Background: an optimization exercise with open tools, aiming at small area, a short achievable clock period and few clock cycles per item. Do not read the settings as production practice. At most, simulation tests tie the RTL to the original design; equivalence was not proved. The series may have gaps, and a smaller design here may also do less where the tests do not look. The RTL of runs 2, 3 and 5 to 8 was laid out without a check of its function.

Figure 1. CTS result over the die (run 1).
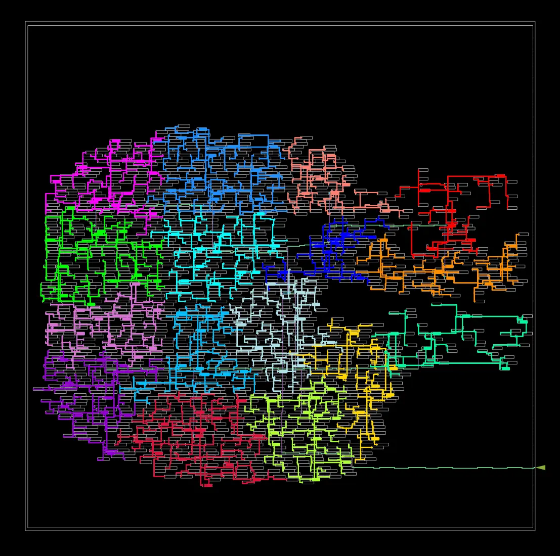
Figure 2. The metal 1 layer (run 1).
Supply wires on this layer in gray.
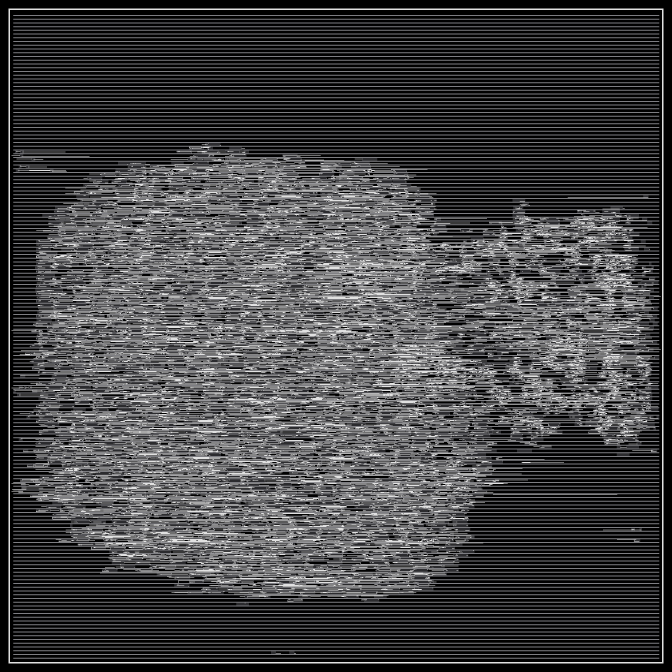
Figure 3. Where the registers sit (run 1).
The bar under the picture is 100 um long. Other sequential cells in the stronger gray, the rest of the logic in the fainter gray.
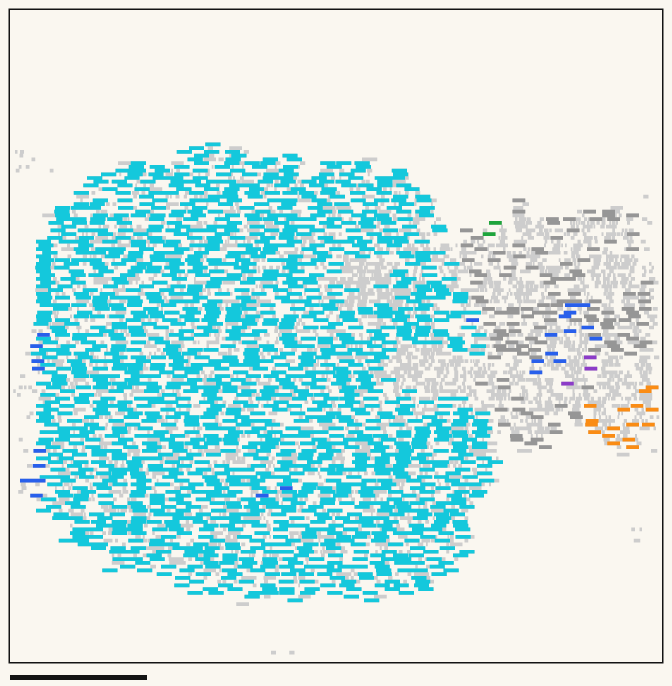
Figure 4. Signal wires by layer (run 1).
The bar under the picture is 100 um long.
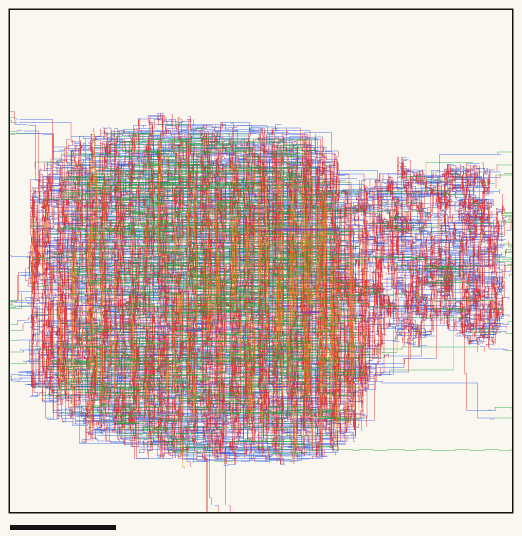
`design/flow/constraint.sdc`:
```
create_clock -name core_clock -period 8.0 [get_ports {clock}]
set_input_delay 1.6000 -clock core_clock [delete_from_list [all_inputs] [get_ports {clock}]]
set_output_delay 1.6000 -clock core_clock [all_outputs]
set_load 0.01 [all_outputs]
```
`design/flow/run.sh`:
```
#!/bin/bash
# synth_recipe.tcl (not shown) runs the flow's synth.tcl, then flattens the netlist and writes it again
# the make line also repeats each setting of config.mk as NAME=value (left out here)
make -C /OpenROAD-flow-scripts/flow DESIGN_CONFIG=/design/flow/config.mk WORK_HOME=/design/flow/orfs CLKGATE_MAP_FILE= SYNTH_SCRIPT=/design/flow/synth_recipe.tcl finish
```
`design/flow/config.mk`:
```
export PLATFORM = sky130hd
export DESIGN_NAME = deinterlacer_v2
export DESIGN_NICKNAME = deinterlacer_v2
export VERILOG_FILES = /design/flow/design.v
export SDC_FILE = /design/flow/constraint.sdc
export NUM_CORES = 4
export LEC_CHECK = 0
export CAP_MARGIN = 20
export CORE_MARGIN = 2
export CORE_UTILIZATION = 30
export SLEW_MARGIN = 20
```
`design/flow/design.v`:
```
`timescale 1ns/1ns
module deinterlacer_v2 (
	clock,
	reset,
	dout_data,
	dout_ready,
	dout_valid,
	dout_startofpacket,
	dout_endofpacket,
	din_data,
	din_ready,
	din_valid,
	din_startofpacket,
	din_endofpacket
);
parameter  SYMBOLS_PER_BEAT = 3;
parameter  BITS_PER_SYMBOL  = 8;
localparam DATA_WIDTH       = SYMBOLS_PER_BEAT * BITS_PER_SYMBOL;
parameter  WIDTH            = 32;   
localparam PW               = $clog2(WIDTH);
localparam BUFF0_BASE       = 0;      
localparam BUFF1_BASE       = WIDTH;  
input  logic                  clock;
input  logic                  reset;
output logic [DATA_WIDTH-1:0] dout_data;
input  logic                  dout_ready;
output logic                  dout_valid;
output logic                  dout_startofpacket;
output logic                  dout_endofpacket;
input  logic [DATA_WIDTH-1:0] din_data;
output logic                  din_ready;
input  logic                  din_valid;
input  logic                  din_startofpacket;
input  logic                  din_endofpacket;
logic [15:0] width, half_height;          
logic [15:0] s_width, s_half_height;      
logic [15:0] cols, rows;                  
logic [15:0] num_of_pixel_in_line;        
logic [15:0] num_of_line;                 
logic        repeat_line;                 
logic [DATA_WIDTH-1:0] buffs [0:2*WIDTH-1];  
logic        wr_buff, rd_buff;            
logic [1:0]  buff_full;                   
logic        ready_to_send;               
logic [1:0]  beat_index;                  
logic [2:0]  s_beat_index;                
localparam [2:0] send_first_ready    = 3'd0,
                 process_ctrl_packet = 3'd1,
                 init_video_packet   = 3'd2,
                 receive_line        = 3'd3;
logic [2:0] sink_state;
localparam [2:0] wait_for_ready      = 3'd0,
                 form_ctrl_packet    = 3'd1,
                 begin_video_packet  = 3'd2,
                 send_line           = 3'd3;
logic [2:0] source_state;
wire in_fire  = din_valid & din_ready;
wire can_load = ~dout_valid | dout_ready;    
wire [DATA_WIDTH-1:0] rd_data = buffs[{rd_buff, num_of_pixel_in_line[PW-1:0]}];
wire last_pixel = (num_of_pixel_in_line == s_width - 16'd1);
wire last_line  = (num_of_line == s_half_height - 16'd1);
wire src_line_done = (source_state == send_line) && can_load && buff_full[rd_buff]
                     && last_pixel && repeat_line;
always_ff @(posedge clock or posedge reset) begin : sink
	if (reset) begin
		din_ready     <= 0;
		sink_state    <= send_first_ready;
		beat_index    <= 0;
		width         <= 0;
		half_height   <= 0;
		cols          <= 0;
		rows          <= 0;
		wr_buff       <= 0;
		ready_to_send <= 0;
	end else begin
		case (sink_state)
			send_first_ready : begin
				if (!ready_to_send) begin
					din_ready  <= 1;
					beat_index <= 0;
					sink_state <= process_ctrl_packet;
				end
			end
			process_ctrl_packet : begin
				if (in_fire) begin
					beat_index <= beat_index + 2'd1;
					case (beat_index)
						2'd1 : width[15:4] <= {din_data[3:0], din_data[11:8], din_data[19:16]};
						2'd2 : begin
							width[3:0]        <= din_data[3:0];
							half_height[15:8] <= {din_data[11:8], din_data[19:16]};
						end
						2'd3 : half_height[7:0] <= {din_data[3:0], din_data[11:8]};
						default : ;
					endcase
					if (din_endofpacket) begin
						ready_to_send <= 1;
						sink_state    <= init_video_packet;
					end
				end
			end
			init_video_packet : begin
				if (in_fire) begin
					cols       <= 0;
					rows       <= 0;
					sink_state <= receive_line;
					din_ready  <= ~buff_full[wr_buff];
				end
			end
			receive_line : begin
				if (in_fire) begin
					buffs[{wr_buff, cols[PW-1:0]}] <= din_data;
					if (cols == width - 16'd1) begin
						cols    <= 0;
						wr_buff <= ~wr_buff;
						if (rows == half_height - 16'd1) begin
							din_ready  <= 0;
							sink_state <= send_first_ready;
						end else begin
							rows      <= rows + 16'd1;
							din_ready <= ~buff_full[~wr_buff] | (src_line_done && rd_buff == ~wr_buff);
						end
					end else
						cols <= cols + 16'd1;
				end else if (!din_ready)
					din_ready <= ~buff_full[wr_buff] | (src_line_done && rd_buff == wr_buff);
			end
			default : sink_state <= send_first_ready;
		endcase
		if (source_state == wait_for_ready && ready_to_send && can_load)
			ready_to_send <= 0;
	end
end
always_ff @(posedge clock or posedge reset) begin : status
	if (reset)
		buff_full <= 2'b00;
	else begin
		if (sink_state == receive_line && in_fire && cols == width - 16'd1)
			buff_full[wr_buff] <= 1'b1;
		if (src_line_done)
			buff_full[rd_buff] <= 1'b0;
	end
end
always_ff @(posedge clock or posedge reset) begin : source
	if (reset) begin
		dout_valid           <= 0;
		dout_startofpacket   <= 0;
		dout_endofpacket     <= 0;
		dout_data            <= 0;
		source_state         <= wait_for_ready;
		s_beat_index         <= 0;
		s_width              <= 0;
		s_half_height        <= 0;
		num_of_pixel_in_line <= 0;
		num_of_line          <= 0;
		repeat_line          <= 0;
		rd_buff              <= 0;
	end else begin
		if (dout_ready)
			dout_valid <= 0;
		case (source_state)
			wait_for_ready : begin
				if (ready_to_send && can_load) begin
					s_width            <= width;
					s_half_height      <= half_height;
					dout_valid         <= 1;
					dout_startofpacket <= 1;
					dout_endofpacket   <= 0;
					dout_data          <= 24'h00_00_0F;
					s_beat_index       <= 1;
					source_state       <= form_ctrl_packet;
				end
			end
			form_ctrl_packet : begin
				if (can_load) begin
					dout_valid         <= 1;
					dout_startofpacket <= 0;
					s_beat_index       <= s_beat_index + 3'd1;
					case (s_beat_index)
						3'd1 : dout_data <= {4'h0, s_width[7:4], 4'h0, s_width[11:8], 4'h0, s_width[15:12]};
						3'd2 : dout_data <= {4'h0, s_half_height[10:7], 4'h0, s_half_height[14:11], 4'h0, s_width[3:0]};
						default : begin
							dout_data <= {
								4'h0, 4'h2  ,
								4'h0, s_half_height[2:0], 1'b0,
								4'h0, s_half_height[6:3]
							};
							dout_endofpacket <= 1;
							source_state     <= begin_video_packet;
						end
					endcase
				end
			end
			begin_video_packet : begin
				if (can_load) begin
					dout_valid           <= 1;
					dout_startofpacket   <= 1;
					dout_endofpacket     <= 0;
					dout_data            <= 24'h00_00_00;
					num_of_pixel_in_line <= 0;
					num_of_line          <= 0;
					repeat_line          <= 0;
					source_state         <= send_line;
				end
			end
			send_line : begin
				if (can_load && buff_full[rd_buff]) begin
					dout_valid         <= 1;
					dout_startofpacket <= 0;
					dout_endofpacket   <= 0;
					dout_data          <= rd_data;
					if (last_pixel) begin
						num_of_pixel_in_line <= 0;
						repeat_line          <= ~repeat_line;
						if (repeat_line) begin
							rd_buff <= ~rd_buff;
							if (last_line) begin
								dout_endofpacket <= 1;
								source_state     <= wait_for_ready;
							end else
								num_of_line <= num_of_line + 16'd1;
						end
					end else
						num_of_pixel_in_line <= num_of_pixel_in_line + 16'd1;
				end
			end
			default : source_state <= wait_for_ready;
		endcase
	end
end
endmodule
```
==> flow_summary.yaml, run 1 <==
critical_path:
  crit_cells: 9
  worstPathCellList: "nand3b_1 -> nor2_4 -> buf_4 -> nor4_1 -> nand4_1 -> nor4b_4 -> buf_4 -> a211oi_1 -> o21ai_0"
  crit_end: "dout_data[23]$_DFFE_PP0P_"
  crit_path_start_kind: "flip-flop"
  timing.critical_path.arrival_ns: 5.51
  setup.worst_path.end_class: "flip-flop"
  critical-path-slowest-cell: "sky130_fd_sc_hd__a211oi_1"
  critical_path.n_buffers_inverters: 2
  reg2reg_depth: 9
finish:
  multi_input_area_share: 0.207
  largest_register_ff_count: 1536
  final_cell_mix: "sky130_fd_sc_hd__edfxtp_1, sky130_fd_sc_hd__a22oi_1, sky130_fd_sc_hd__nand2_1"
  instances_no_fill: 7511
  multi_input_comb_area_um2: 16000
  mostFrequentLayoutCell: "sky130_fd_sc_hd__edfxtp_1"
  fillerInstances: 20878
  multi_input_cells: 2279
synth:
  synth_ff_type: "sky130_fd_sc_hd__edfxtp_1"
  synthMostInstantiatedCell: "sky130_fd_sc_hd__edfxtp_1"
  ys_seq_elements: 1707
  async_reset_ff_frac: 0.100
  post-synth-top-area-cell: "sky130_fd_sc_hd__edfxtp_1"
  synth_edf_count: 1536
  synth-adder-area-share: 0.00565
  synth_area_leaders: "sky130_fd_sc_hd__edfxtp_1, sky130_fd_sc_hd__a22oi_1, sky130_fd_sc_hd__dfrtp_1, sky130_fd_sc_hd__nand2_1, sky130_fd_sc_hd__nor2_1"
sta:
  max_slew_violation_count: 0
  timing.final.crit_share: 0.607
  max_slew.worst_pin.slew_ns: 1.21
  setup_repair_after_global_routing_missed_its_margin: "no"
place:
  gp_congestion: 0.876
  dp_hpwl_um: 148000
  dp_slack_ns: 2.41
  postPlaceCellArea_um2: 72200
outcome:
  outcome: "finished clean"
floorplan:
  top_level_ports: 58
  start_util: 0.302
cts:
  numCtsBuffers: 161
  post_cts_repair_setup_buffers: 0
  clk_path_buf_depth: 3
worst_hold_path:
  whs_path_depth: 2
  timing.hold.worst.class: "reg -> reg"
global_routing:
  overflow: 0
  grt.met2_usage: 0.327
  maximum_number_of_pins_on_one_net_before_global_route_repair: 104
  grt_first_pass_wirelength_um: 347000
routing:
  top_layer_used: "met5"
  drc_errors: 0
  routed-wl-met3_um: 40900
flow_run:
  cap_violations: 0
Testbench counts for the RTL of run 1, summed over its fixed seeds: cycles 15,398, frames 64.
Notes on Figure 1 above:
library cell used as clock root buffer: sky130_fd_sc_hd__clkbuf_16
FF+latch count: 1707
total clock sinks: 1707

Notes on Figure 2 above:
nets with wire on the layer: 4277
longest straight run: 157 um
main direction: horizontal
routed wire length: 257000 um
vias after detailed routing: 44824
met1 routing resource usage after global routing: 0.303

Notes on Figure 3 above:
| signal | color | sequential cells |
|---|---|---|
| buff_full | green | 2 |
| num_of_line | orange | 16 |
| buffs | cyan | 1536 |
| dout_data | blue | 24 |
| s_beat_index | purple | 3 |
not colored: 126
sequential fraction of total cell area: 0.652
Sequential cell area: 50400 um^2
post-layout util: 0.352

Notes on Figure 4 above:
| layer | color | wire length |
|---|---|---|
| M5 | purple | 89.2 um |
| M1 | blue | 93.9 mm |
| M3 | green | 40.9 mm |
| M2 | red | 109 mm |
| M4 | orange | 13000 um |
DR WL/cell: 34.3 um
global-route usage over all layers: 0.223

--- run 2 (changed files replaced; the others as in run 1) ---
==> design/flow/design.v <==
`timescale 1ns/1ns
module deinterlacer_v2 (
	clock,
	reset,
	dout_data,
	dout_ready,
	dout_valid,
	dout_startofpacket,
	dout_endofpacket,
	din_data,
	din_ready,
	din_valid,
	din_startofpacket,
	din_endofpacket
);
localparam DW = 24;
input  logic          clock;
input  logic          reset;
output logic [DW-1:0] dout_data;
input  logic          dout_ready;
output logic          dout_valid;
output logic          dout_startofpacket;
output logic          dout_endofpacket;
input  logic [DW-1:0] din_data;
output logic          din_ready;
input  logic          din_valid;
input  logic          din_startofpacket;
input  logic          din_endofpacket;
localparam [2:0] S_C0 = 3'd0, S_C1 = 3'd1, S_C2 = 3'd2, S_C3 = 3'd3,
                 S_HDR = 3'd4, S_PIX = 3'd5;
logic [2:0] ss;                     
localparam [2:0] O_IDLE = 3'd0, O_B1 = 3'd1, O_B2 = 3'd2, O_B3 = 3'd3,
                 O_VHDR = 3'd4, O_PIX = 3'd5;
logic [2:0] so;                     
logic [15:0] cw;                    
logic [14:0] ch;                    
logic [4:0]  wm1;                   
logic        line_active;           
logic        wfull;                 
logic        copy1;                 
logic        lastline;              
logic [4:0]  wp, op;                
logic [4:0]  aw, ao;                
logic [DW-1:0]    r0;
logic [16*DW-1:0] s16;
logic [8*DW-1:0]  s8;
logic [4*DW-1:0]  s4;
logic [2*DW-1:0]  s2;
logic [DW-1:0]    s1;
wire  [DW-1:0] o16 = wm1[4] ? s16[16*DW-1 -: DW] : r0;
wire  [DW-1:0] o8  = wm1[3] ? s8[8*DW-1 -: DW]   : o16;
wire  [DW-1:0] o4  = wm1[2] ? s4[4*DW-1 -: DW]   : o8;
wire  [DW-1:0] o2  = wm1[1] ? s2[2*DW-1 -: DW]   : o4;
wire  [DW-1:0] tap = wm1[0] ? s1                 : o2;
logic wsel;                         
wire in_fire   = din_valid && din_ready;
wire write_now = din_valid && wsel;
wire can_load  = !dout_valid || dout_ready;
wire line_go   = line_active || write_now;
wire use_din   = !copy1 && !wfull && (wp == op);
wire c0_ok     = copy1 || wfull || (wp != op) || write_now;
wire pix_load  = (so == O_PIX) && line_go && (ao == 5'd0) && c0_ok && can_load;
wire op_last   = (op == wm1);
wire wp_last   = (wp == wm1);
wire retire    = pix_load && copy1 && op_last;
wire cap_ready = (ss == S_HDR) || (ss == S_PIX);
wire aw_wrap   = (aw == wm1);
wire ao_wrap   = (ao == wm1);
wire [4:0] aw_inc = aw_wrap ? 5'd0 : aw + 5'd1;
wire [4:0] ao_inc = ao_wrap ? 5'd0 : ao + 5'd1;
wire [DW-1:0] r0_d = wsel ? din_data : tap;
logic [2:0] ss_n, so_n;
always_comb begin
	ss_n = ss;
	if (in_fire)
		case (ss)
			S_C0  : ss_n = S_C1;
			S_C1  : ss_n = S_C2;
			S_C2  : ss_n = S_C3;
			S_C3  : ss_n = S_HDR;
			S_HDR : ss_n = S_PIX;
			default : if (wp_last && din_endofpacket) ss_n = S_C0;
		endcase
	so_n = so;
	case (so)
		O_IDLE : if (cap_ready && can_load) so_n = O_B1;
		O_B1, O_B2, O_B3 : if (can_load) so_n = so + 3'd1;
		O_VHDR : if (can_load) so_n = O_PIX;
		default : if (retire && lastline) so_n = O_IDLE;
	endcase
end
wire line_active_n = !retire && (line_active || write_now);
wire wfull_n       = !retire && (wfull || (write_now && wp_last));
wire aw_zero_n     = (write_now || !line_active || wfull) ? (aw == 5'd0) : aw_wrap;
wire wsel_n        = (ss_n == S_PIX) && (so_n == O_PIX) && (!line_active_n || (!wfull_n && aw_zero_n));
always_ff @(posedge clock) begin : loop
	r0  <= r0_d;
	s16 <= {s16[15*DW-1:0], r0};
	s8  <= {s8[7*DW-1:0], o16};
	s4  <= {s4[3*DW-1:0], o8};
	s2  <= {s2[DW-1:0], o4};
	s1  <= o2;
end
always_ff @(posedge clock or posedge reset) begin : states
	if (reset) begin
		ss        <= S_C0;
		so        <= O_IDLE;
		wsel      <= 0;
		din_ready <= 1;
	end else begin
		ss        <= ss_n;
		so        <= so_n;
		wsel      <= wsel_n;
		din_ready <= (ss_n != S_PIX) || wsel_n;
	end
end
always_ff @(posedge clock) begin : capture
	if (din_valid && ss == S_C1)
		cw[15:4] <= {din_data[3:0], din_data[11:8], din_data[19:16]};
	if (din_valid && ss == S_C2) begin
		cw[3:0]   <= din_data[3:0];
		ch[14:8]  <= {din_data[10:8], din_data[19:16]};
	end
	if (din_valid && ss == S_C3)
		ch[7:0]   <= {din_data[3:0], din_data[11:8]};
	if (so == O_IDLE)
		wm1 <= cw[4:0] - 5'd1;
end
always_ff @(posedge clock or posedge reset) begin : lines
	if (reset) begin
		line_active <= 0;
		wfull       <= 0;
		copy1       <= 0;
		lastline    <= 0;
		wp          <= 0;
		op          <= 0;
		aw          <= 0;
		ao          <= 0;
	end else begin
		line_active <= line_active_n;
		wfull       <= wfull_n;
		if (write_now) begin
			wp <= wp_last ? 5'd0 : wp + 5'd1;
			if (wp_last)
				lastline <= din_endofpacket;
		end else if (line_active && !wfull)
			aw <= aw_inc;
		if (pix_load) begin
			op <= op_last ? 5'd0 : op + 5'd1;
			if (op_last)
				copy1 <= ~copy1;
		end else if (line_go)
			ao <= ao_inc;
		if (retire)
			lastline <= 0;
	end
end
always_ff @(posedge clock or posedge reset) begin : source_ctl
	if (reset)
		dout_valid <= 0;
	else if ((so == O_PIX) ? pix_load : (so_n != so))
		dout_valid <= 1;
	else if (dout_ready)
		dout_valid <= 0;
end
always_ff @(posedge clock) begin : source_data
	if (can_load) begin
		case (so)
			O_IDLE : begin
				dout_data          <= 24'h00_00_0F;
				dout_startofpacket <= 1;
				dout_endofpacket   <= 0;
			end
			O_B1 : begin
				dout_data          <= {4'h0, cw[7:4], 4'h0, cw[11:8], 4'h0, cw[15:12]};
				dout_startofpacket <= 0;
				dout_endofpacket   <= 0;
			end
			O_B2 : begin
				dout_data          <= {4'h0, ch[10:7], 4'h0, ch[14:11], 4'h0, cw[3:0]};
				dout_startofpacket <= 0;
				dout_endofpacket   <= 0;
			end
			O_B3 : begin
				dout_data          <= {4'h0, 4'h2, 4'h0, ch[2:0], 1'b0, 4'h0, ch[6:3]};
				dout_startofpacket <= 0;
				dout_endofpacket   <= 1;
			end
			O_VHDR : begin
				dout_data          <= 24'h00_00_00;
				dout_startofpacket <= 1;
				dout_endofpacket   <= 0;
			end
			default : begin
				dout_data          <= r0_d;
				dout_startofpacket <= 0;
				dout_endofpacket   <= copy1 && op_last && lastline;
			end
		endcase
	end
end
endmodule
==> design/flow/config.mk <==
export PLATFORM = sky130hd
export DESIGN_NAME = deinterlacer_v2
export DESIGN_NICKNAME = deinterlacer_v2
export VERILOG_FILES = /design/flow/design.v
export SDC_FILE = /design/flow/constraint.sdc
export NUM_CORES = 4
export LEC_CHECK = 0
export CAP_MARGIN = 20
export CORE_MARGIN = 2
export CORE_UTILIZATION = 30
export SETUP_SLACK_MARGIN = 5
export SLEW_MARGIN = 20
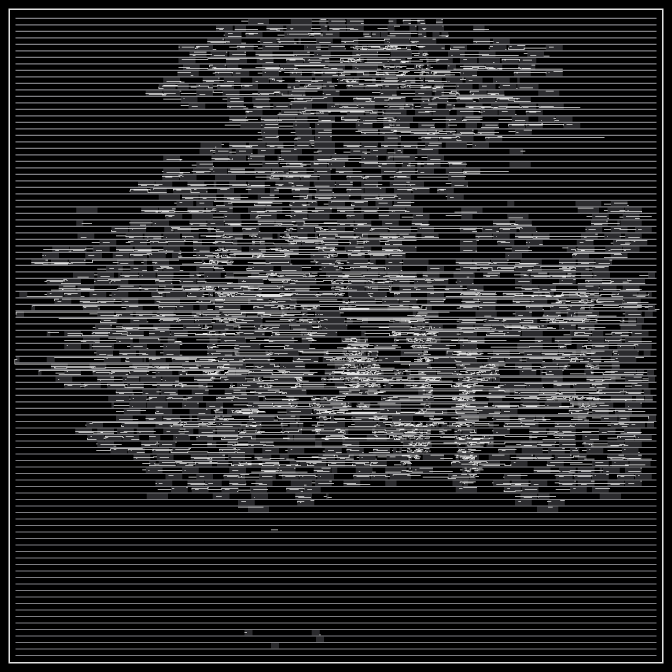
Figure 5: run 2, the metal 1 layer.
Supply wires on this layer in gray.
wire length on this layer: 17400 um
longest straight run: 89.7 um
share of all routed wire: 49%
nets with wire on the layer: 1466
vias after detailed routing: 9945
routed wire length: 35400 um

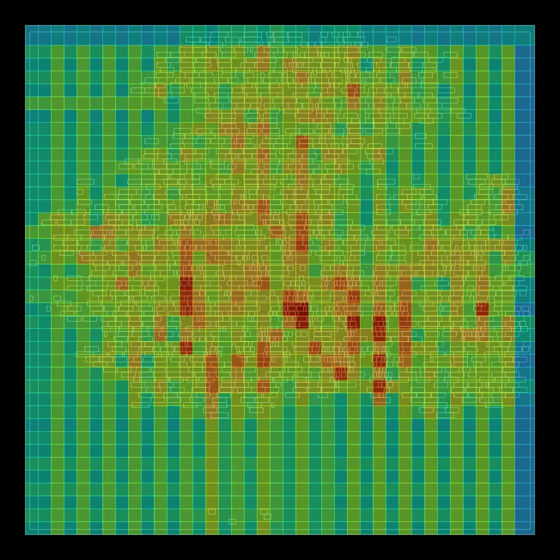
Figure 6: run 2, routing congestion.
layer with the highest usage: met2
post-layout util: 0.365
global-route usage over all layers: 0.0970
met1 routing resource usage after global routing: 0.132

==> flow_summary.yaml, run 2 <==
outcome:
  outcome: "finished clean"
sta:
  setup_repair_after_global_routing_missed_its_margin: "no"
  max_slew.worst_pin.slew_ns: 1.00
  timing.final.crit_share: 0.372
  max_slew_violation_count: 0
finish:
  sequential_fraction_of_total_cell_area: 0.692
  fillerInstances: 6624
  instances_no_fill: 2507
  multi_input_cells: 457
  register_area_um2: 18100
  mostFrequentLayoutCell: "sky130_fd_sc_hd__dfxtp_1"
  final_cell_mix: "sky130_fd_sc_hd__dfxtp_1, sky130_fd_sc_hd__clkbuf_16, sky130_fd_sc_hd__mux2_2"
  multi_input_comb_area_um2: 3460
  largest_register_ff_count: 384
  ff_latch_count: 863
worst_hold_path:
  timing.hold.worst.class: "reg -> reg"
  whs_path_depth: 0
global_routing:
  grt_first_pass_wirelength_um: 56300
  grt.met2_usage: 0.141
  overflow: 0
  via_count_of_the_first_global_routing_pass: 10143
  maximum_number_of_pins_on_one_net_before_global_route_repair: 40
  antenna_found_initial: 9
cts:
  cts_tree: "yes"
  post_cts_repair_setup_buffers: 5
  numCtsBuffers: 78
  clk_path_buf_depth: 3
  clock_sink_count: 863
synth:
  synth_edf_count: 62
  synth_area_leaders: "sky130_fd_sc_hd__dfxtp_1, sky130_fd_sc_hd__edfxtp_1, sky130_fd_sc_hd__dfrtp_1, sky130_fd_sc_hd__mux2_2, sky130_fd_sc_hd__mux2_4"
  post-synth-top-area-cell: "sky130_fd_sc_hd__dfxtp_1"
  synth-adder-area-share: 0.00808
  ys_seq_elements: 863
routing:
  drc_errors: 0
  routed-wl-met3_um: 2180
place:
  dp_hpwl_um: 21000
  gp_congestion: 0.757
  postPlaceCellArea_um2: 23400
  dp_slack_ns: 3.88
critical_path:
  crit_cells: 7
  timing.critical_path.arrival_ns: 3.46
  critical_path.n_buffers_inverters: 1
  setup.worst_path.end_class: "flip-flop"
  critical-path-slowest-cell: "sky130_fd_sc_hd__a211o_4"
  worstPathCellList: "dlygate4sd2_1 -> nand2b_4 -> nand4_1 -> a211o_4 -> nor2b_2 -> a41oi_2 -> nor4b_1"
  reg2reg_depth: 7
  crit_path_start_kind: "primary input"
  crit_end: "wsel$_DFF_PP0_"
flow_run:
  cap_violations: 0
floorplan:
  start_util: 0.303
  top_level_ports: 58
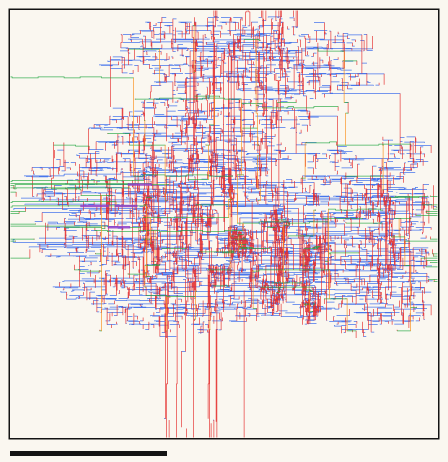
Figure 7: run 2, signal wires by layer.
The bar under the picture is 100 um long.
| layer | color | wire length |
|---|---|---|
| M5 | purple | 56.1 um |
| M4 | orange | 1050 um |
| M3 | green | 2180 um |
| M1 | blue | 17400 um |
| M2 | red | 14700 um |

Figure 8. Where the registers sit (run 2).
The bar under the picture is 100 um long. Other sequential cells in the stronger gray, the rest of the logic in the fainter gray.
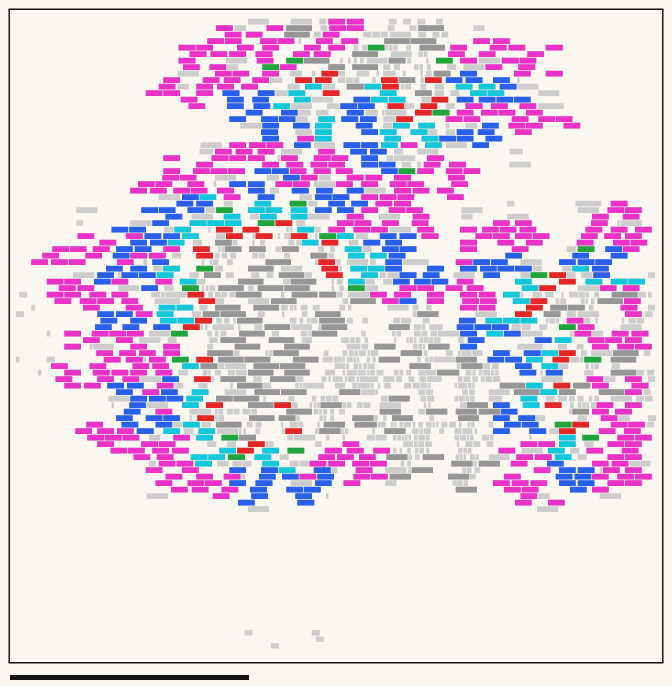

==> run 3, diff against run 2 <==
--- a/design/flow/config.mk
+++ b/design/flow/config.mk
@@ -5,8 +5,9 @@
 export SDC_FILE = /design/flow/constraint.sdc
 export NUM_CORES = 4
 export LEC_CHECK = 0
+export ABC_CLOCK_PERIOD_IN_PS = 2500
 export CAP_MARGIN = 20
 export CORE_MARGIN = 2
-export CORE_UTILIZATION = 30
+export CORE_UTILIZATION = 50
 export SETUP_SLACK_MARGIN = 5
 export SLEW_MARGIN = 20
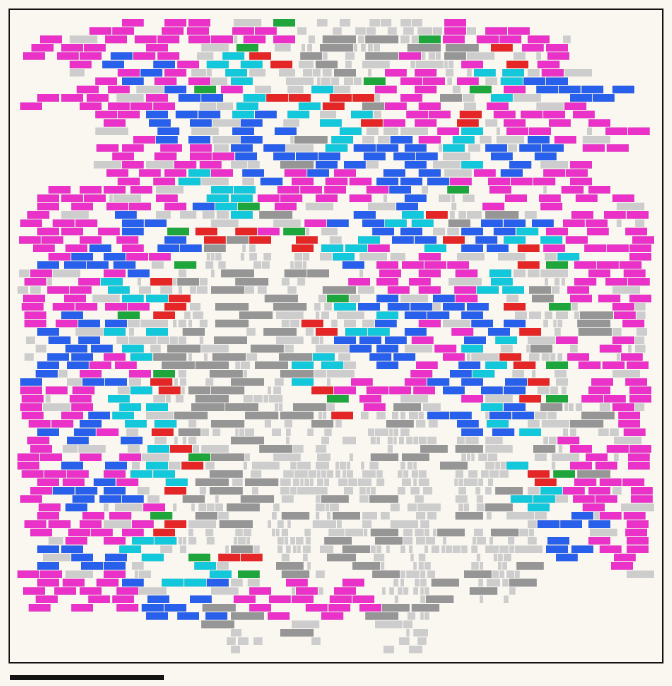
Figure 9: run 3, where the registers sit.
The bar under the picture is 50 um long. Other sequential cells in the stronger gray, the rest of the logic in the fainter gray.
| signal | color | sequential cells |
|---|---|---|
| s8 | blue | 192 |
| r0 | green | 24 |
| s16 | magenta | 384 |
| s2 | red | 48 |
| s4 | cyan | 96 |
not colored: 119
Sequential cell area: 18100 um^2
post-layout util: 0.596
sequential fraction of total cell area: 0.707

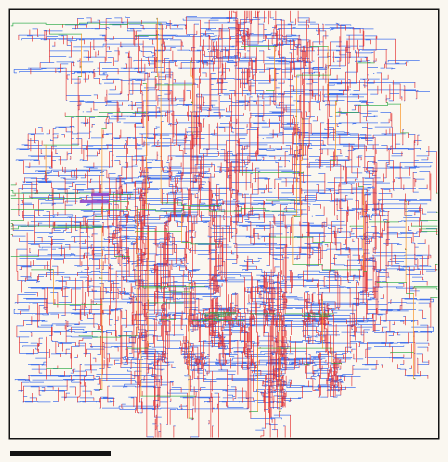
Figure 10: run 3, signal wires by layer.
The bar under the picture is 50 um long.
| layer | color | wire length |
|---|---|---|
| M2 | red | 14300 um |
| M5 | purple | 20.2 um |
| M1 | blue | 16400 um |
| M4 | orange | 1090 um |
| M3 | green | 1340 um |
DR WL/cell: 15.5 um
vias after detailed routing: 9795

==> flow_summary.yaml, run 3 <==
global_routing:
  via_count_of_the_first_global_routing_pass: 9867
  grt.met1_usage: 0.212
  grt.met2_usage: 0.225
  globalRouteTotalUtil: 0.153
  overflow: 0
  grt_first_pass_wirelength_um: 52600
  antenna_found_initial: 3
  maximum_number_of_pins_on_one_net_before_global_route_repair: 40
  globalRoute.busiestLayer: "met2"
sta:
  report.final.setup_viol: 0
  max_slew_violation_count: 0
  timing.final.crit_share: 0.368
  setup_repair_after_global_routing_missed_its_margin: "no"
  timing.slew.headroom: 0.352
  final.setup.worst_slack_ns: 5.06
  max_slew.worst_pin.slew_ns: 0.969
floorplan:
  start_util: 0.505
  die_y_um: 212
  top_level_ports: 58
place:
  gp_congestion: 0.763
  dp_hpwl_um: 19300
  dp_slack_ns: 3.88
  postPlaceCellArea_um2: 22900
cts:
  clk_path_buf_depth: 3
  post_cts_repair_setup_buffers: 4
  cts_tree: "yes"
  cts.root.buffer_cell: "sky130_fd_sc_hd__clkbuf_16"
  numCtsBuffers: 78
  clock_sink_count: 863
critical_path:
  critical-path-slowest-cell: "sky130_fd_sc_hd__edfxtp_1"
  worstPathCellList: "dlygate4sd2_1"
  crit_path_start_kind: "flip-flop"
  reg2reg_depth: 7
  critical_path.n_buffers_inverters: 1
  timing.critical_path.arrival_ns: 1.34
  crit_cells: 1
synth:
  ys_seq_elements: 863
  synth_simple_gate_area_frac: 0.0416
  synth_area_leaders: "sky130_fd_sc_hd__dfxtp_1, sky130_fd_sc_hd__edfxtp_1, sky130_fd_sc_hd__dfrtp_1, sky130_fd_sc_hd__mux2_2, sky130_fd_sc_hd__mux2_4"
  synthMostInstantiatedCell: "sky130_fd_sc_hd__dfxtp_1"
  synth_ff_type: "sky130_fd_sc_hd__dfxtp_1"
  synth_edf_count: 62
  post-synth-top-area-cell: "sky130_fd_sc_hd__dfxtp_1"
finish:
  final_cell_mix: "sky130_fd_sc_hd__dfxtp_1, sky130_fd_sc_hd__clkbuf_16, sky130_fd_sc_hd__mux2_2"
  fillerInstances: 3309
  mostFrequentLayoutCell: "sky130_fd_sc_hd__dfxtp_1"
  multi_input_cells: 457
  largest_register_ff_count: 384
  multi_input_comb_area_um2: 3480
  multi_input_area_share: 0.136
routing:
  routed-wl-met3_um: 1340
  top_layer_used: "met5"
  route.final.wire_length_um: 33100
  detail-route-antenna-nets: 0
worst_hold_path:
  whs_path_depth: 0
  timing.hold.worst.class: "reg -> reg"
  min-delay-start: "s16[238]$_DFF_P_"
  holdPathEnd: "s16[262]$_DFF_P_"
flow_run:
  cap_violations: 0
outcome:
  outcome: "finished clean"
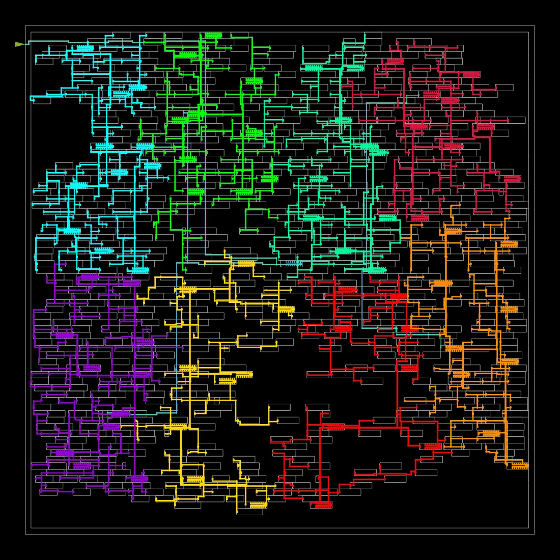
Figure 11: run 3, CTS result over the die.
number of levels the H-tree was split into: 3
FF+latch count: 863

==> run 4: a larger rewrite; changed files in full <==
==> design/flow/design.v <==
`timescale 1ns/1ns
module deinterlacer_v2 (
	clock,
	reset,
	dout_data,
	dout_ready,
	dout_valid,
	dout_startofpacket,
	dout_endofpacket,
	din_data,
	din_ready,
	din_valid,
	din_startofpacket,
	din_endofpacket
);
localparam DW = 24;
input  logic          clock;
input  logic          reset;
output logic [DW-1:0] dout_data;
input  logic          dout_ready;
output logic          dout_valid;
output logic          dout_startofpacket;
output logic          dout_endofpacket;
input  logic [DW-1:0] din_data;
output logic          din_ready;
input  logic          din_valid;
input  logic          din_startofpacket;
input  logic          din_endofpacket;
localparam [2:0] S_C0 = 3'd0, S_C1 = 3'd1, S_C2 = 3'd2, S_C3 = 3'd3,
                 S_HDR = 3'd4, S_PIX = 3'd5;
logic [2:0] ss;                     
localparam [2:0] O_IDLE = 3'd0, O_B1 = 3'd1, O_B2 = 3'd2, O_B3 = 3'd3,
                 O_VHDR = 3'd4, O_PIX = 3'd5;
logic [2:0] so;                     
logic [15:0] cw;                    
logic [14:0] ch;                    
logic [4:0]  wm1;                   
logic        line_active;           
logic        wfull;                 
logic        copy1;                 
logic        lastline;              
logic [4:0]  wp, op;                
logic [4:0]  aw, ao;                
logic [DW-1:0]    r0;
logic [16*DW-1:0] s16;
logic [8*DW-1:0]  s8;
logic [4*DW-1:0]  s4;
logic [2*DW-1:0]  s2;
logic [DW-1:0]    s1;
wire  [DW-1:0] o16 = wm1[4] ? s16[16*DW-1 -: DW] : r0;
wire  [DW-1:0] o8  = wm1[3] ? s8[8*DW-1 -: DW]   : o16;
wire  [DW-1:0] o4  = wm1[2] ? s4[4*DW-1 -: DW]   : o8;
wire  [DW-1:0] o2  = wm1[1] ? s2[2*DW-1 -: DW]   : o4;
wire  [DW-1:0] tap = wm1[0] ? s1                 : o2;
wire pix_mode  = (ss == S_PIX) && (so == O_PIX);
wire wsel      = pix_mode && (!line_active || (!wfull && aw == 5'd0));
assign din_ready = (ss != S_PIX) || wsel;
wire in_fire   = din_valid && din_ready;
wire write_now = din_valid && wsel;
wire can_load  = !dout_valid || dout_ready;
wire line_go   = line_active || write_now;
wire use_din   = !copy1 && !wfull && (wp == op);
wire c0_ok     = copy1 || wfull || (wp != op) || write_now;
wire pix_load  = (so == O_PIX) && line_go && (ao == 5'd0) && c0_ok && can_load;
wire op_last   = (op == wm1);
wire wp_last   = (wp == wm1);
wire retire    = pix_load && copy1 && op_last;
wire cap_ready = (ss == S_HDR) || (ss == S_PIX);
wire [4:0] aw_inc = (aw == wm1) ? 5'd0 : aw + 5'd1;
wire [4:0] ao_inc = (ao == wm1) ? 5'd0 : ao + 5'd1;
always_ff @(posedge clock) begin : loop
	r0  <= wsel ? din_data : tap;
	s16 <= {s16[15*DW-1:0], r0};
	s8  <= {s8[7*DW-1:0], o16};
	s4  <= {s4[3*DW-1:0], o8};
	s2  <= {s2[DW-1:0], o4};
	s1  <= o2;
end
always_ff @(posedge clock or posedge reset) begin : sink
	if (reset)
		ss <= S_C0;
	else if (in_fire) begin
		case (ss)
			S_C0  : ss <= S_C1;
			S_C1  : ss <= S_C2;
			S_C2  : ss <= S_C3;
			S_C3  : ss <= S_HDR;
			S_HDR : ss <= S_PIX;
			default : if (wp_last && din_endofpacket) ss <= S_C0;
		endcase
	end
end
always_ff @(posedge clock) begin : capture
	if (din_valid && ss == S_C1)
		cw[15:4] <= {din_data[3:0], din_data[11:8], din_data[19:16]};
	if (din_valid && ss == S_C2) begin
		cw[3:0]   <= din_data[3:0];
		ch[14:8]  <= {din_data[10:8], din_data[19:16]};
	end
	if (din_valid && ss == S_C3)
		ch[7:0]   <= {din_data[3:0], din_data[11:8]};
	if (so == O_IDLE)
		wm1 <= cw[4:0] - 5'd1;
end
always_ff @(posedge clock or posedge reset) begin : lines
	if (reset) begin
		line_active <= 0;
		wfull       <= 0;
		copy1       <= 0;
		lastline    <= 0;
		wp          <= 0;
		op          <= 0;
		aw          <= 0;
		ao          <= 0;
	end else begin
		if (write_now) begin
			line_active <= 1;
			wp          <= wp_last ? 5'd0 : wp + 5'd1;
			if (wp_last) begin
				wfull    <= 1;
				lastline <= din_endofpacket;
			end
		end else if (line_active && !wfull)
			aw <= aw_inc;
		if (pix_load) begin
			op <= op_last ? 5'd0 : op + 5'd1;
			if (op_last)
				copy1 <= ~copy1;
		end else if (line_go)
			ao <= ao_inc;
		if (retire) begin
			line_active <= 0;
			wfull       <= 0;
			lastline    <= 0;
		end
	end
end
always_ff @(posedge clock or posedge reset) begin : source_ctl
	if (reset) begin
		so         <= O_IDLE;
		dout_valid <= 0;
	end else begin
		if (dout_ready)
			dout_valid <= 0;
		case (so)
			O_IDLE : if (cap_ready && can_load) begin
				dout_valid <= 1;
				so         <= O_B1;
			end
			O_B1, O_B2, O_B3 : if (can_load) begin
				dout_valid <= 1;
				so         <= so + 3'd1;
			end
			O_VHDR : if (can_load) begin
				dout_valid <= 1;
				so         <= O_PIX;
			end
			default : if (pix_load) begin
				dout_valid <= 1;
				if (retire && lastline)
					so <= O_IDLE;
			end
		endcase
	end
end
always_ff @(posedge clock) begin : source_data
	if (can_load) begin
		case (so)
			O_IDLE : begin
				dout_data          <= 24'h00_00_0F;
				dout_startofpacket <= 1;
				dout_endofpacket   <= 0;
			end
			O_B1 : begin
				dout_data          <= {4'h0, cw[7:4], 4'h0, cw[11:8], 4'h0, cw[15:12]};
				dout_startofpacket <= 0;
				dout_endofpacket   <= 0;
			end
			O_B2 : begin
				dout_data          <= {4'h0, ch[10:7], 4'h0, ch[14:11], 4'h0, cw[3:0]};
				dout_startofpacket <= 0;
				dout_endofpacket   <= 0;
			end
			O_B3 : begin
				dout_data          <= {4'h0, 4'h2, 4'h0, ch[2:0], 1'b0, 4'h0, ch[6:3]};
				dout_startofpacket <= 0;
				dout_endofpacket   <= 1;
			end
			O_VHDR : begin
				dout_data          <= 24'h00_00_00;
				dout_startofpacket <= 1;
				dout_endofpacket   <= 0;
			end
			default : begin
				dout_data          <= use_din ? din_data : tap;
				dout_startofpacket <= 0;
				dout_endofpacket   <= copy1 && op_last && lastline;
			end
		endcase
	end
end
endmodule
==> design/flow/config.mk <==
export PLATFORM = sky130hd
export DESIGN_NAME = deinterlacer_v2
export DESIGN_NICKNAME = deinterlacer_v2
export VERILOG_FILES = /design/flow/design.v
export SDC_FILE = /design/flow/constraint.sdc
export NUM_CORES = 4
export LEC_CHECK = 0
export CAP_MARGIN = 20
export CORE_MARGIN = 2
export CORE_UTILIZATION = 30
export SLEW_MARGIN = 20
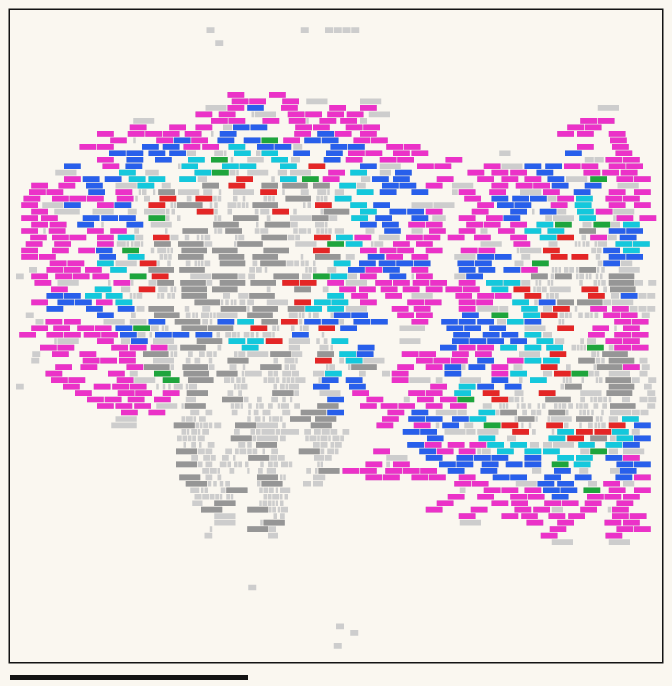
Figure 12: run 4, where the registers sit.
The bar under the picture is 100 um long. Other sequential cells in the stronger gray, the rest of the logic in the fainter gray.
| signal | color | sequential cells |
|---|---|---|
| s16 | magenta | 384 |
| s8 | blue | 192 |
| s2 | red | 48 |
| s4 | cyan | 96 |
| r0 | green | 24 |
not colored: 117

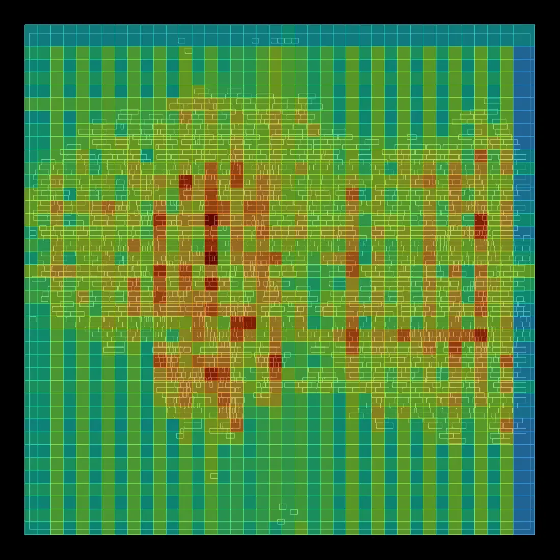
Figure 13: run 4, routing congestion.
met1 routing resource usage after global routing: 0.132
global-route usage over all layers: 0.0976
DR WL/cell: 13.9 um
met3 global-route usage: 0.0319

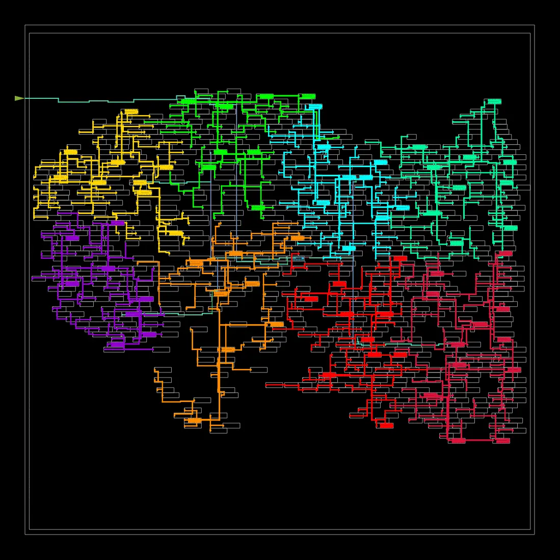
Figure 14: run 4, CTS result over the die.
FF+latch count: 861
number of buffers inserted during clock tree synthesis: 75
total clock sinks: 861

==> flow_summary.yaml, run 4 <==
outcome:
  outcome: "finished clean"
finish:
  fin_util: 0.362
  fillerInstances: 6738
  register_area_um2: 18000
  mostFrequentLayoutCell: "sky130_fd_sc_hd__dfxtp_1"
  instances_no_fill: 2581
  sequential_fraction_of_total_cell_area: 0.694
  largest_register_ff_count: 384
  multi_input_area_share: 0.136
  multi_input_cells: 538
  multi_input_comb_area_um2: 3520
sta:
  report.final.setup_viol: 0
  final.setup.worst_slack_ns: 2.63
  max_slew_violation_count: 0
  max_slew.worst_pin.slew_ns: 1.06
  setup_repair_after_global_routing_missed_its_margin: "no"
  timing.final.crit_share: 0.672
synth:
  post-synth-top-area-cell: "sky130_fd_sc_hd__dfxtp_1"
  synth_area_leaders: "sky130_fd_sc_hd__dfxtp_1, sky130_fd_sc_hd__edfxtp_1, sky130_fd_sc_hd__mux2_2, sky130_fd_sc_hd__dfrtp_1, sky130_fd_sc_hd__nor2_1"
  ys_seq_elements: 861
  synth_ff_type: "sky130_fd_sc_hd__dfxtp_1"
  synthMostInstantiatedCell: "sky130_fd_sc_hd__dfxtp_1"
  synth_edf_count: 62
  async_reset_ff_frac: 0.0360
  synth_simple_gate_area_frac: 0.0488
global_routing:
  grt.met2_usage: 0.143
  grt_first_pass_wirelength_um: 57300
  overflow: 0
  maximum_number_of_pins_on_one_net_before_global_route_repair: 50
  globalRoute.busiestLayer: "met2"
  via_count_of_the_first_global_routing_pass: 10520
  antenna_found_initial: 6
critical_path:
  reg2reg_depth: 6
  timing.critical_path.arrival_ns: 3.77
  crit_path_start_kind: "flip-flop"
  critical-path-slowest-cell: "sky130_fd_sc_hd__nand2_2"
  worstPathCellList: "inv_1 -> ha_1 -> nand2b_1 -> o41ai_1 -> nand2_2 -> nand2_1 -> clkdlybuf4s50_1"
  crit_end: "din_ready"
  critical_path.n_buffers_inverters: 2
  crit_cells: 7
worst_hold_path:
  whs_path_depth: 0
  timing.hold.worst.class: "reg -> reg"
  min-delay-start: "s8[121]$_DFF_P_"
  holdPathEnd: "s8[145]$_DFF_P_"
cts:
  cts.root.buffer_cell: "sky130_fd_sc_hd__clkbuf_16"
  clk_path_buf_depth: 3
  clock_tree.htree_level_count: 3
  post_cts_repair_setup_buffers: 0
  cts_tree: "yes"
routing:
  drc_errors: 0
  top_layer_used: "met5"
  route.final.wire_length_um: 36000
  routed-wl-met3_um: 2140
  detail-route-antenna-nets: 0
place:
  gp_congestion: 0.760
  dp_hpwl_um: 21500
  postPlaceCellArea_um2: 23400
floorplan:
  die_y_um: 274
  top_level_ports: 58
  start_util: 0.304
flow_run:
  cap_violations: 0
Testbench counts for the RTL of run 4, summed over its fixed seeds: cycles 15,218, frames 64.
--- run 5 (changed files replaced; the others as in run 4) ---
==> design/flow/design.v <==
`timescale 1ns/1ns
module deinterlacer_v2 (
	clock,
	reset,
	dout_data,
	dout_ready,
	dout_valid,
	dout_startofpacket,
	dout_endofpacket,
	din_data,
	din_ready,
	din_valid,
	din_startofpacket,
	din_endofpacket
);
localparam DW = 24;
input  logic          clock;
input  logic          reset;
output logic [DW-1:0] dout_data;
input  logic          dout_ready;
output logic          dout_valid;
output logic          dout_startofpacket;
output logic          dout_endofpacket;
input  logic [DW-1:0] din_data;
output logic          din_ready;
input  logic          din_valid;
input  logic          din_startofpacket;
input  logic          din_endofpacket;
localparam [2:0] S_C0 = 3'd0, S_C1 = 3'd1, S_C2 = 3'd2, S_C3 = 3'd3,
                 S_HDR = 3'd4, S_PIX = 3'd5;
logic [2:0] ss;                     
localparam [2:0] O_IDLE = 3'd0, O_B1 = 3'd1, O_B2 = 3'd2, O_B3 = 3'd3,
                 O_VHDR = 3'd4, O_PIX = 3'd5;
logic [2:0] so;                     
logic [15:0] cw;                    
logic [14:0] ch;                    
logic [4:0]  wm1;                   
logic        wsel;                  
logic        oact;                  
logic        ahead;                 
logic        wfull;                 
logic        copy1;                 
logic        lastline;              
logic [4:0]  wp, op;                
logic [4:0]  aw;                    
logic [4:0]  ao;                    
logic [DW-1:0]    r0;
logic [16*DW-1:0] s16;
logic [8*DW-1:0]  s8;
logic [4*DW-1:0]  s4;
logic [2*DW-1:0]  s2;
logic [DW-1:0]    s1;
wire  [DW-1:0] o16 = wm1[4] ? s16[16*DW-1 -: DW] : r0;
wire  [DW-1:0] o8  = wm1[3] ? s8[8*DW-1 -: DW]   : o16;
wire  [DW-1:0] o4  = wm1[2] ? s4[4*DW-1 -: DW]   : o8;
wire  [DW-1:0] o2  = wm1[1] ? s2[2*DW-1 -: DW]   : o4;
wire  [DW-1:0] tap = wm1[0] ? s1                 : o2;
always_ff @(posedge clock) begin : loop
	r0  <= wsel ? din_data : tap;
	s16 <= {s16[15*DW-1:0], r0};
	s8  <= {s8[7*DW-1:0], o16};
	s4  <= {s4[3*DW-1:0], o8};
	s2  <= {s2[DW-1:0], o4};
	s1  <= o2;
end
wire in_fire   = din_valid && din_ready;
wire write_now = din_valid && wsel;
wire can_load  = !dout_valid || dout_ready;
wire op_last   = (op == wm1);
wire wp_last   = (wp == wm1);
wire [4:0] aw_inc = (aw == wm1) ? 5'd0 : aw + 5'd1;
wire [4:0] ao_inc = (ao == wm1) ? 5'd0 : ao + 5'd1;
wire pix_ready = oact && (ao == 5'd0) && (copy1 || ahead || wfull || wp != op);
wire pix_load  = (so == O_PIX) && pix_ready && can_load;
wire retire    = pix_load && copy1 && op_last;
wire start     = write_now && (wp == 5'd0) && (wfull || !oact);    
wire cap_ready = (ss == S_HDR) || (ss == S_PIX);
logic [2:0] ss_n, so_n;
always_comb begin
	ss_n = ss;
	if (in_fire)
		case (ss)
			S_C0  : ss_n = S_C1;
			S_C1  : ss_n = S_C2;
			S_C2  : ss_n = S_C3;
			S_C3  : ss_n = S_HDR;
			S_HDR : ss_n = S_PIX;
			default : if (wp_last && din_endofpacket) ss_n = S_C0;
		endcase
	so_n = so;
	case (so)
		O_IDLE : if (cap_ready && can_load) so_n = O_B1;
		O_B1, O_B2, O_B3 : if (can_load) so_n = so + 3'd1;
		O_VHDR : if (can_load) so_n = O_PIX;
		default : if (retire && lastline && !ahead) so_n = O_IDLE;
	endcase
end
wire oact_n   = (oact && !(retire && !ahead)) || write_now;
wire ahead_n  = oact && !retire && (ahead || start);
wire wfull_n  = write_now ? wp_last : (wfull && !(retire && !ahead));
wire [4:0] wp_n = write_now ? (wp_last ? 5'd0 : wp + 5'd1) : wp;
wire [4:0] aw_n = write_now ? 5'd0 : aw_inc;
wire [4:0] op_n = pix_load ? (op_last ? 5'd0 : op + 5'd1) : op;
wire copy1_n    = (pix_load && op_last) ? ~copy1 : copy1;
wire [4:0] ao_n = (!oact || pix_load) ? ao : ao_inc;
wire lastline_n = (write_now && wp_last) ? din_endofpacket : (lastline && !(retire && !ahead));
wire pix_mode_n = (ss_n == S_PIX) && (so_n == O_VHDR || so_n == O_PIX);
wire wsel_n = pix_mode_n &&
              ((!wfull_n && wp_n != 5'd0 && aw_n == 5'd0 && !ahead_n) ||
               !oact_n ||
               (wfull_n && copy1_n && op_n == wm1 && ao_n == 5'd0 && wm1 != 5'd0 && !ahead_n && !lastline_n));
always_ff @(posedge clock or posedge reset) begin : states
	if (reset) begin
		ss        <= S_C0;
		so        <= O_IDLE;
		wsel      <= 0;
		din_ready <= 1;
		oact      <= 0;
		ahead     <= 0;
		wfull     <= 0;
		copy1     <= 0;
		lastline  <= 0;
		wp        <= 0;
		op        <= 0;
		aw        <= 0;
		ao        <= 0;
	end else begin
		ss        <= ss_n;
		so        <= so_n;
		wsel      <= wsel_n;
		din_ready <= (ss_n != S_PIX) || wsel_n;
		oact      <= oact_n;
		ahead     <= ahead_n;
		wfull     <= wfull_n;
		copy1     <= copy1_n;
		wp        <= wp_n;
		op        <= op_n;
		aw        <= aw_n;
		ao        <= ao_n;
		lastline  <= lastline_n;
	end
end
always_ff @(posedge clock) begin : capture
	if (din_valid && ss == S_C1)
		cw[15:4] <= {din_data[3:0], din_data[11:8], din_data[19:16]};
	if (din_valid && ss == S_C2) begin
		cw[3:0]   <= din_data[3:0];
		ch[14:8]  <= {din_data[10:8], din_data[19:16]};
	end
	if (din_valid && ss == S_C3)
		ch[7:0]   <= {din_data[3:0], din_data[11:8]};
	if (so == O_IDLE)
		wm1 <= cw[4:0] - 5'd1;
end
always_ff @(posedge clock or posedge reset) begin : source_ctl
	if (reset)
		dout_valid <= 0;
	else if ((so == O_PIX) ? pix_load : (so_n != so))
		dout_valid <= 1;
	else if (dout_ready)
		dout_valid <= 0;
end
always_ff @(posedge clock) begin : source_data
	if (can_load) begin
		case (so)
			O_IDLE : begin
				dout_data          <= 24'h00_00_0F;
				dout_startofpacket <= 1;
				dout_endofpacket   <= 0;
			end
			O_B1 : begin
				dout_data          <= {4'h0, cw[7:4], 4'h0, cw[11:8], 4'h0, cw[15:12]};
				dout_startofpacket <= 0;
				dout_endofpacket   <= 0;
			end
			O_B2 : begin
				dout_data          <= {4'h0, ch[10:7], 4'h0, ch[14:11], 4'h0, cw[3:0]};
				dout_startofpacket <= 0;
				dout_endofpacket   <= 0;
			end
			O_B3 : begin
				dout_data          <= {4'h0, 4'h2, 4'h0, ch[2:0], 1'b0, 4'h0, ch[6:3]};
				dout_startofpacket <= 0;
				dout_endofpacket   <= 1;
			end
			O_VHDR : begin
				dout_data          <= 24'h00_00_00;
				dout_startofpacket <= 1;
				dout_endofpacket   <= 0;
			end
			default : begin
				dout_data          <= r0;
				dout_startofpacket <= 0;
				dout_endofpacket   <= copy1 && op_last && lastline && !ahead;
			end
		endcase
	end
end
endmodule
==> design/flow/config.mk <==
export PLATFORM = sky130hd
export DESIGN_NAME = deinterlacer_v2
export DESIGN_NICKNAME = deinterlacer_v2
export VERILOG_FILES = /design/flow/design.v
export SDC_FILE = /design/flow/constraint.sdc
export NUM_CORES = 4
export LEC_CHECK = 0
export ABC_CLOCK_PERIOD_IN_PS = 2500
export CAP_MARGIN = 20
export CORE_MARGIN = 2
export CORE_UTILIZATION = 50
export SETUP_SLACK_MARGIN = 5
export SLEW_MARGIN = 20
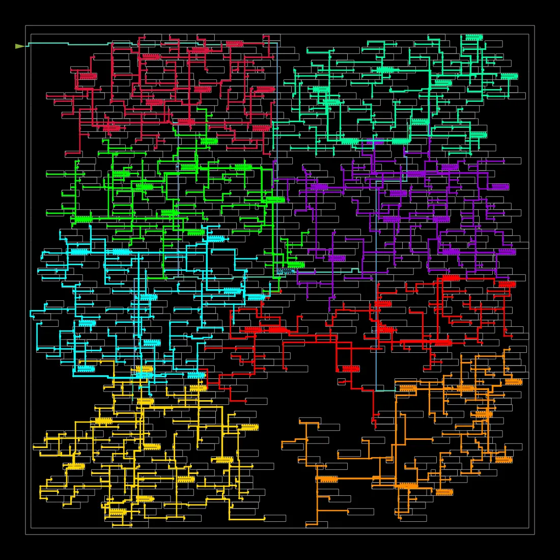
Figure 15: run 5, CTS result over the die.
total clock sinks: 864
number of buffers inserted during clock tree synthesis: 80

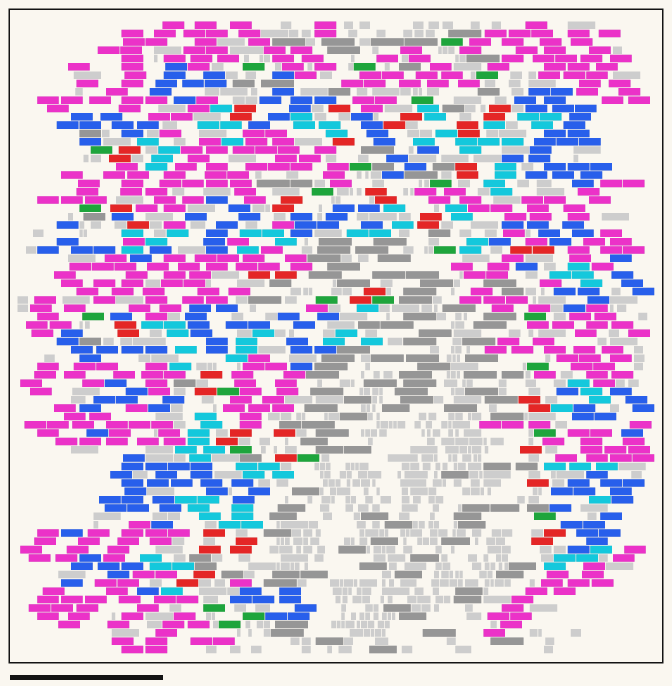
Figure 16: run 5, where the registers sit.
The bar under the picture is 50 um long. Other sequential cells in the stronger gray, the rest of the logic in the fainter gray.
| signal | color | sequential cells | where |
|---|---|---|---|
| s16 | magenta | 384 | all over the die |
| s4 | cyan | 96 | all over the die |
| s2 | red | 48 | all over the die |
| r0 | green | 24 | all over the die |
| s8 | blue | 192 | all over the die |
post-layout util: 0.601
Sequential cell area: 18100 um^2
sequential fraction of total cell area: 0.699

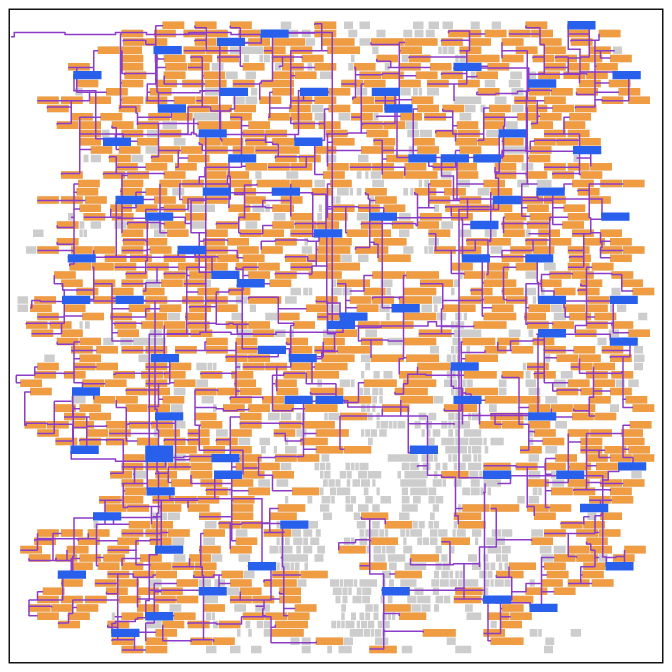
Figure 17: run 5, routed clock nets over the placement.
[clock-net drivers] blue | count: 80
[flip-flops] orange | count: 864
[clock wires] purple | length: 8510 um
flops lie: all over the die

==> flow_summary.yaml, run 5 <==
worst_hold_path:
  timing.hold.worst.class: "reg -> reg"
  min-delay-start: "s8[157]$_DFF_P_"
  holdPathEnd: "s8[181]$_DFF_P_"
  whs_path_depth: 0
sta:
  final.setup.worst_slack_ns: 5.05
  max_slew.worst_pin.slew_ns: 1.08
  timing.final.crit_share: 0.369
  report.final.setup_viol: 0
  setup_repair_after_global_routing_missed_its_margin: "yes"
  timing.slew.headroom: 0.280
  max_slew_violation_count: 0
finish:
  fillerInstances: 3288
  final_cell_mix: "sky130_fd_sc_hd__dfxtp_1, sky130_fd_sc_hd__clkbuf_16, sky130_fd_sc_hd__mux2_2"
  ff_latch_count: 864
  multi_input_cells: 468
  multi_input_comb_area_um2: 3590
  mostFrequentLayoutCell: "sky130_fd_sc_hd__dfxtp_1"
  largest_register_ff_count: 384
  instances_no_fill: 2163
floorplan:
  start_util: 0.507
  die_y_um: 213
  top_level_ports: 58
synth:
  synth_ff_type: "sky130_fd_sc_hd__dfxtp_1"
  synth_simple_gate_area_frac: 0.0406
  synth-adder-area-share: 0.00744
  post-synth-top-area-cell: "sky130_fd_sc_hd__dfxtp_1"
global_routing:
  globalRouteTotalUtil: 0.162
  grt.met1_usage: 0.228
  antenna_found_initial: 1
  maximum_number_of_pins_on_one_net_before_global_route_repair: 50
  via_count_of_the_first_global_routing_pass: 10053
  grt_first_pass_wirelength_um: 55900
  grt.met2_usage: 0.242
  gr-usage-met3: 0.0378
critical_path:
  timing.critical_path.arrival_ns: 1.35
  crit_cells: 1
  crit_end: "dout_data[17]"
  worstPathCellList: "dlygate4sd2_1"
  reg2reg_depth: 10
  setup.worst_path.end_class: "output port"
  critical_path.n_buffers_inverters: 1
cts:
  clock_tree.htree_level_count: 3
  cts_tree: "yes"
  cts.root.buffer_cell: "sky130_fd_sc_hd__clkbuf_16"
routing:
  route.final.wire_length_um: 35500
  via_count: 10034
  drc_errors: 0
  routedWlPerCell_um: 16.4
  routed-wl-met3_um: 1680
outcome:
  outcome: "finished clean"
place:
  postPlaceCellArea_um2: 23100
  dp_slack_ns: 3.53
  gp_congestion: 0.832
flow_run:
  cap_violations: 0
Figure 18. Routing congestion (run 5).
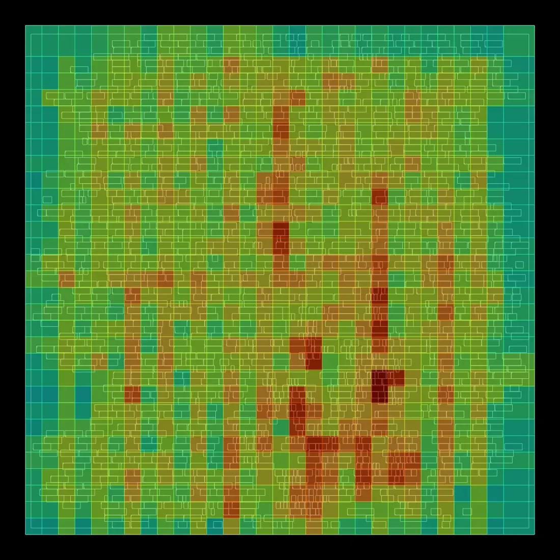

==> run 6, diff against run 5 <==
--- a/design/flow/config.mk
+++ b/design/flow/config.mk
@@ -9,5 +9,7 @@
 export CAP_MARGIN = 20
 export CORE_MARGIN = 2
 export CORE_UTILIZATION = 50
+export CTS_BUF_LIST = sky130_fd_sc_hd__clkbuf_4 sky130_fd_sc_hd__clkbuf_8
+export CTS_CLUSTER_SIZE = 30
 export SETUP_SLACK_MARGIN = 5
 export SLEW_MARGIN = 20
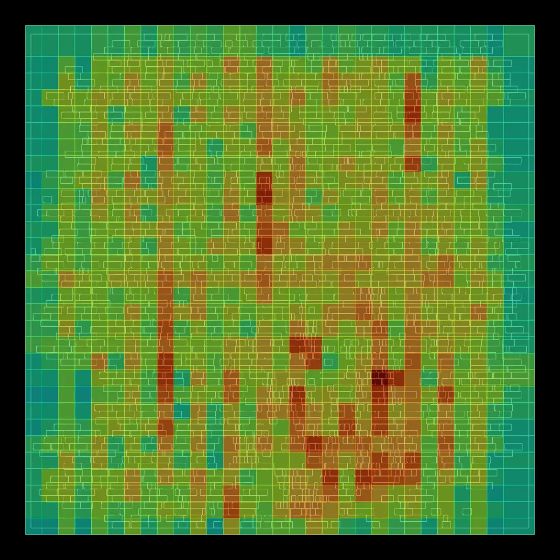
Figure 19: run 6, routing congestion.
global-route usage over all layers: 0.164
met3 global-route usage: 0.0425
DR WL/cell: 15.9 um
post-layout util: 0.604
Global Route met2 Usage: 0.244

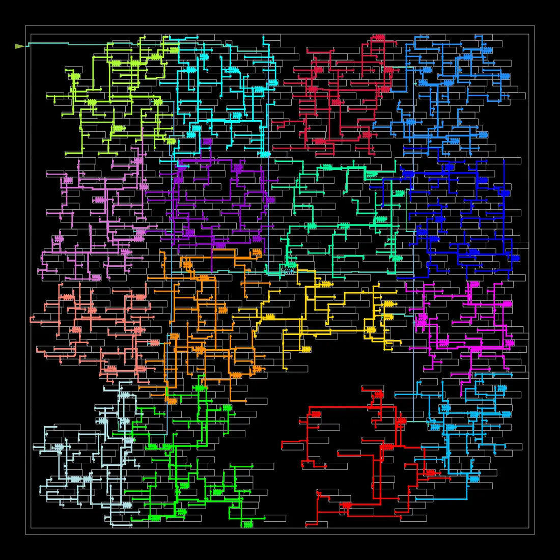
Figure 20: run 6, CTS result over the die.
FF+latch count: 864
library cell used as clock root buffer: sky130_fd_sc_hd__clkbuf_8
number of levels the H-tree was split into: 4
number of buffers inserted during clock tree synthesis: 130

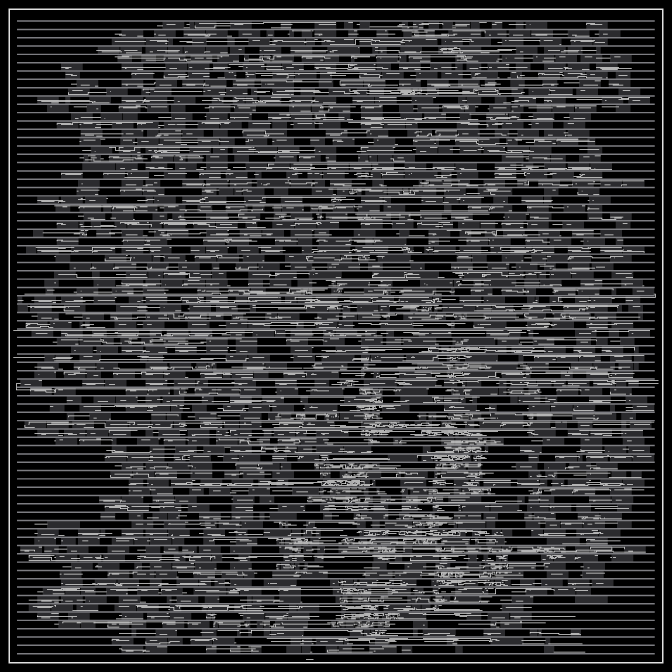
Figure 21: run 6, the metal 1 layer.
Supply wires on this layer in gray.
longest straight run: 85.6 um
wire length on this layer: 17300 um
main direction: horizontal
vias after detailed routing: 10269
routed wire length: 35700 um
met1 routing resource usage after global routing: 0.225

==> flow_summary.yaml, run 6 <==
flow_run:
  cap_violations: 0
critical_path:
  worstPathRequired_ns: 6.40
  worstPathCellList: "buf_6"
  cp_top_family: "flip-flops"
  crit_end: "din_ready"
  critical-path-slowest-cell: "sky130_fd_sc_hd__dfstp_2"
  critical_path.n_buffers_inverters: 1
  crit_path_start_kind: "flip-flop"
  setup.worst_path.end_class: "output port"
  worst_setup_path_startpoint: "din_ready$_DFF_PP1_"
  reg2reg_depth: 10
  r2r_end: "din_ready$_DFF_PP1_"
  critPathKind: "reg -> out"
  timing.critical_path.arrival_ns: 1.39
  ff2ff_setup_slack_ns: 5.24
  crit_cells: 1
place:
  postPlaceCellArea_um2: 23100
  dp_slack_ns: 3.53
  port_buffers: 56
  placedCellCount: 2005
  gp_congestion: 0.832
  dp_hpwl_um: 19700
routing:
  via_per_inst: 4.57
  top_layer_used: "met4"
  detail-route-antenna-nets: 0
  drc_errors: 0
  wl_met1_um: 17300
  firstDrtPassIters: 6
  met2_length_um: 15800
  routed-wl-met3_um: 1770
finish:
  mostFrequentLayoutCell: "sky130_fd_sc_hd__dfxtp_1"
  syn2layout_area_growth_pct: 19.0
  largest_register_ff_count: 384
  buffers_excl_clock: 75
  drive_above_1_share: 0.219
  multi_input_area_share: 0.138
  fin_area_um2: 26000
  multi_input_cells: 468
  final_cell_mix: "sky130_fd_sc_hd__dfxtp_1, sky130_fd_sc_hd__clkbuf_8, sky130_fd_sc_hd__mux2_2"
  instances_no_fill: 2247
  fillerInstances: 3317
  register_area_um2: 18100
  multi_input_comb_area_um2: 3590
  sequential_fraction_of_total_cell_area: 0.696
synth:
  synth_ff_type: "sky130_fd_sc_hd__dfxtp_1"
  synth_simple_gate_area_frac: 0.0406
  synth_area_um2: 21900
  async_reset_ff_frac: 0.0394
  post-synth-top-area-cell: "sky130_fd_sc_hd__dfxtp_1"
  synth_sequential_area_ratio: 0.828
  synth_top_family_by_area: "multiplexers"
  synth_edf_count: 62
  postSynthAreaPerCell_um2: 15.6
  yosys_warnings: 1
  synthMostInstantiatedCell: "sky130_fd_sc_hd__dfxtp_1"
  synth-adder-area-share: 0.00744
  synth_top_cells_by_count: "sky130_fd_sc_hd__dfxtp_1, sky130_fd_sc_hd__mux2_2, sky130_fd_sc_hd__nand2_1, sky130_fd_sc_hd__edfxtp_1, sky130_fd_sc_hd__nor2_1"
  synth_top_cell_area_share: 0.704
  synth_cells: 1397
  ys_seq_elements: 864
  synth_area_leaders: "sky130_fd_sc_hd__dfxtp_1, sky130_fd_sc_hd__edfxtp_1, sky130_fd_sc_hd__dfrtp_1, sky130_fd_sc_hd__mux2_2, sky130_fd_sc_hd__mux2_1"
global_routing:
  overflow: 0
  via_count_of_the_first_global_routing_pass: 10488
  globalRoute.busiestLayer: "met2"
  grt_first_pass_wirelength_um: 56200
  antenna_found_initial: 0
  maximum_number_of_pins_on_one_net_before_global_route_repair: 50
floorplan:
  die_y_um: 213
  tap_cells: 585
  top_level_ports: 58
  core.rowCount: 76
  start_util: 0.507
sta:
  timing.final.crit_share: 0.373
  max_slew.worst_pin.slew_ns: 1.08
  achievable-frequency_mhz: 335
  timing.slew.headroom: 0.280
  max_slew_violation_count: 0
  setup_repair_after_global_routing_missed_its_margin: "yes"
  final.setup.worst_slack_ns: 5.01
  report.final.setup_viol: 0
worst_hold_path:
  holdPathEnd: "s4[43]$_DFF_P_"
  timing.hold.worst.class: "reg -> reg"
  whs_path_depth: 0
  min-delay-start: "s4[19]$_DFF_P_"
cts:
  worst_setup_hold_path_clk_slew_ns: 0.07
  cts.hold.buffers_added: 0
  clk_path_buf_depth: 3
  cts_tree: "yes"
  post_cts_repair_setup_buffers: 8
  clock_sink_count: 864
outcome:
  outcome: "finished clean"
Figure 22. Where the registers sit (run 6).
The bar under the picture is 50 um long. Other sequential cells in the stronger gray, the rest of the logic in the fainter gray.
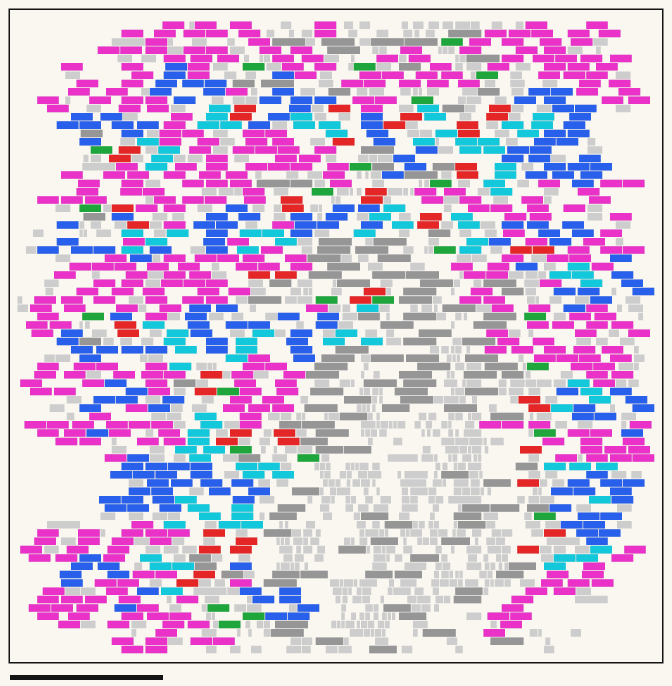

==> run 7, diff against run 6 <==
==> design/flow/flow/run.sh (new file) <==
#!/bin/bash
# Standard layout, with plain buffers on the ports and no CTS dummy loads.
export BUFFER_PORTS_ARGS="-buffer_cell sky130_fd_sc_hd__buf_2"
export CTS_ARGS="-sink_clustering_enable -repair_clock_nets -dont_use_dummy_load -sink_clustering_size 30 -buf_list {sky130_fd_sc_hd__clkbuf_4 sky130_fd_sc_hd__clkbuf_8}"
bash standard.sh > standard.log 2>&1
==> design/flow/standard.sh (new file) <==
#!/bin/bash
# synth_recipe.tcl (not shown) runs the flow's synth.tcl, then flattens the netlist and writes it again
# the make line also repeats each setting of config.mk as NAME=value (left out here)
make -C /OpenROAD-flow-scripts/flow DESIGN_CONFIG=/design/flow/config.mk WORK_HOME=/design/flow/orfs CLKGATE_MAP_FILE= SYNTH_SCRIPT=/design/flow/synth_recipe.tcl "${@:-finish}"
removed: design/flow/run.sh
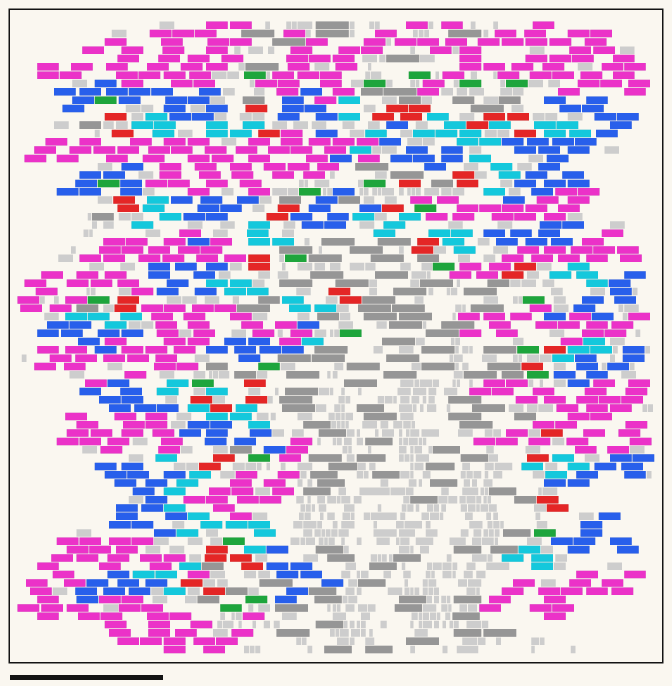
Figure 23: run 7, where the registers sit.
The bar under the picture is 50 um long. Other sequential cells in the stronger gray, the rest of the logic in the fainter gray.
| signal | color | sequential cells | where |
|---|---|---|---|
| s16 | magenta | 384 | all over the die |
| s2 | red | 48 | all over the die |
| r0 | green | 24 | all over the die |
| s4 | cyan | 96 | all over the die |
| s8 | blue | 192 | all over the die |
not colored: 120
post-layout util: 0.572
sequential fraction of total cell area: 0.734

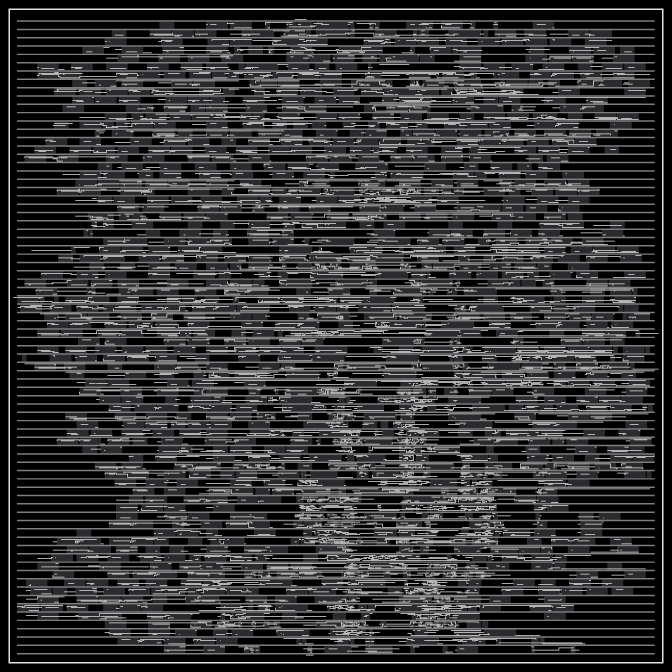
Figure 24: run 7, the metal 1 layer.
Supply wires on this layer in gray.
share of all routed wire: 48%
longest straight run: 60.3 um
nets with wire on the layer: 1552

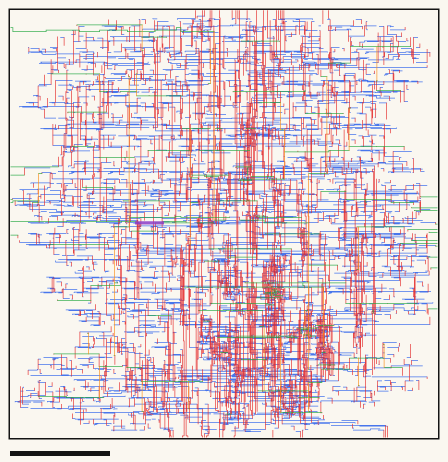
Figure 25: run 7, signal wires by layer.
The bar under the picture is 50 um long.
| layer | color | wire length |
|---|---|---|
| M5 | purple | 12.9 um |
| M1 | blue | 16800 um |
| M3 | green | 1920 um |
| M2 | red | 15300 um |
| M4 | orange | 795 um |

==> flow_summary.yaml, run 7 <==
synth:
  synth-adder-area-share: 0.00744
  synth_area_leaders: "sky130_fd_sc_hd__dfxtp_1, sky130_fd_sc_hd__edfxtp_1, sky130_fd_sc_hd__dfrtp_1, sky130_fd_sc_hd__mux2_2, sky130_fd_sc_hd__mux2_1"
  synth_simple_gate_area_frac: 0.0406
  synth_area_um2: 21900
  synthMostInstantiatedCell: "sky130_fd_sc_hd__dfxtp_1"
  synth_top_family_by_area: "multiplexers"
  post-synth-top-area-cell: "sky130_fd_sc_hd__dfxtp_1"
  synth_ff_type: "sky130_fd_sc_hd__dfxtp_1"
  synth_sequential_area_ratio: 0.828
  postSynthAreaPerCell_um2: 15.6
  synth_top_cell_area_share: 0.704
  synth_cells: 1397
  async_reset_ff_frac: 0.0394
  ys_seq_elements: 864
  synth_top_cells_by_count: "sky130_fd_sc_hd__dfxtp_1, sky130_fd_sc_hd__mux2_2, sky130_fd_sc_hd__nand2_1, sky130_fd_sc_hd__edfxtp_1, sky130_fd_sc_hd__nor2_1"
  yosys_warnings: 1
  synth-compound-area-share: 0.0369
routing:
  detail-route-antenna-nets: 0
  via_per_inst: 4.70
  top_layer_used: "met5"
  routedWlPerCell_um: 16.3
  route.final.wire_length_um: 34900
  routed-wl-met3_um: 1920
  drc_errors: 0
  firstDrtPassIters: 8
  wl_met1_um: 16800
  via_count: 10067
  met2_length_um: 15300
finish:
  instances_no_fill: 2140
  largest_register_ff_count: 384
  buffers_excl_clock: 79
  register_area_um2: 18100
  multi_input_area_share: 0.146
  syn2layout_area_growth_pct: 12.8
  largestClassByArea: "flip-flops and latches"
  fin_area_um2: 24600
  mostFrequentLayoutCell: "sky130_fd_sc_hd__dfxtp_1"
  ff_latch_count: 864
  fillerInstances: 3389
  final_cell_mix: "sky130_fd_sc_hd__dfxtp_1, sky130_fd_sc_hd__clkbuf_8, sky130_fd_sc_hd__mux2_2"
  multi_input_cells: 468
  final_net_count: 1600
  multi_input_comb_area_um2: 3600
sta:
  max_slew.worst_pin.slew_ns: 1.09
  timing.final.crit_share: 0.375
  report.final.setup_viol: 0
  max_slew_violation_count: 0
  setup_repair_after_global_routing_missed_its_margin: "yes"
  timing.slew.headroom: 0.273
  final.setup.worst_slack_ns: 5.00
place:
  placedCellCount: 2004
  postPlaceCellArea_um2: 22800
  port_buffers: 56
  dp_hpwl_um: 19600
critical_path:
  r2r_end: "din_ready$_DFF_PP1_"
  critical-path-slowest-cell: "sky130_fd_sc_hd__nor4b_4"
  setup.worst_path.end_class: "flip-flop"
  worst_setup_path_startpoint: "dout_ready"
  critPathKind: "in -> reg"
  cp_top_family: "simple AND/OR/NAND/NOR gates"
  ff2ff_setup_slack_ns: 5.16
  worstPathCellList: "buf_12 -> nand2b_4 -> inv_8 -> nor4b_4 -> o21a_4 -> buf_4 -> nand4b_1 -> and3_4 -> nor4_4 -> nand4_1 -> a22oi_1"
  reg2reg_depth: 11
  timing.critical_path.arrival_ns: 3.56
  crit_cells: 11
  worstPathRequired_ns: 8.56
  crit_end: "din_ready$_DFF_PP1_"
  critical_path.n_buffers_inverters: 3
global_routing:
  via_count_of_the_first_global_routing_pass: 10159
  maximum_number_of_pins_on_one_net_before_global_route_repair: 50
  overflow: 0
  antenna_found_initial: 1
  grt.met1_usage: 0.218
  globalRouteTotalUtil: 0.160
  grt.met2_usage: 0.239
  globalRoute.busiestLayer: "met2"
  grt_first_pass_wirelength_um: 54800
  gr-usage-met3: 0.0434
floorplan:
  core.rowCount: 76
  tap_cells: 585
  start_util: 0.507
  top_level_ports: 58
  die_y_um: 213
worst_hold_path:
  timing.hold.worst.class: "reg -> reg"
  holdPathEnd: "s16[330]$_DFF_P_"
  min-delay-start: "s16[306]$_DFF_P_"
  whs_path_depth: 0
flow_run:
  cap_violations: 0
cts:
  cts_tree: "yes"
  worst_setup_hold_path_clk_slew_ns: 0.06
  numCtsBuffers: 120
  clk_path_buf_depth: 3
  cts.hold.buffers_added: 0
  clock_tree.htree_level_count: 3
  cts.root.buffer_cell: "sky130_fd_sc_hd__clkbuf_8"
outcome:
  outcome: "finished clean"
==> run 8, diff against run 7 <==
--- a/design/flow/design.v
+++ b/design/flow/design.v
@@ -42,8 +42,8 @@
 logic        copy1;                 
 logic        lastline;              
 logic [4:0]  wp, op;                
+logic [4:0]  k;                     
 logic [4:0]  aw;                    
-logic [4:0]  ao;                    
 logic [DW-1:0]    r0;
 logic [16*DW-1:0] s16;
 logic [8*DW-1:0]  s8;
@@ -68,12 +68,14 @@
 wire can_load  = !dout_valid || dout_ready;
 wire op_last   = (op == wm1);
 wire wp_last   = (wp == wm1);
+wire [4:0] k_p1   = k + 5'd1;
+wire [4:0] k_inc  = (k == wm1) ? 5'd0 : k_p1;
 wire [4:0] aw_inc = (aw == wm1) ? 5'd0 : aw + 5'd1;
-wire [4:0] ao_inc = (ao == wm1) ? 5'd0 : ao + 5'd1;
-wire pix_ready = oact && (ao == 5'd0) && (copy1 || ahead || wfull || wp != op);
+wire pix_ready = oact && (k == op) && (copy1 || ahead || wfull || wp != op);
 wire pix_load  = (so == O_PIX) && pix_ready && can_load;
 wire retire    = pix_load && copy1 && op_last;
-wire start     = write_now && (wp == 5'd0) && (wfull || !oact);    
+wire fresh     = write_now && !oact;                              
+wire start     = write_now && (wp == 5'd0) && (wfull || !oact);   
 wire cap_ready = (ss == S_HDR) || (ss == S_PIX);
 logic [2:0] ss_n, so_n;
 always_comb begin
@@ -102,13 +104,17 @@
 wire [4:0] aw_n = write_now ? 5'd0 : aw_inc;
 wire [4:0] op_n = pix_load ? (op_last ? 5'd0 : op + 5'd1) : op;
 wire copy1_n    = (pix_load && op_last) ? ~copy1 : copy1;
-wire [4:0] ao_n = (!oact || pix_load) ? ao : ao_inc;
+wire [4:0] k_n  = fresh ? 5'd0 : k_inc;
 wire lastline_n = (write_now && wp_last) ? din_endofpacket : (lastline && !(retire && !ahead));
-wire pix_mode_n = (ss_n == S_PIX) && (so_n == O_VHDR || so_n == O_PIX);
-wire wsel_n = pix_mode_n &&
-              ((!wfull_n && wp_n != 5'd0 && aw_n == 5'd0 && !ahead_n) ||
-               !oact_n ||
-               (wfull_n && copy1_n && op_n == wm1 && ao_n == 5'd0 && wm1 != 5'd0 && !ahead_n && !lastline_n));
+wire sink_pix_n = (ss_n == S_PIX);
+wire src_pix_n  = (so == O_VHDR) ||
+                  (so == O_B3 && can_load) ||
+                  (so == O_PIX && !(lastline && copy1 && op_last && k == op && !ahead));
+wire mid_n   = !wfull_n && wp_n != 5'd0 && aw_n == 5'd0 &&
+               (!(ahead || (start && oact)) || wp_n < op);
+wire fresh_n = !oact && !write_now;
+wire early_n = wfull && copy1 && op != 5'd0 && k_p1 == wm1 && wm1 != 5'd0 && !lastline && !ahead;
+wire wsel_n  = sink_pix_n && src_pix_n && (mid_n || fresh_n || early_n);
 always_ff @(posedge clock or posedge reset) begin : states
 	if (reset) begin
 		ss        <= S_C0;
@@ -122,22 +128,22 @@
 		lastline  <= 0;
 		wp        <= 0;
 		op        <= 0;
+		k         <= 0;
 		aw        <= 0;
-		ao        <= 0;
 	end else begin
 		ss        <= ss_n;
 		so        <= so_n;
 		wsel      <= wsel_n;
-		din_ready <= (ss_n != S_PIX) || wsel_n;
+		din_ready <= !sink_pix_n || wsel_n;
 		oact      <= oact_n;
 		ahead     <= ahead_n;
 		wfull     <= wfull_n;
 		copy1     <= copy1_n;
+		lastline  <= lastline_n;
 		wp        <= wp_n;
 		op        <= op_n;
+		k         <= k_n;
 		aw        <= aw_n;
-		ao        <= ao_n;
-		lastline  <= lastline_n;
 	end
 end
 always_ff @(posedge clock) begin : capture
==> flow_summary.yaml, run 8 <==
synth:
  synth_simple_gate_area_frac: 0.0369
  synth_top_cell_area_share: 0.702
  yosysUniqueCellTypes: 62
  synth_cells: 1395
  async_reset_ff_frac: 0.0394
  synth_ff_type: "sky130_fd_sc_hd__dfxtp_1"
  synth_area_leaders: "sky130_fd_sc_hd__dfxtp_1, sky130_fd_sc_hd__edfxtp_1, sky130_fd_sc_hd__mux2_2, sky130_fd_sc_hd__dfrtp_1, sky130_fd_sc_hd__mux2i_1"
  synth_top_family_by_area: "multiplexers"
  synth_top_cells_by_count: "sky130_fd_sc_hd__dfxtp_1, sky130_fd_sc_hd__mux2_2, sky130_fd_sc_hd__edfxtp_1, sky130_fd_sc_hd__nand2_1, sky130_fd_sc_hd__o21ai_0"
  yosys_warnings: 1
  post-synth-top-area-cell: "sky130_fd_sc_hd__dfxtp_1"
  postSynthAreaPerCell_um2: 15.7
  synth_area_um2: 21900
  synth_sequential_area_ratio: 0.826
routing:
  wl_met1_um: 17400
  via_count: 10106
  route.final.wire_length_um: 35800
  routed-wl-met3_um: 1510
  via_per_inst: 4.72
  top_layer_used: "met5"
  met2_length_um: 15800
  routedWlPerCell_um: 16.8
  firstDrtPassIters: 8
  detail-route-antenna-nets: 0
  drc_errors: 0
worst_hold_path:
  timing.hold.worst.class: "reg -> reg"
  whs_path_depth: 0
  holdPathEnd: "s16[208]$_DFF_P_"
critical_path:
  critical-path-slowest-cell: "sky130_fd_sc_hd__or4_4"
  worstPathRequired_ns: 8.61
  reg2reg_depth: 12
  worstPathCellList: "buf_12 -> and2_4 -> o21ai_2 -> nand2_1 -> o21ai_2 -> ha_2 -> or3b_4 -> or4_4 -> a211oi_4 -> o21ai_2 -> o211ai_1"
  crit_path_start_kind: "primary input"
  worst_setup_path_startpoint: "din_valid"
  ff2ff_setup_slack_ns: 5.04
  setup.worst_path.end_class: "flip-flop"
  r2r_end: "din_ready$_DFF_PP1_"
  critical_path.n_buffers_inverters: 1
  critPathKind: "in -> reg"
  cp_top_family: "simple AND/OR/NAND/NOR gates"
  timing.critical_path.arrival_ns: 3.68
  crit_end: "din_ready$_DFF_PP1_"
  crit_cells: 11
floorplan:
  die_y_um: 213
  tap_cells: 585
  top_level_ports: 58
  core.rowCount: 76
  start_util: 0.507
finish:
  largestClassByArea: "flip-flops and latches"
  buffers_excl_clock: 72
  final_net_count: 1603
  sequential_fraction_of_total_cell_area: 0.730
  ff_latch_count: 864
  final_cell_mix: "sky130_fd_sc_hd__dfxtp_1, sky130_fd_sc_hd__clkbuf_8, sky130_fd_sc_hd__mux2_2"
  syn2layout_area_growth_pct: 13.1
  multi_input_area_share: 0.147
  mostFrequentLayoutCell: "sky130_fd_sc_hd__dfxtp_1"
  largest_register_ff_count: 384
  multi_input_cells: 460
  fin_area_um2: 24800
  multi_input_comb_area_um2: 3630
sta:
  timing.final.crit_share: 0.383
  setup_repair_after_global_routing_missed_its_margin: "yes"
  timing.slew.headroom: 0.331
  report.final.setup_viol: 0
  achievable-frequency_mhz: 326
  max_slew_violation_count: 0
  final.setup.worst_slack_ns: 4.93
place:
  dp_hpwl_um: 19900
  placedCellCount: 2002
  dp_slack_ns: 3.95
  postPlaceCellArea_um2: 22900
  port_buffers: 56
  gp_congestion: 0.817
global_routing:
  maximum_number_of_pins_on_one_net_before_global_route_repair: 52
  grt_first_pass_wirelength_um: 55600
  globalRoute.busiestLayer: "met2"
  via_count_of_the_first_global_routing_pass: 10375
  antenna_found_initial: 2
  overflow: 0
  globalRouteTotalUtil: 0.163
cts:
  worst_setup_hold_path_clk_slew_ns: 0.06
  clock_sink_count: 864
  clk_path_buf_depth: 3
  cts_tree: "yes"
  post_cts_repair_setup_buffers: 5
outcome:
  outcome: "finished clean"
flow_run:
  cap_violations: 0
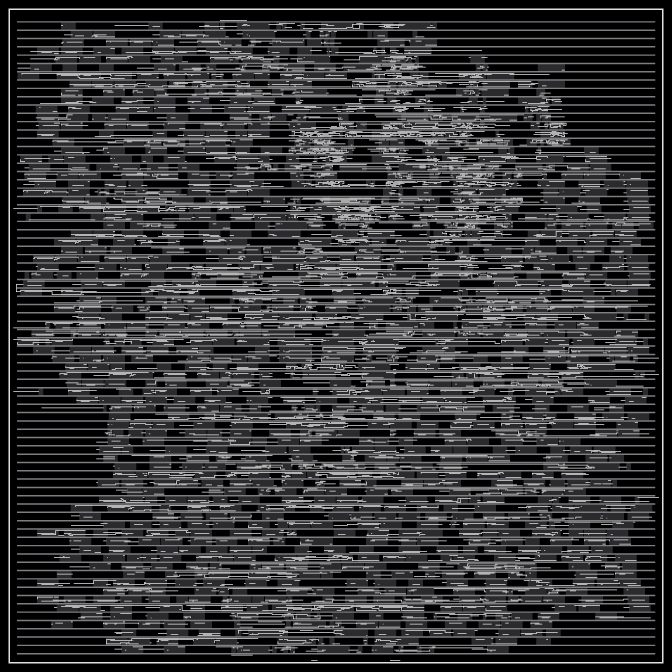
Figure 26: run 8, the metal 1 layer.
Supply wires on this layer in gray.
main direction: horizontal
wire length on this layer: 17400 um
longest straight run: 77.7 um
nets with wire on the layer: 1557

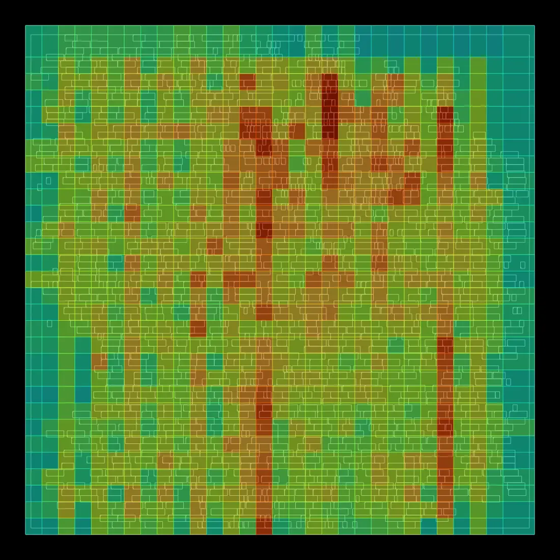
Figure 27: run 8, routing congestion.
Global Route met2 Usage: 0.240
post-layout util: 0.574
met3 global-route usage: 0.0418
met1 routing resource usage after global routing: 0.221

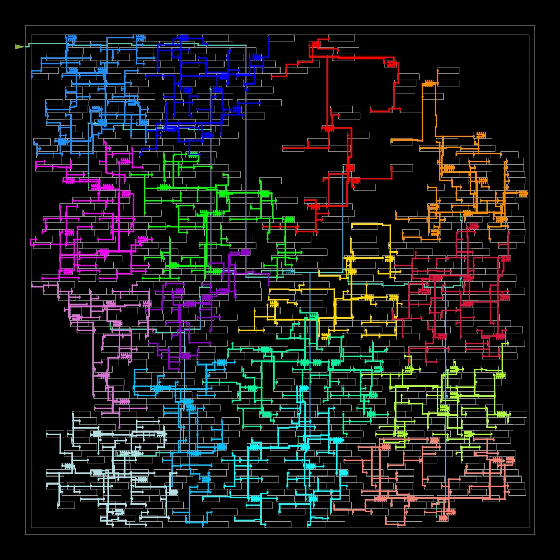
Figure 28: run 8, CTS result over the die.

==> run 9, diff against run 8 <==
--- a/design/flow/design.v
+++ b/design/flow/design.v
@@ -106,15 +106,21 @@
 wire copy1_n    = (pix_load && op_last) ? ~copy1 : copy1;
 wire [4:0] k_n  = fresh ? 5'd0 : k_inc;
 wire lastline_n = (write_now && wp_last) ? din_endofpacket : (lastline && !(retire && !ahead));
-wire sink_pix_n = (ss_n == S_PIX);
-wire src_pix_n  = (so == O_VHDR) ||
-                  (so == O_B3 && can_load) ||
-                  (so == O_PIX && !(lastline && copy1 && op_last && k == op && !ahead));
-wire mid_n   = !wfull_n && wp_n != 5'd0 && aw_n == 5'd0 &&
-               (!(ahead || (start && oact)) || wp_n < op);
-wire fresh_n = !oact && !write_now;
-wire early_n = wfull && copy1 && op != 5'd0 && k_p1 == wm1 && wm1 != 5'd0 && !lastline && !ahead;
-wire wsel_n  = sink_pix_n && src_pix_n && (mid_n || fresh_n || early_n);
+wire wp_zero   = (wp == 5'd0);
+wire ahead_w   = ahead || (wp_zero && wfull);               
+wire [4:0] wp_p1 = wp + 5'd1;
+wire mid_w     = !wp_last && (!ahead_w || wp_p1 < op);         
+wire mid_nw    = !wfull && !wp_zero && (aw_inc == 5'd0) && (!ahead || wp < op);
+wire early_n   = wfull && copy1 && op != 5'd0 && k_p1 == wm1 && wm1 != 5'd0 && !lastline && !ahead;
+wire src_pix_n = (so == O_VHDR) ||
+                 (so == O_B3 && can_load) ||
+                 (so == O_PIX && !(lastline && copy1 && op_last && k == op && !ahead));
+wire spix_v    = (ss == S_HDR) || (ss == S_PIX && !(wsel && wp_last && din_endofpacket));
+wire spix_nv   = (ss == S_PIX);
+wire wsel_v    = spix_v && src_pix_n && (wsel ? (mid_w || early_n) : (mid_nw || early_n || !oact));
+wire wsel_nv   = spix_nv && src_pix_n && (mid_nw || early_n || !oact);
+wire wsel_n    = din_valid ? wsel_v : wsel_nv;
+wire drdy_n    = din_valid ? (!spix_v || wsel_v) : (!spix_nv || wsel_nv);
 always_ff @(posedge clock or posedge reset) begin : states
 	if (reset) begin
 		ss        <= S_C0;
@@ -134,7 +140,7 @@
 		ss        <= ss_n;
 		so        <= so_n;
 		wsel      <= wsel_n;
-		din_ready <= !sink_pix_n || wsel_n;
+		din_ready <= drdy_n;
 		oact      <= oact_n;
 		ahead     <= ahead_n;
 		wfull     <= wfull_n;
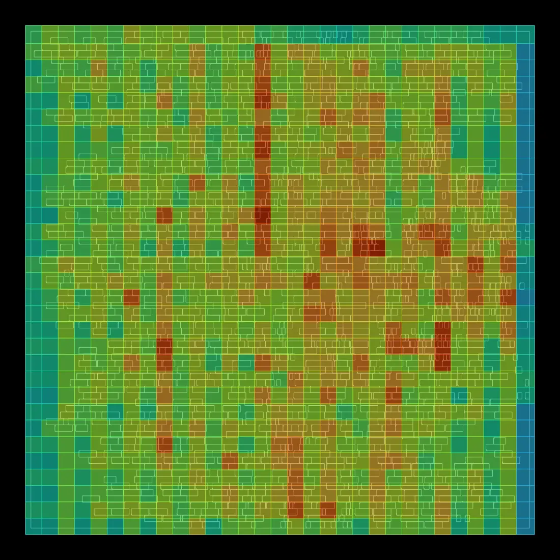
Figure 29: run 9, routing congestion.
post-layout util: 0.564
met3 global-route usage: 0.0404
met1 routing resource usage after global routing: 0.201
global-route usage over all layers: 0.151
Global Route met2 Usage: 0.232

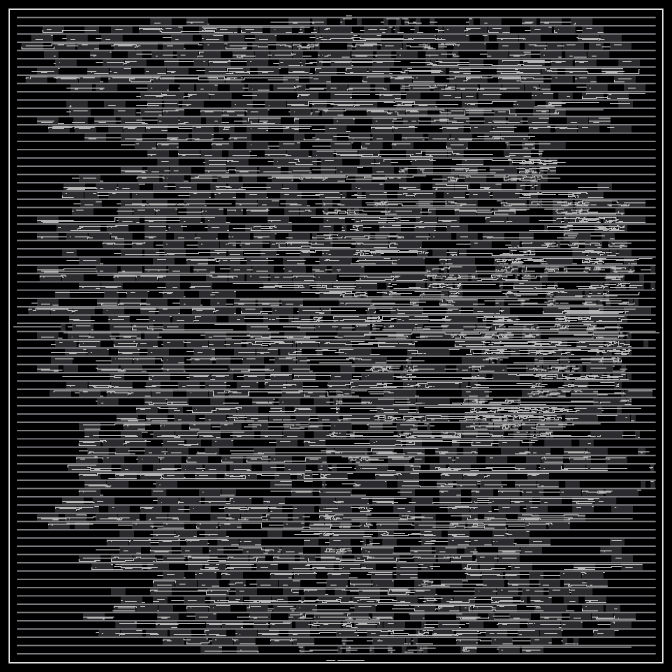
Figure 30: run 9, the metal 1 layer.
Supply wires on this layer in gray.
main direction: horizontal
share of all routed wire: 48%

==> flow_summary.yaml, run 9 <==
critical_path:
  reg2reg_depth: 7
  crit_end: "dout_valid"
  critPathKind: "reg -> out"
  r2r_end: "dout_data[2]$_DFFE_PN_"
  worstPathCellList: "buf_2"
  worst_setup_path_startpoint: "dout_valid$_DFFE_PP0P_"
  timing.critical_path.arrival_ns: 1.36
  crit_cells: 1
  cp_top_family: "flip-flops"
  worstPathRequired_ns: 6.40
flow_run:
  cap_violations: 0
place:
  gp_congestion: 0.769
  postPlaceCellArea_um2: 23100
sta:
  timing.final.crit_share: 0.370
  final.setup.worst_slack_ns: 5.04
  max_slew.worst_pin.slew_ns: 1.07
  setup_repair_after_global_routing_missed_its_margin: "yes"
  report.final.setup_viol: 0
synth:
  synth_area_um2: 22200
  ys_seq_elements: 864
  synth_area_leaders: "sky130_fd_sc_hd__dfxtp_1, sky130_fd_sc_hd__edfxtp_1, sky130_fd_sc_hd__mux2_4, sky130_fd_sc_hd__dfrtp_1, sky130_fd_sc_hd__ha_1"
  synth_top_family_by_area: "multiplexers"
  synthMostInstantiatedCell: "sky130_fd_sc_hd__dfxtp_1"
  synth_sequential_area_ratio: 0.816
  synth-adder-area-share: 0.0130
  synth-compound-area-share: 0.0314
  async_reset_ff_frac: 0.0394
  synth_ff_type: "sky130_fd_sc_hd__dfxtp_1"
  synth_simple_gate_area_frac: 0.0346
  synth_top_cells_by_count: "sky130_fd_sc_hd__dfxtp_1, sky130_fd_sc_hd__mux2_4, sky130_fd_sc_hd__edfxtp_1, sky130_fd_sc_hd__nand2_1"
  synth_edf_count: 62
cts:
  cts_tree: "yes"
  worst_setup_hold_path_clk_slew_ns: 0.06
  cts.root.buffer_cell: "sky130_fd_sc_hd__clkbuf_8"
  numCtsBuffers: 121
  clock_sink_count: 864
  post_cts_repair_setup_buffers: 1
routing:
  route.final.wire_length_um: 33800
  via_count: 9947
  drc_errors: 0
  firstDrtPassIters: 4
  wl_met1_um: 16300
  via_per_inst: 4.67
  routedWlPerCell_um: 15.8
  top_layer_used: "met5"
  met2_length_um: 14900
finish:
  mostFrequentLayoutCell: "sky130_fd_sc_hd__dfxtp_1"
  multi_input_cells: 457
  ff_latch_count: 864
  register_area_um2: 18100
  syn2layout_area_growth_pct: 11.9
  fin_area_um2: 24800
  fillerInstances: 3532
  largestClassByArea: "flip-flops and latches"
  sequential_fraction_of_total_cell_area: 0.729
  drive_above_1_share: 0.195
  instances_no_fill: 2130
  multi_input_comb_area_um2: 3840
  final_cell_mix: "sky130_fd_sc_hd__dfxtp_1, sky130_fd_sc_hd__clkbuf_8, sky130_fd_sc_hd__mux2_4"
  buffers_excl_clock: 67
  multi_input_area_share: 0.155
outcome:
  outcome: "finished clean"
floorplan:
  core.rowCount: 77
  tap_cells: 592
  top_level_ports: 58
worst_hold_path:
  whs_path_depth: 0
  holdPathEnd: "s16[347]$_DFF_P_"
global_routing:
  globalRoute.busiestLayer: "met2"
  via_count_of_the_first_global_routing_pass: 10334
  maximum_number_of_pins_on_one_net_before_global_route_repair: 49
Testbench counts for the RTL of run 9, summed over its fixed seeds: cycles 15,218, frames 64.
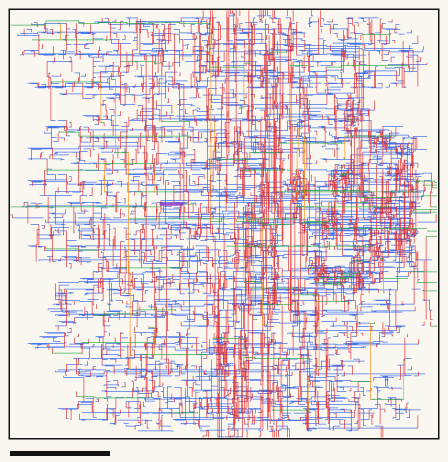
Figure 31: run 9, signal wires by layer.
The bar under the picture is 50 um long.
| layer | color | wire length |
|---|---|---|
| M5 | purple | 10.1 um |
| M2 | red | 14900 um |
| M3 | green | 1710 um |
| M1 | blue | 16300 um |
| M4 | orange | 853 um |

==> run 10, diff against run 9 <==
==> design/flow/flow/run.sh (replaced) <==
#!/bin/bash
# Standard layout, with plain buffers on the ports, no CTS dummy loads and
# larger clock sink clusters.
export BUFFER_PORTS_ARGS="-buffer_cell sky130_fd_sc_hd__buf_2"
export CTS_ARGS="-sink_clustering_enable -repair_clock_nets -dont_use_dummy_load -sink_clustering_size 20 -sink_clustering_max_diameter 60 -sink_buffer_max_cap_derate 0.2 -buf_list {sky130_fd_sc_hd__clkbuf_8 sky130_fd_sc_hd__clkbuf_16}"
bash standard.sh > standard.log 2>&1
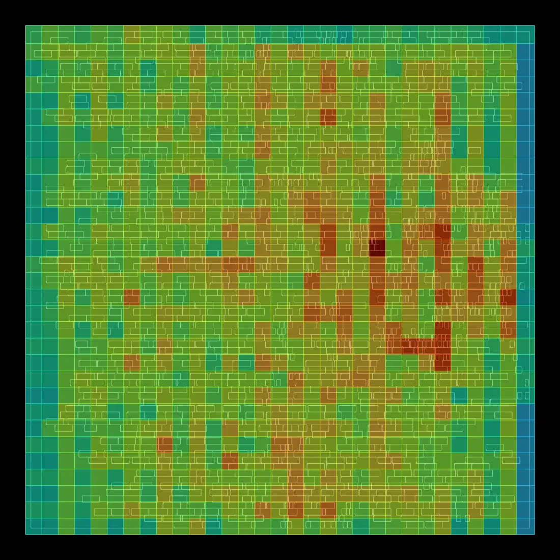
Figure 32: run 10, routing congestion.
met3 global-route usage: 0.0288
post-layout util: 0.542
met1 routing resource usage after global routing: 0.204

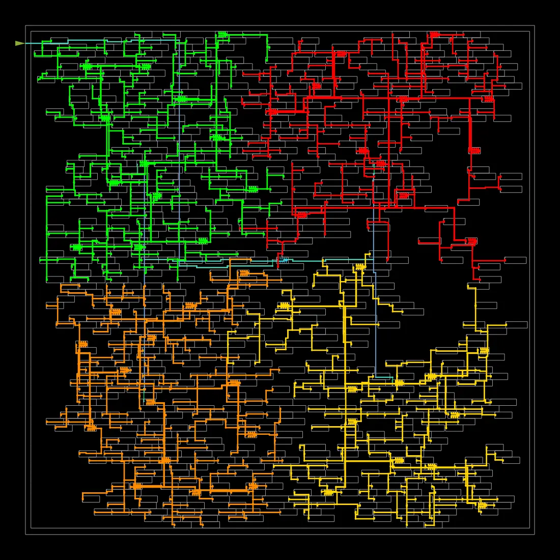
Figure 33: run 10, CTS result over the die.
number of levels the H-tree was split into: 2
number of buffers inserted during clock tree synthesis: 52

==> flow_summary.yaml, run 10 <==
critical_path:
  critPathKind: "reg -> out"
  ff2ff_setup_slack_ns: 5.19
  crit_end: "dout_data[14]"
  worstPathCellList: "buf_2"
  worstPathRequired_ns: 6.40
  cp_top_family: "flip-flops"
  reg2reg_depth: 7
  critical_path.n_buffers_inverters: 1
  critical-path-slowest-cell: "sky130_fd_sc_hd__edfxtp_1"
  worst_setup_path_startpoint: "dout_data[14]$_DFFE_PN_"
  setup.worst_path.end_class: "output port"
  crit_path_start_kind: "flip-flop"
  crit_cells: 1
global_routing:
  maximum_number_of_pins_on_one_net_before_global_route_repair: 49
  overflow: 0
  grt.met2_usage: 0.229
  antenna_found_initial: 1
  globalRouteTotalUtil: 0.146
  via_count_of_the_first_global_routing_pass: 9665
  globalRoute.busiestLayer: "met2"
  grt_first_pass_wirelength_um: 52500
floorplan:
  start_util: 0.504
  die_y_um: 215
  top_level_ports: 58
  core.rowCount: 77
  tap_cells: 592
synth:
  post-synth-top-area-cell: "sky130_fd_sc_hd__dfxtp_1"
  synth_top_cells_by_count: "sky130_fd_sc_hd__dfxtp_1, sky130_fd_sc_hd__mux2_4, sky130_fd_sc_hd__edfxtp_1, sky130_fd_sc_hd__nand2_1"
  synth_area_leaders: "sky130_fd_sc_hd__dfxtp_1, sky130_fd_sc_hd__edfxtp_1, sky130_fd_sc_hd__mux2_4, sky130_fd_sc_hd__dfrtp_1, sky130_fd_sc_hd__ha_1"
  synth_simple_gate_area_frac: 0.0346
  synth_cells: 1388
  synth_ff_type: "sky130_fd_sc_hd__dfxtp_1"
  ys_seq_elements: 864
  synth_area_um2: 22200
  postSynthAreaPerCell_um2: 16.0
  synth_edf_count: 62
  synth_top_cell_area_share: 0.693
  async_reset_ff_frac: 0.0394
sta:
  report.final.setup_viol: 0
  achievable-frequency_mhz: 341
  timing.final.crit_share: 0.366
  timing.slew.headroom: 0.286
  max_slew.worst_pin.slew_ns: 1.07
  max_slew_violation_count: 0
  final.setup.worst_slack_ns: 5.07
  setup_repair_after_global_routing_missed_its_margin: "no"
worst_hold_path:
  min-delay-start: "s8[74]$_DFF_P_"
  whs_path_depth: 0
  timing.hold.worst.class: "reg -> reg"
  holdPathEnd: "s8[98]$_DFF_P_"
cts:
  clock_sink_count: 864
  worst_setup_hold_path_clk_slew_ns: 0.11
  clk_path_buf_depth: 3
  cts.root.buffer_cell: "sky130_fd_sc_hd__clkbuf_8"
  cts_tree: "yes"
  cts.hold.buffers_added: 0
finish:
  drive_above_1_share: 0.157
  fin_area_um2: 23900
  largestClassByArea: "flip-flops and latches"
  sequential_fraction_of_total_cell_area: 0.758
  buffers_excl_clock: 66
  multi_input_comb_area_um2: 3840
  instances_no_fill: 2060
  fillerInstances: 3595
  ff_latch_count: 864
  final_net_count: 1523
  multi_input_area_share: 0.161
  mostFrequentLayoutCell: "sky130_fd_sc_hd__dfxtp_1"
routing:
  firstDrtPassIters: 5
  top_layer_used: "met5"
  drc_errors: 0
  met2_length_um: 14600
  via_per_inst: 4.66
  detail-route-antenna-nets: 0
  routedWlPerCell_um: 16.1
place:
  placedCellCount: 2007
  port_buffers: 56
  postPlaceCellArea_um2: 23100
  gp_congestion: 0.769
  dp_hpwl_um: 20800
outcome:
  outcome: "finished clean"
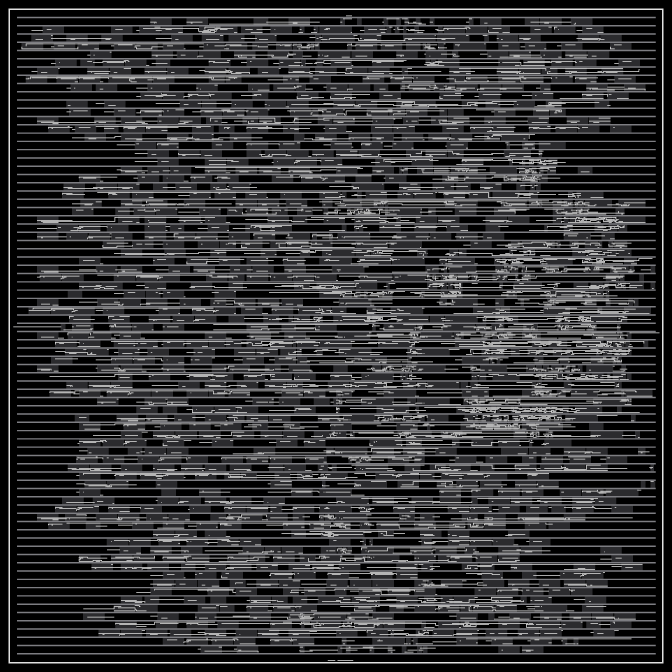
Figure 34: run 10, the metal 1 layer.
Supply wires on this layer in gray.
share of all routed wire: 49%
nets with wire on the layer: 1471
main direction: horizontal
vias after detailed routing: 9590
routed wire length: 33100 um

==> run 11, diff against run 10 <==
==> design/flow/flow/run.sh (replaced) <==
#!/bin/bash
# Standard layout with three changes in how it is made:
#  - the synthesized netlist's combinational cells start at their smallest
#    drive strength (repair sizes up what timing needs);
#  - plain buffers on the ports;
#  - no CTS dummy loads, larger clock sink clusters.
set -euo pipefail
export BUFFER_PORTS_ARGS="-buffer_cell sky130_fd_sc_hd__buf_2"
export CTS_ARGS="-sink_clustering_enable -repair_clock_nets -dont_use_dummy_load -sink_clustering_size 20 -sink_clustering_max_diameter 60 -sink_buffer_max_cap_derate 0.2 -buf_list {sky130_fd_sc_hd__clkbuf_8 sky130_fd_sc_hd__clkbuf_16}"
R=orfs/results/sky130hd/deinterlacer_v2/base
bash standard.sh synth > synth.log 2>&1
python3 flow/downsize.py "$FLOW_HOME/platforms/sky130hd/lib/sky130_fd_sc_hd__tt_025C_1v80.lib" "$R/1_2_yosys.v" > downsize.log 2>&1
rm -f "$R/1_synth.odb" "$R/1_synth.sdc"
bash standard.sh > standard.log 2>&1
==> design/flow/flow/downsize.py (new file) <==
#!/usr/bin/env python3
"""Swap every combinational cell of the synthesized netlist for the smallest
drive strength of the same cell (same function and pins); the layout's
repair steps then size up what timing needs. Flip-flops are left alone."""
import re, sys
lib, net = sys.argv[1], sys.argv[2]
area = {}
cur = None
for line in open(lib):
    m = re.match(r'\s*cell\s*\(\s*"?(sky130_fd_sc_hd__\w+?)"?\s*\)', line)
    if m:
        cur = m.group(1)
        continue
    m = re.match(r'\s*area\s*:\s*([0-9.]+)', line)
    if m and cur:
        area[cur] = float(m.group(1))
        cur = None
dont = set(sys.argv[3].split()) if len(sys.argv) > 3 else set()
best = {}
for c, a in area.items():
    m = re.match(r'(sky130_fd_sc_hd__\w+)_(\d+)$', c)
    if not m or c in dont:
        continue
    base = m.group(1)
    if base not in best or a < area[best[base]]:
        best[base] = c
seq = re.compile(r'sky130_fd_sc_hd__(df|edf|sdf|dl|clk|conb|tap|fill|decap|lpflow|probe)')
text = open(net).read()
swaps = {}
def sub(m):
    c = m.group(0)
    mm = re.match(r'(sky130_fd_sc_hd__\w+)_(\d+)$', c)
    if not mm or seq.match(c):
        return c
    b = best.get(mm.group(1))
    if b and b != c and area[b] < area[c]:
        swaps[c] = swaps.get(c, 0) + 1
        return b
    return c
text = re.sub(r'\bsky130_fd_sc_hd__\w+\b', sub, text)
open(net, 'w').write(text)
for c, n in sorted(swaps.items()):
    print(c, '->', sub(re.match(r'.*', c)) if False else best[re.match(r'(sky130_fd_sc_hd__\w+)_(\d+)$', c).group(1)], n)
==> flow_summary.yaml, run 11 <==
finish:
  multi_input_comb_area_um2: 3530
  sequential_fraction_of_total_cell_area: 0.767
  largest_register_ff_count: 384
  mostFrequentLayoutCell: "sky130_fd_sc_hd__dfxtp_1"
  register_area_um2: 18100
  final_net_count: 1528
  syn2layout_area_growth_pct: 8.17
  fin_area_um2: 23600
sta:
  report.final.setup_viol: 0
  max_slew_violation_count: 0
  timing.final.crit_share: 0.369
  max_slew.worst_pin.slew_ns: 0.886
  timing.slew.headroom: 0.407
  setup_repair_after_global_routing_missed_its_margin: "yes"
routing:
  detail-route-antenna-nets: 0
  routed-wl-met3_um: 1460
  met2_length_um: 14700
critical_path:
  crit_end: "dout_valid"
  worst_setup_path_startpoint: "dout_valid$_DFFE_PP0P_"
  timing.critical_path.arrival_ns: 1.35
  setup.worst_path.end_class: "output port"
  critical_path.n_buffers_inverters: 1
  crit_path_start_kind: "flip-flop"
place:
  port_buffers: 56
  dp_hpwl_um: 19700
cts:
  post_cts_repair_setup_buffers: 2
  clk_path_buf_depth: 3
  clock_sink_count: 864
global_routing:
  grt.met1_usage: 0.214
  via_count_of_the_first_global_routing_pass: 9378
  antenna_found_initial: 3
synth:
  synth_area_um2: 21800
floorplan:
  die_y_um: 213
  core.rowCount: 76
outcome:
  outcome: "finished clean"
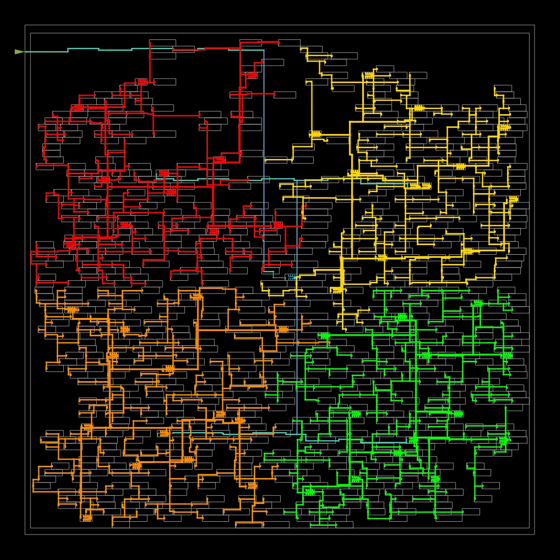
Figure 35: run 11, CTS result over the die.
number of buffers inserted during clock tree synthesis: 51

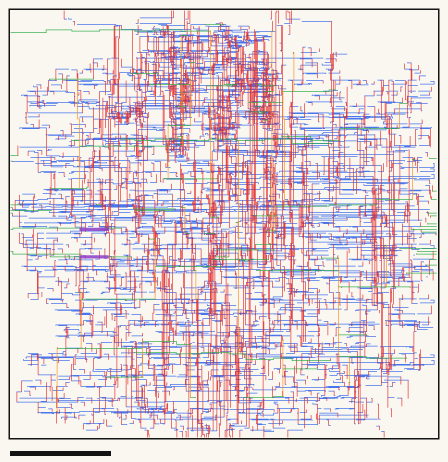
Figure 36: run 11, signal wires by layer.
The bar under the picture is 50 um long.
| layer | color | wire length |
|---|---|---|
| M1 | blue | 16700 um |
| M2 | red | 14700 um |
| M4 | orange | 874 um |
| M5 | purple | 25.8 um |
| M3 | green | 1460 um |
DR WL/cell: 16.4 um
global-route usage over all layers: 0.151
routed wire length: 33800 um
vias after detailed routing: 9593

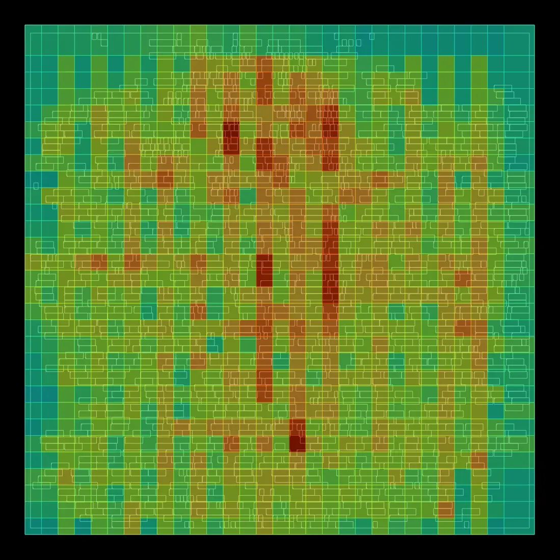
Figure 37: run 11, routing congestion.
met3 global-route usage: 0.0369
post-layout util: 0.548
Global Route met2 Usage: 0.228


==> notes/layouts.md <==
Pictures saved along the way, in no particular order.

Routing congestion.
image #1
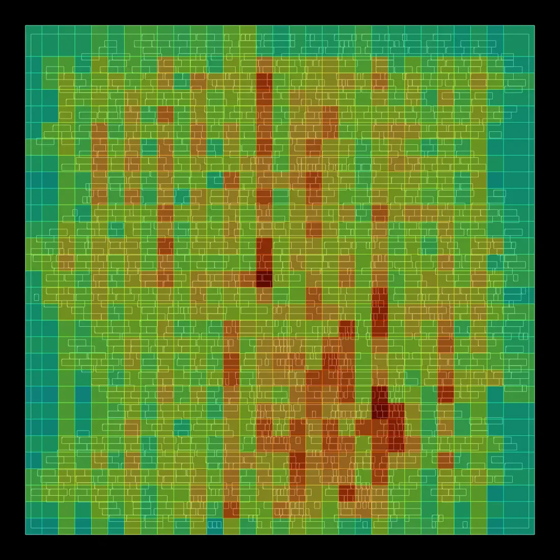
image #2
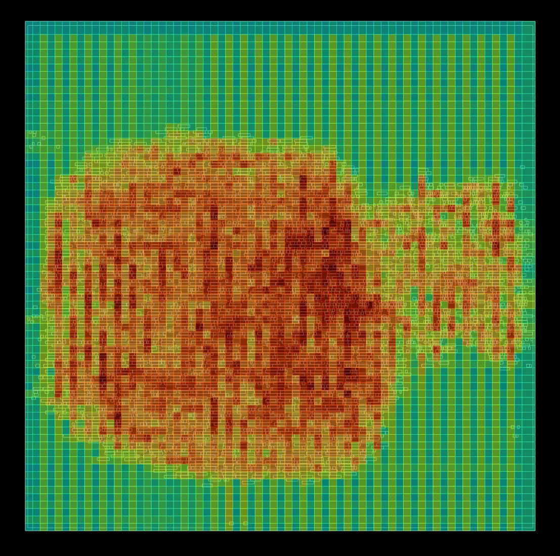
image #3
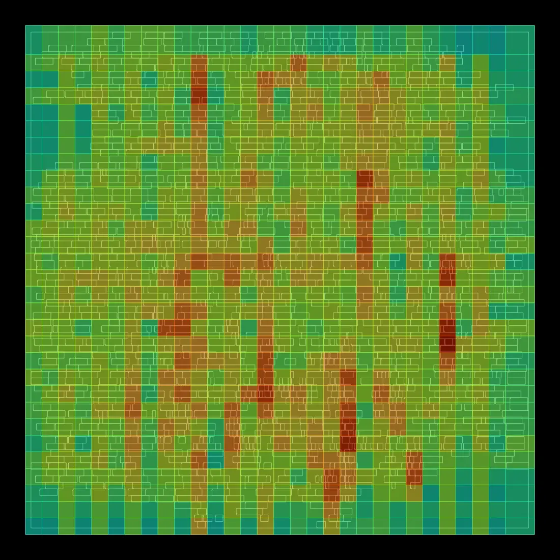
image #2: run 1
image #1: run 7
image #3: run 3

==> re-timing with driven ports <==
How much do the figures lean on ideal ports? The routed layouts below were timed once more, with nothing changed but the port constraints.
Step 1 assumes that a clkbuf_16 drives the clock port and a buf_2 every other input.
Step 2 moves the port delays by t, midway between the first and last clock arrival at a register: inputs arrive t later, outputs are due t later. That takes back most of the time a late clock gives input paths.
Slacks: no drivers / after step 1 / after step 2; pairs: no drivers / after step 1.
| run | shift t [ns] | setup WS [ns] | worst data-port slew with drivers (ns) | pins driven straight from the clock port |
|---|---|---|---|---|
| run 1 | 0.895 | 3.143 / 3.143 / 2.322 | 0.05 | 1 |
| run 2 | 0.655 | 5.027 / 4.999 / 4.402 | 0.11 | 1 |
| run 3 | 0.645 | 5.056 / 5.002 / 4.470 | 0.08 | 1 |
| run 4 | 0.664 | 2.627 / 2.568 / 3.232 | 0.09 | 1 |
| run 5 | 0.640 | 5.046 / 4.988 / 4.458 | 0.08 | 1 |
| run 6 | 0.716 | 5.015 / 4.962 / 4.380 | 0.09 | 1 |
| run 7 | 0.694 | 4.998 / 4.990 / 4.296 | 0.08 | 1 |
| run 8 | 0.740 | 4.933 / 4.885 / 4.145 | 0.10 | 1 |
| run 9 | 0.712 | 5.044 / 4.990 / 4.595 | 0.08 | 1 |
| run 10 | 0.677 | 5.070 / 5.019 / 4.544 | 0.09 | 1 |
| run 11 | 0.691 | 5.046 / 4.994 / 4.494 | 0.08 | 1 |
After both steps setup and hold are still met in every run listed. For run 1, which loses most, drivers alone change the setup slack by 0.000 ns; drivers and shift together by -0.821 ns.
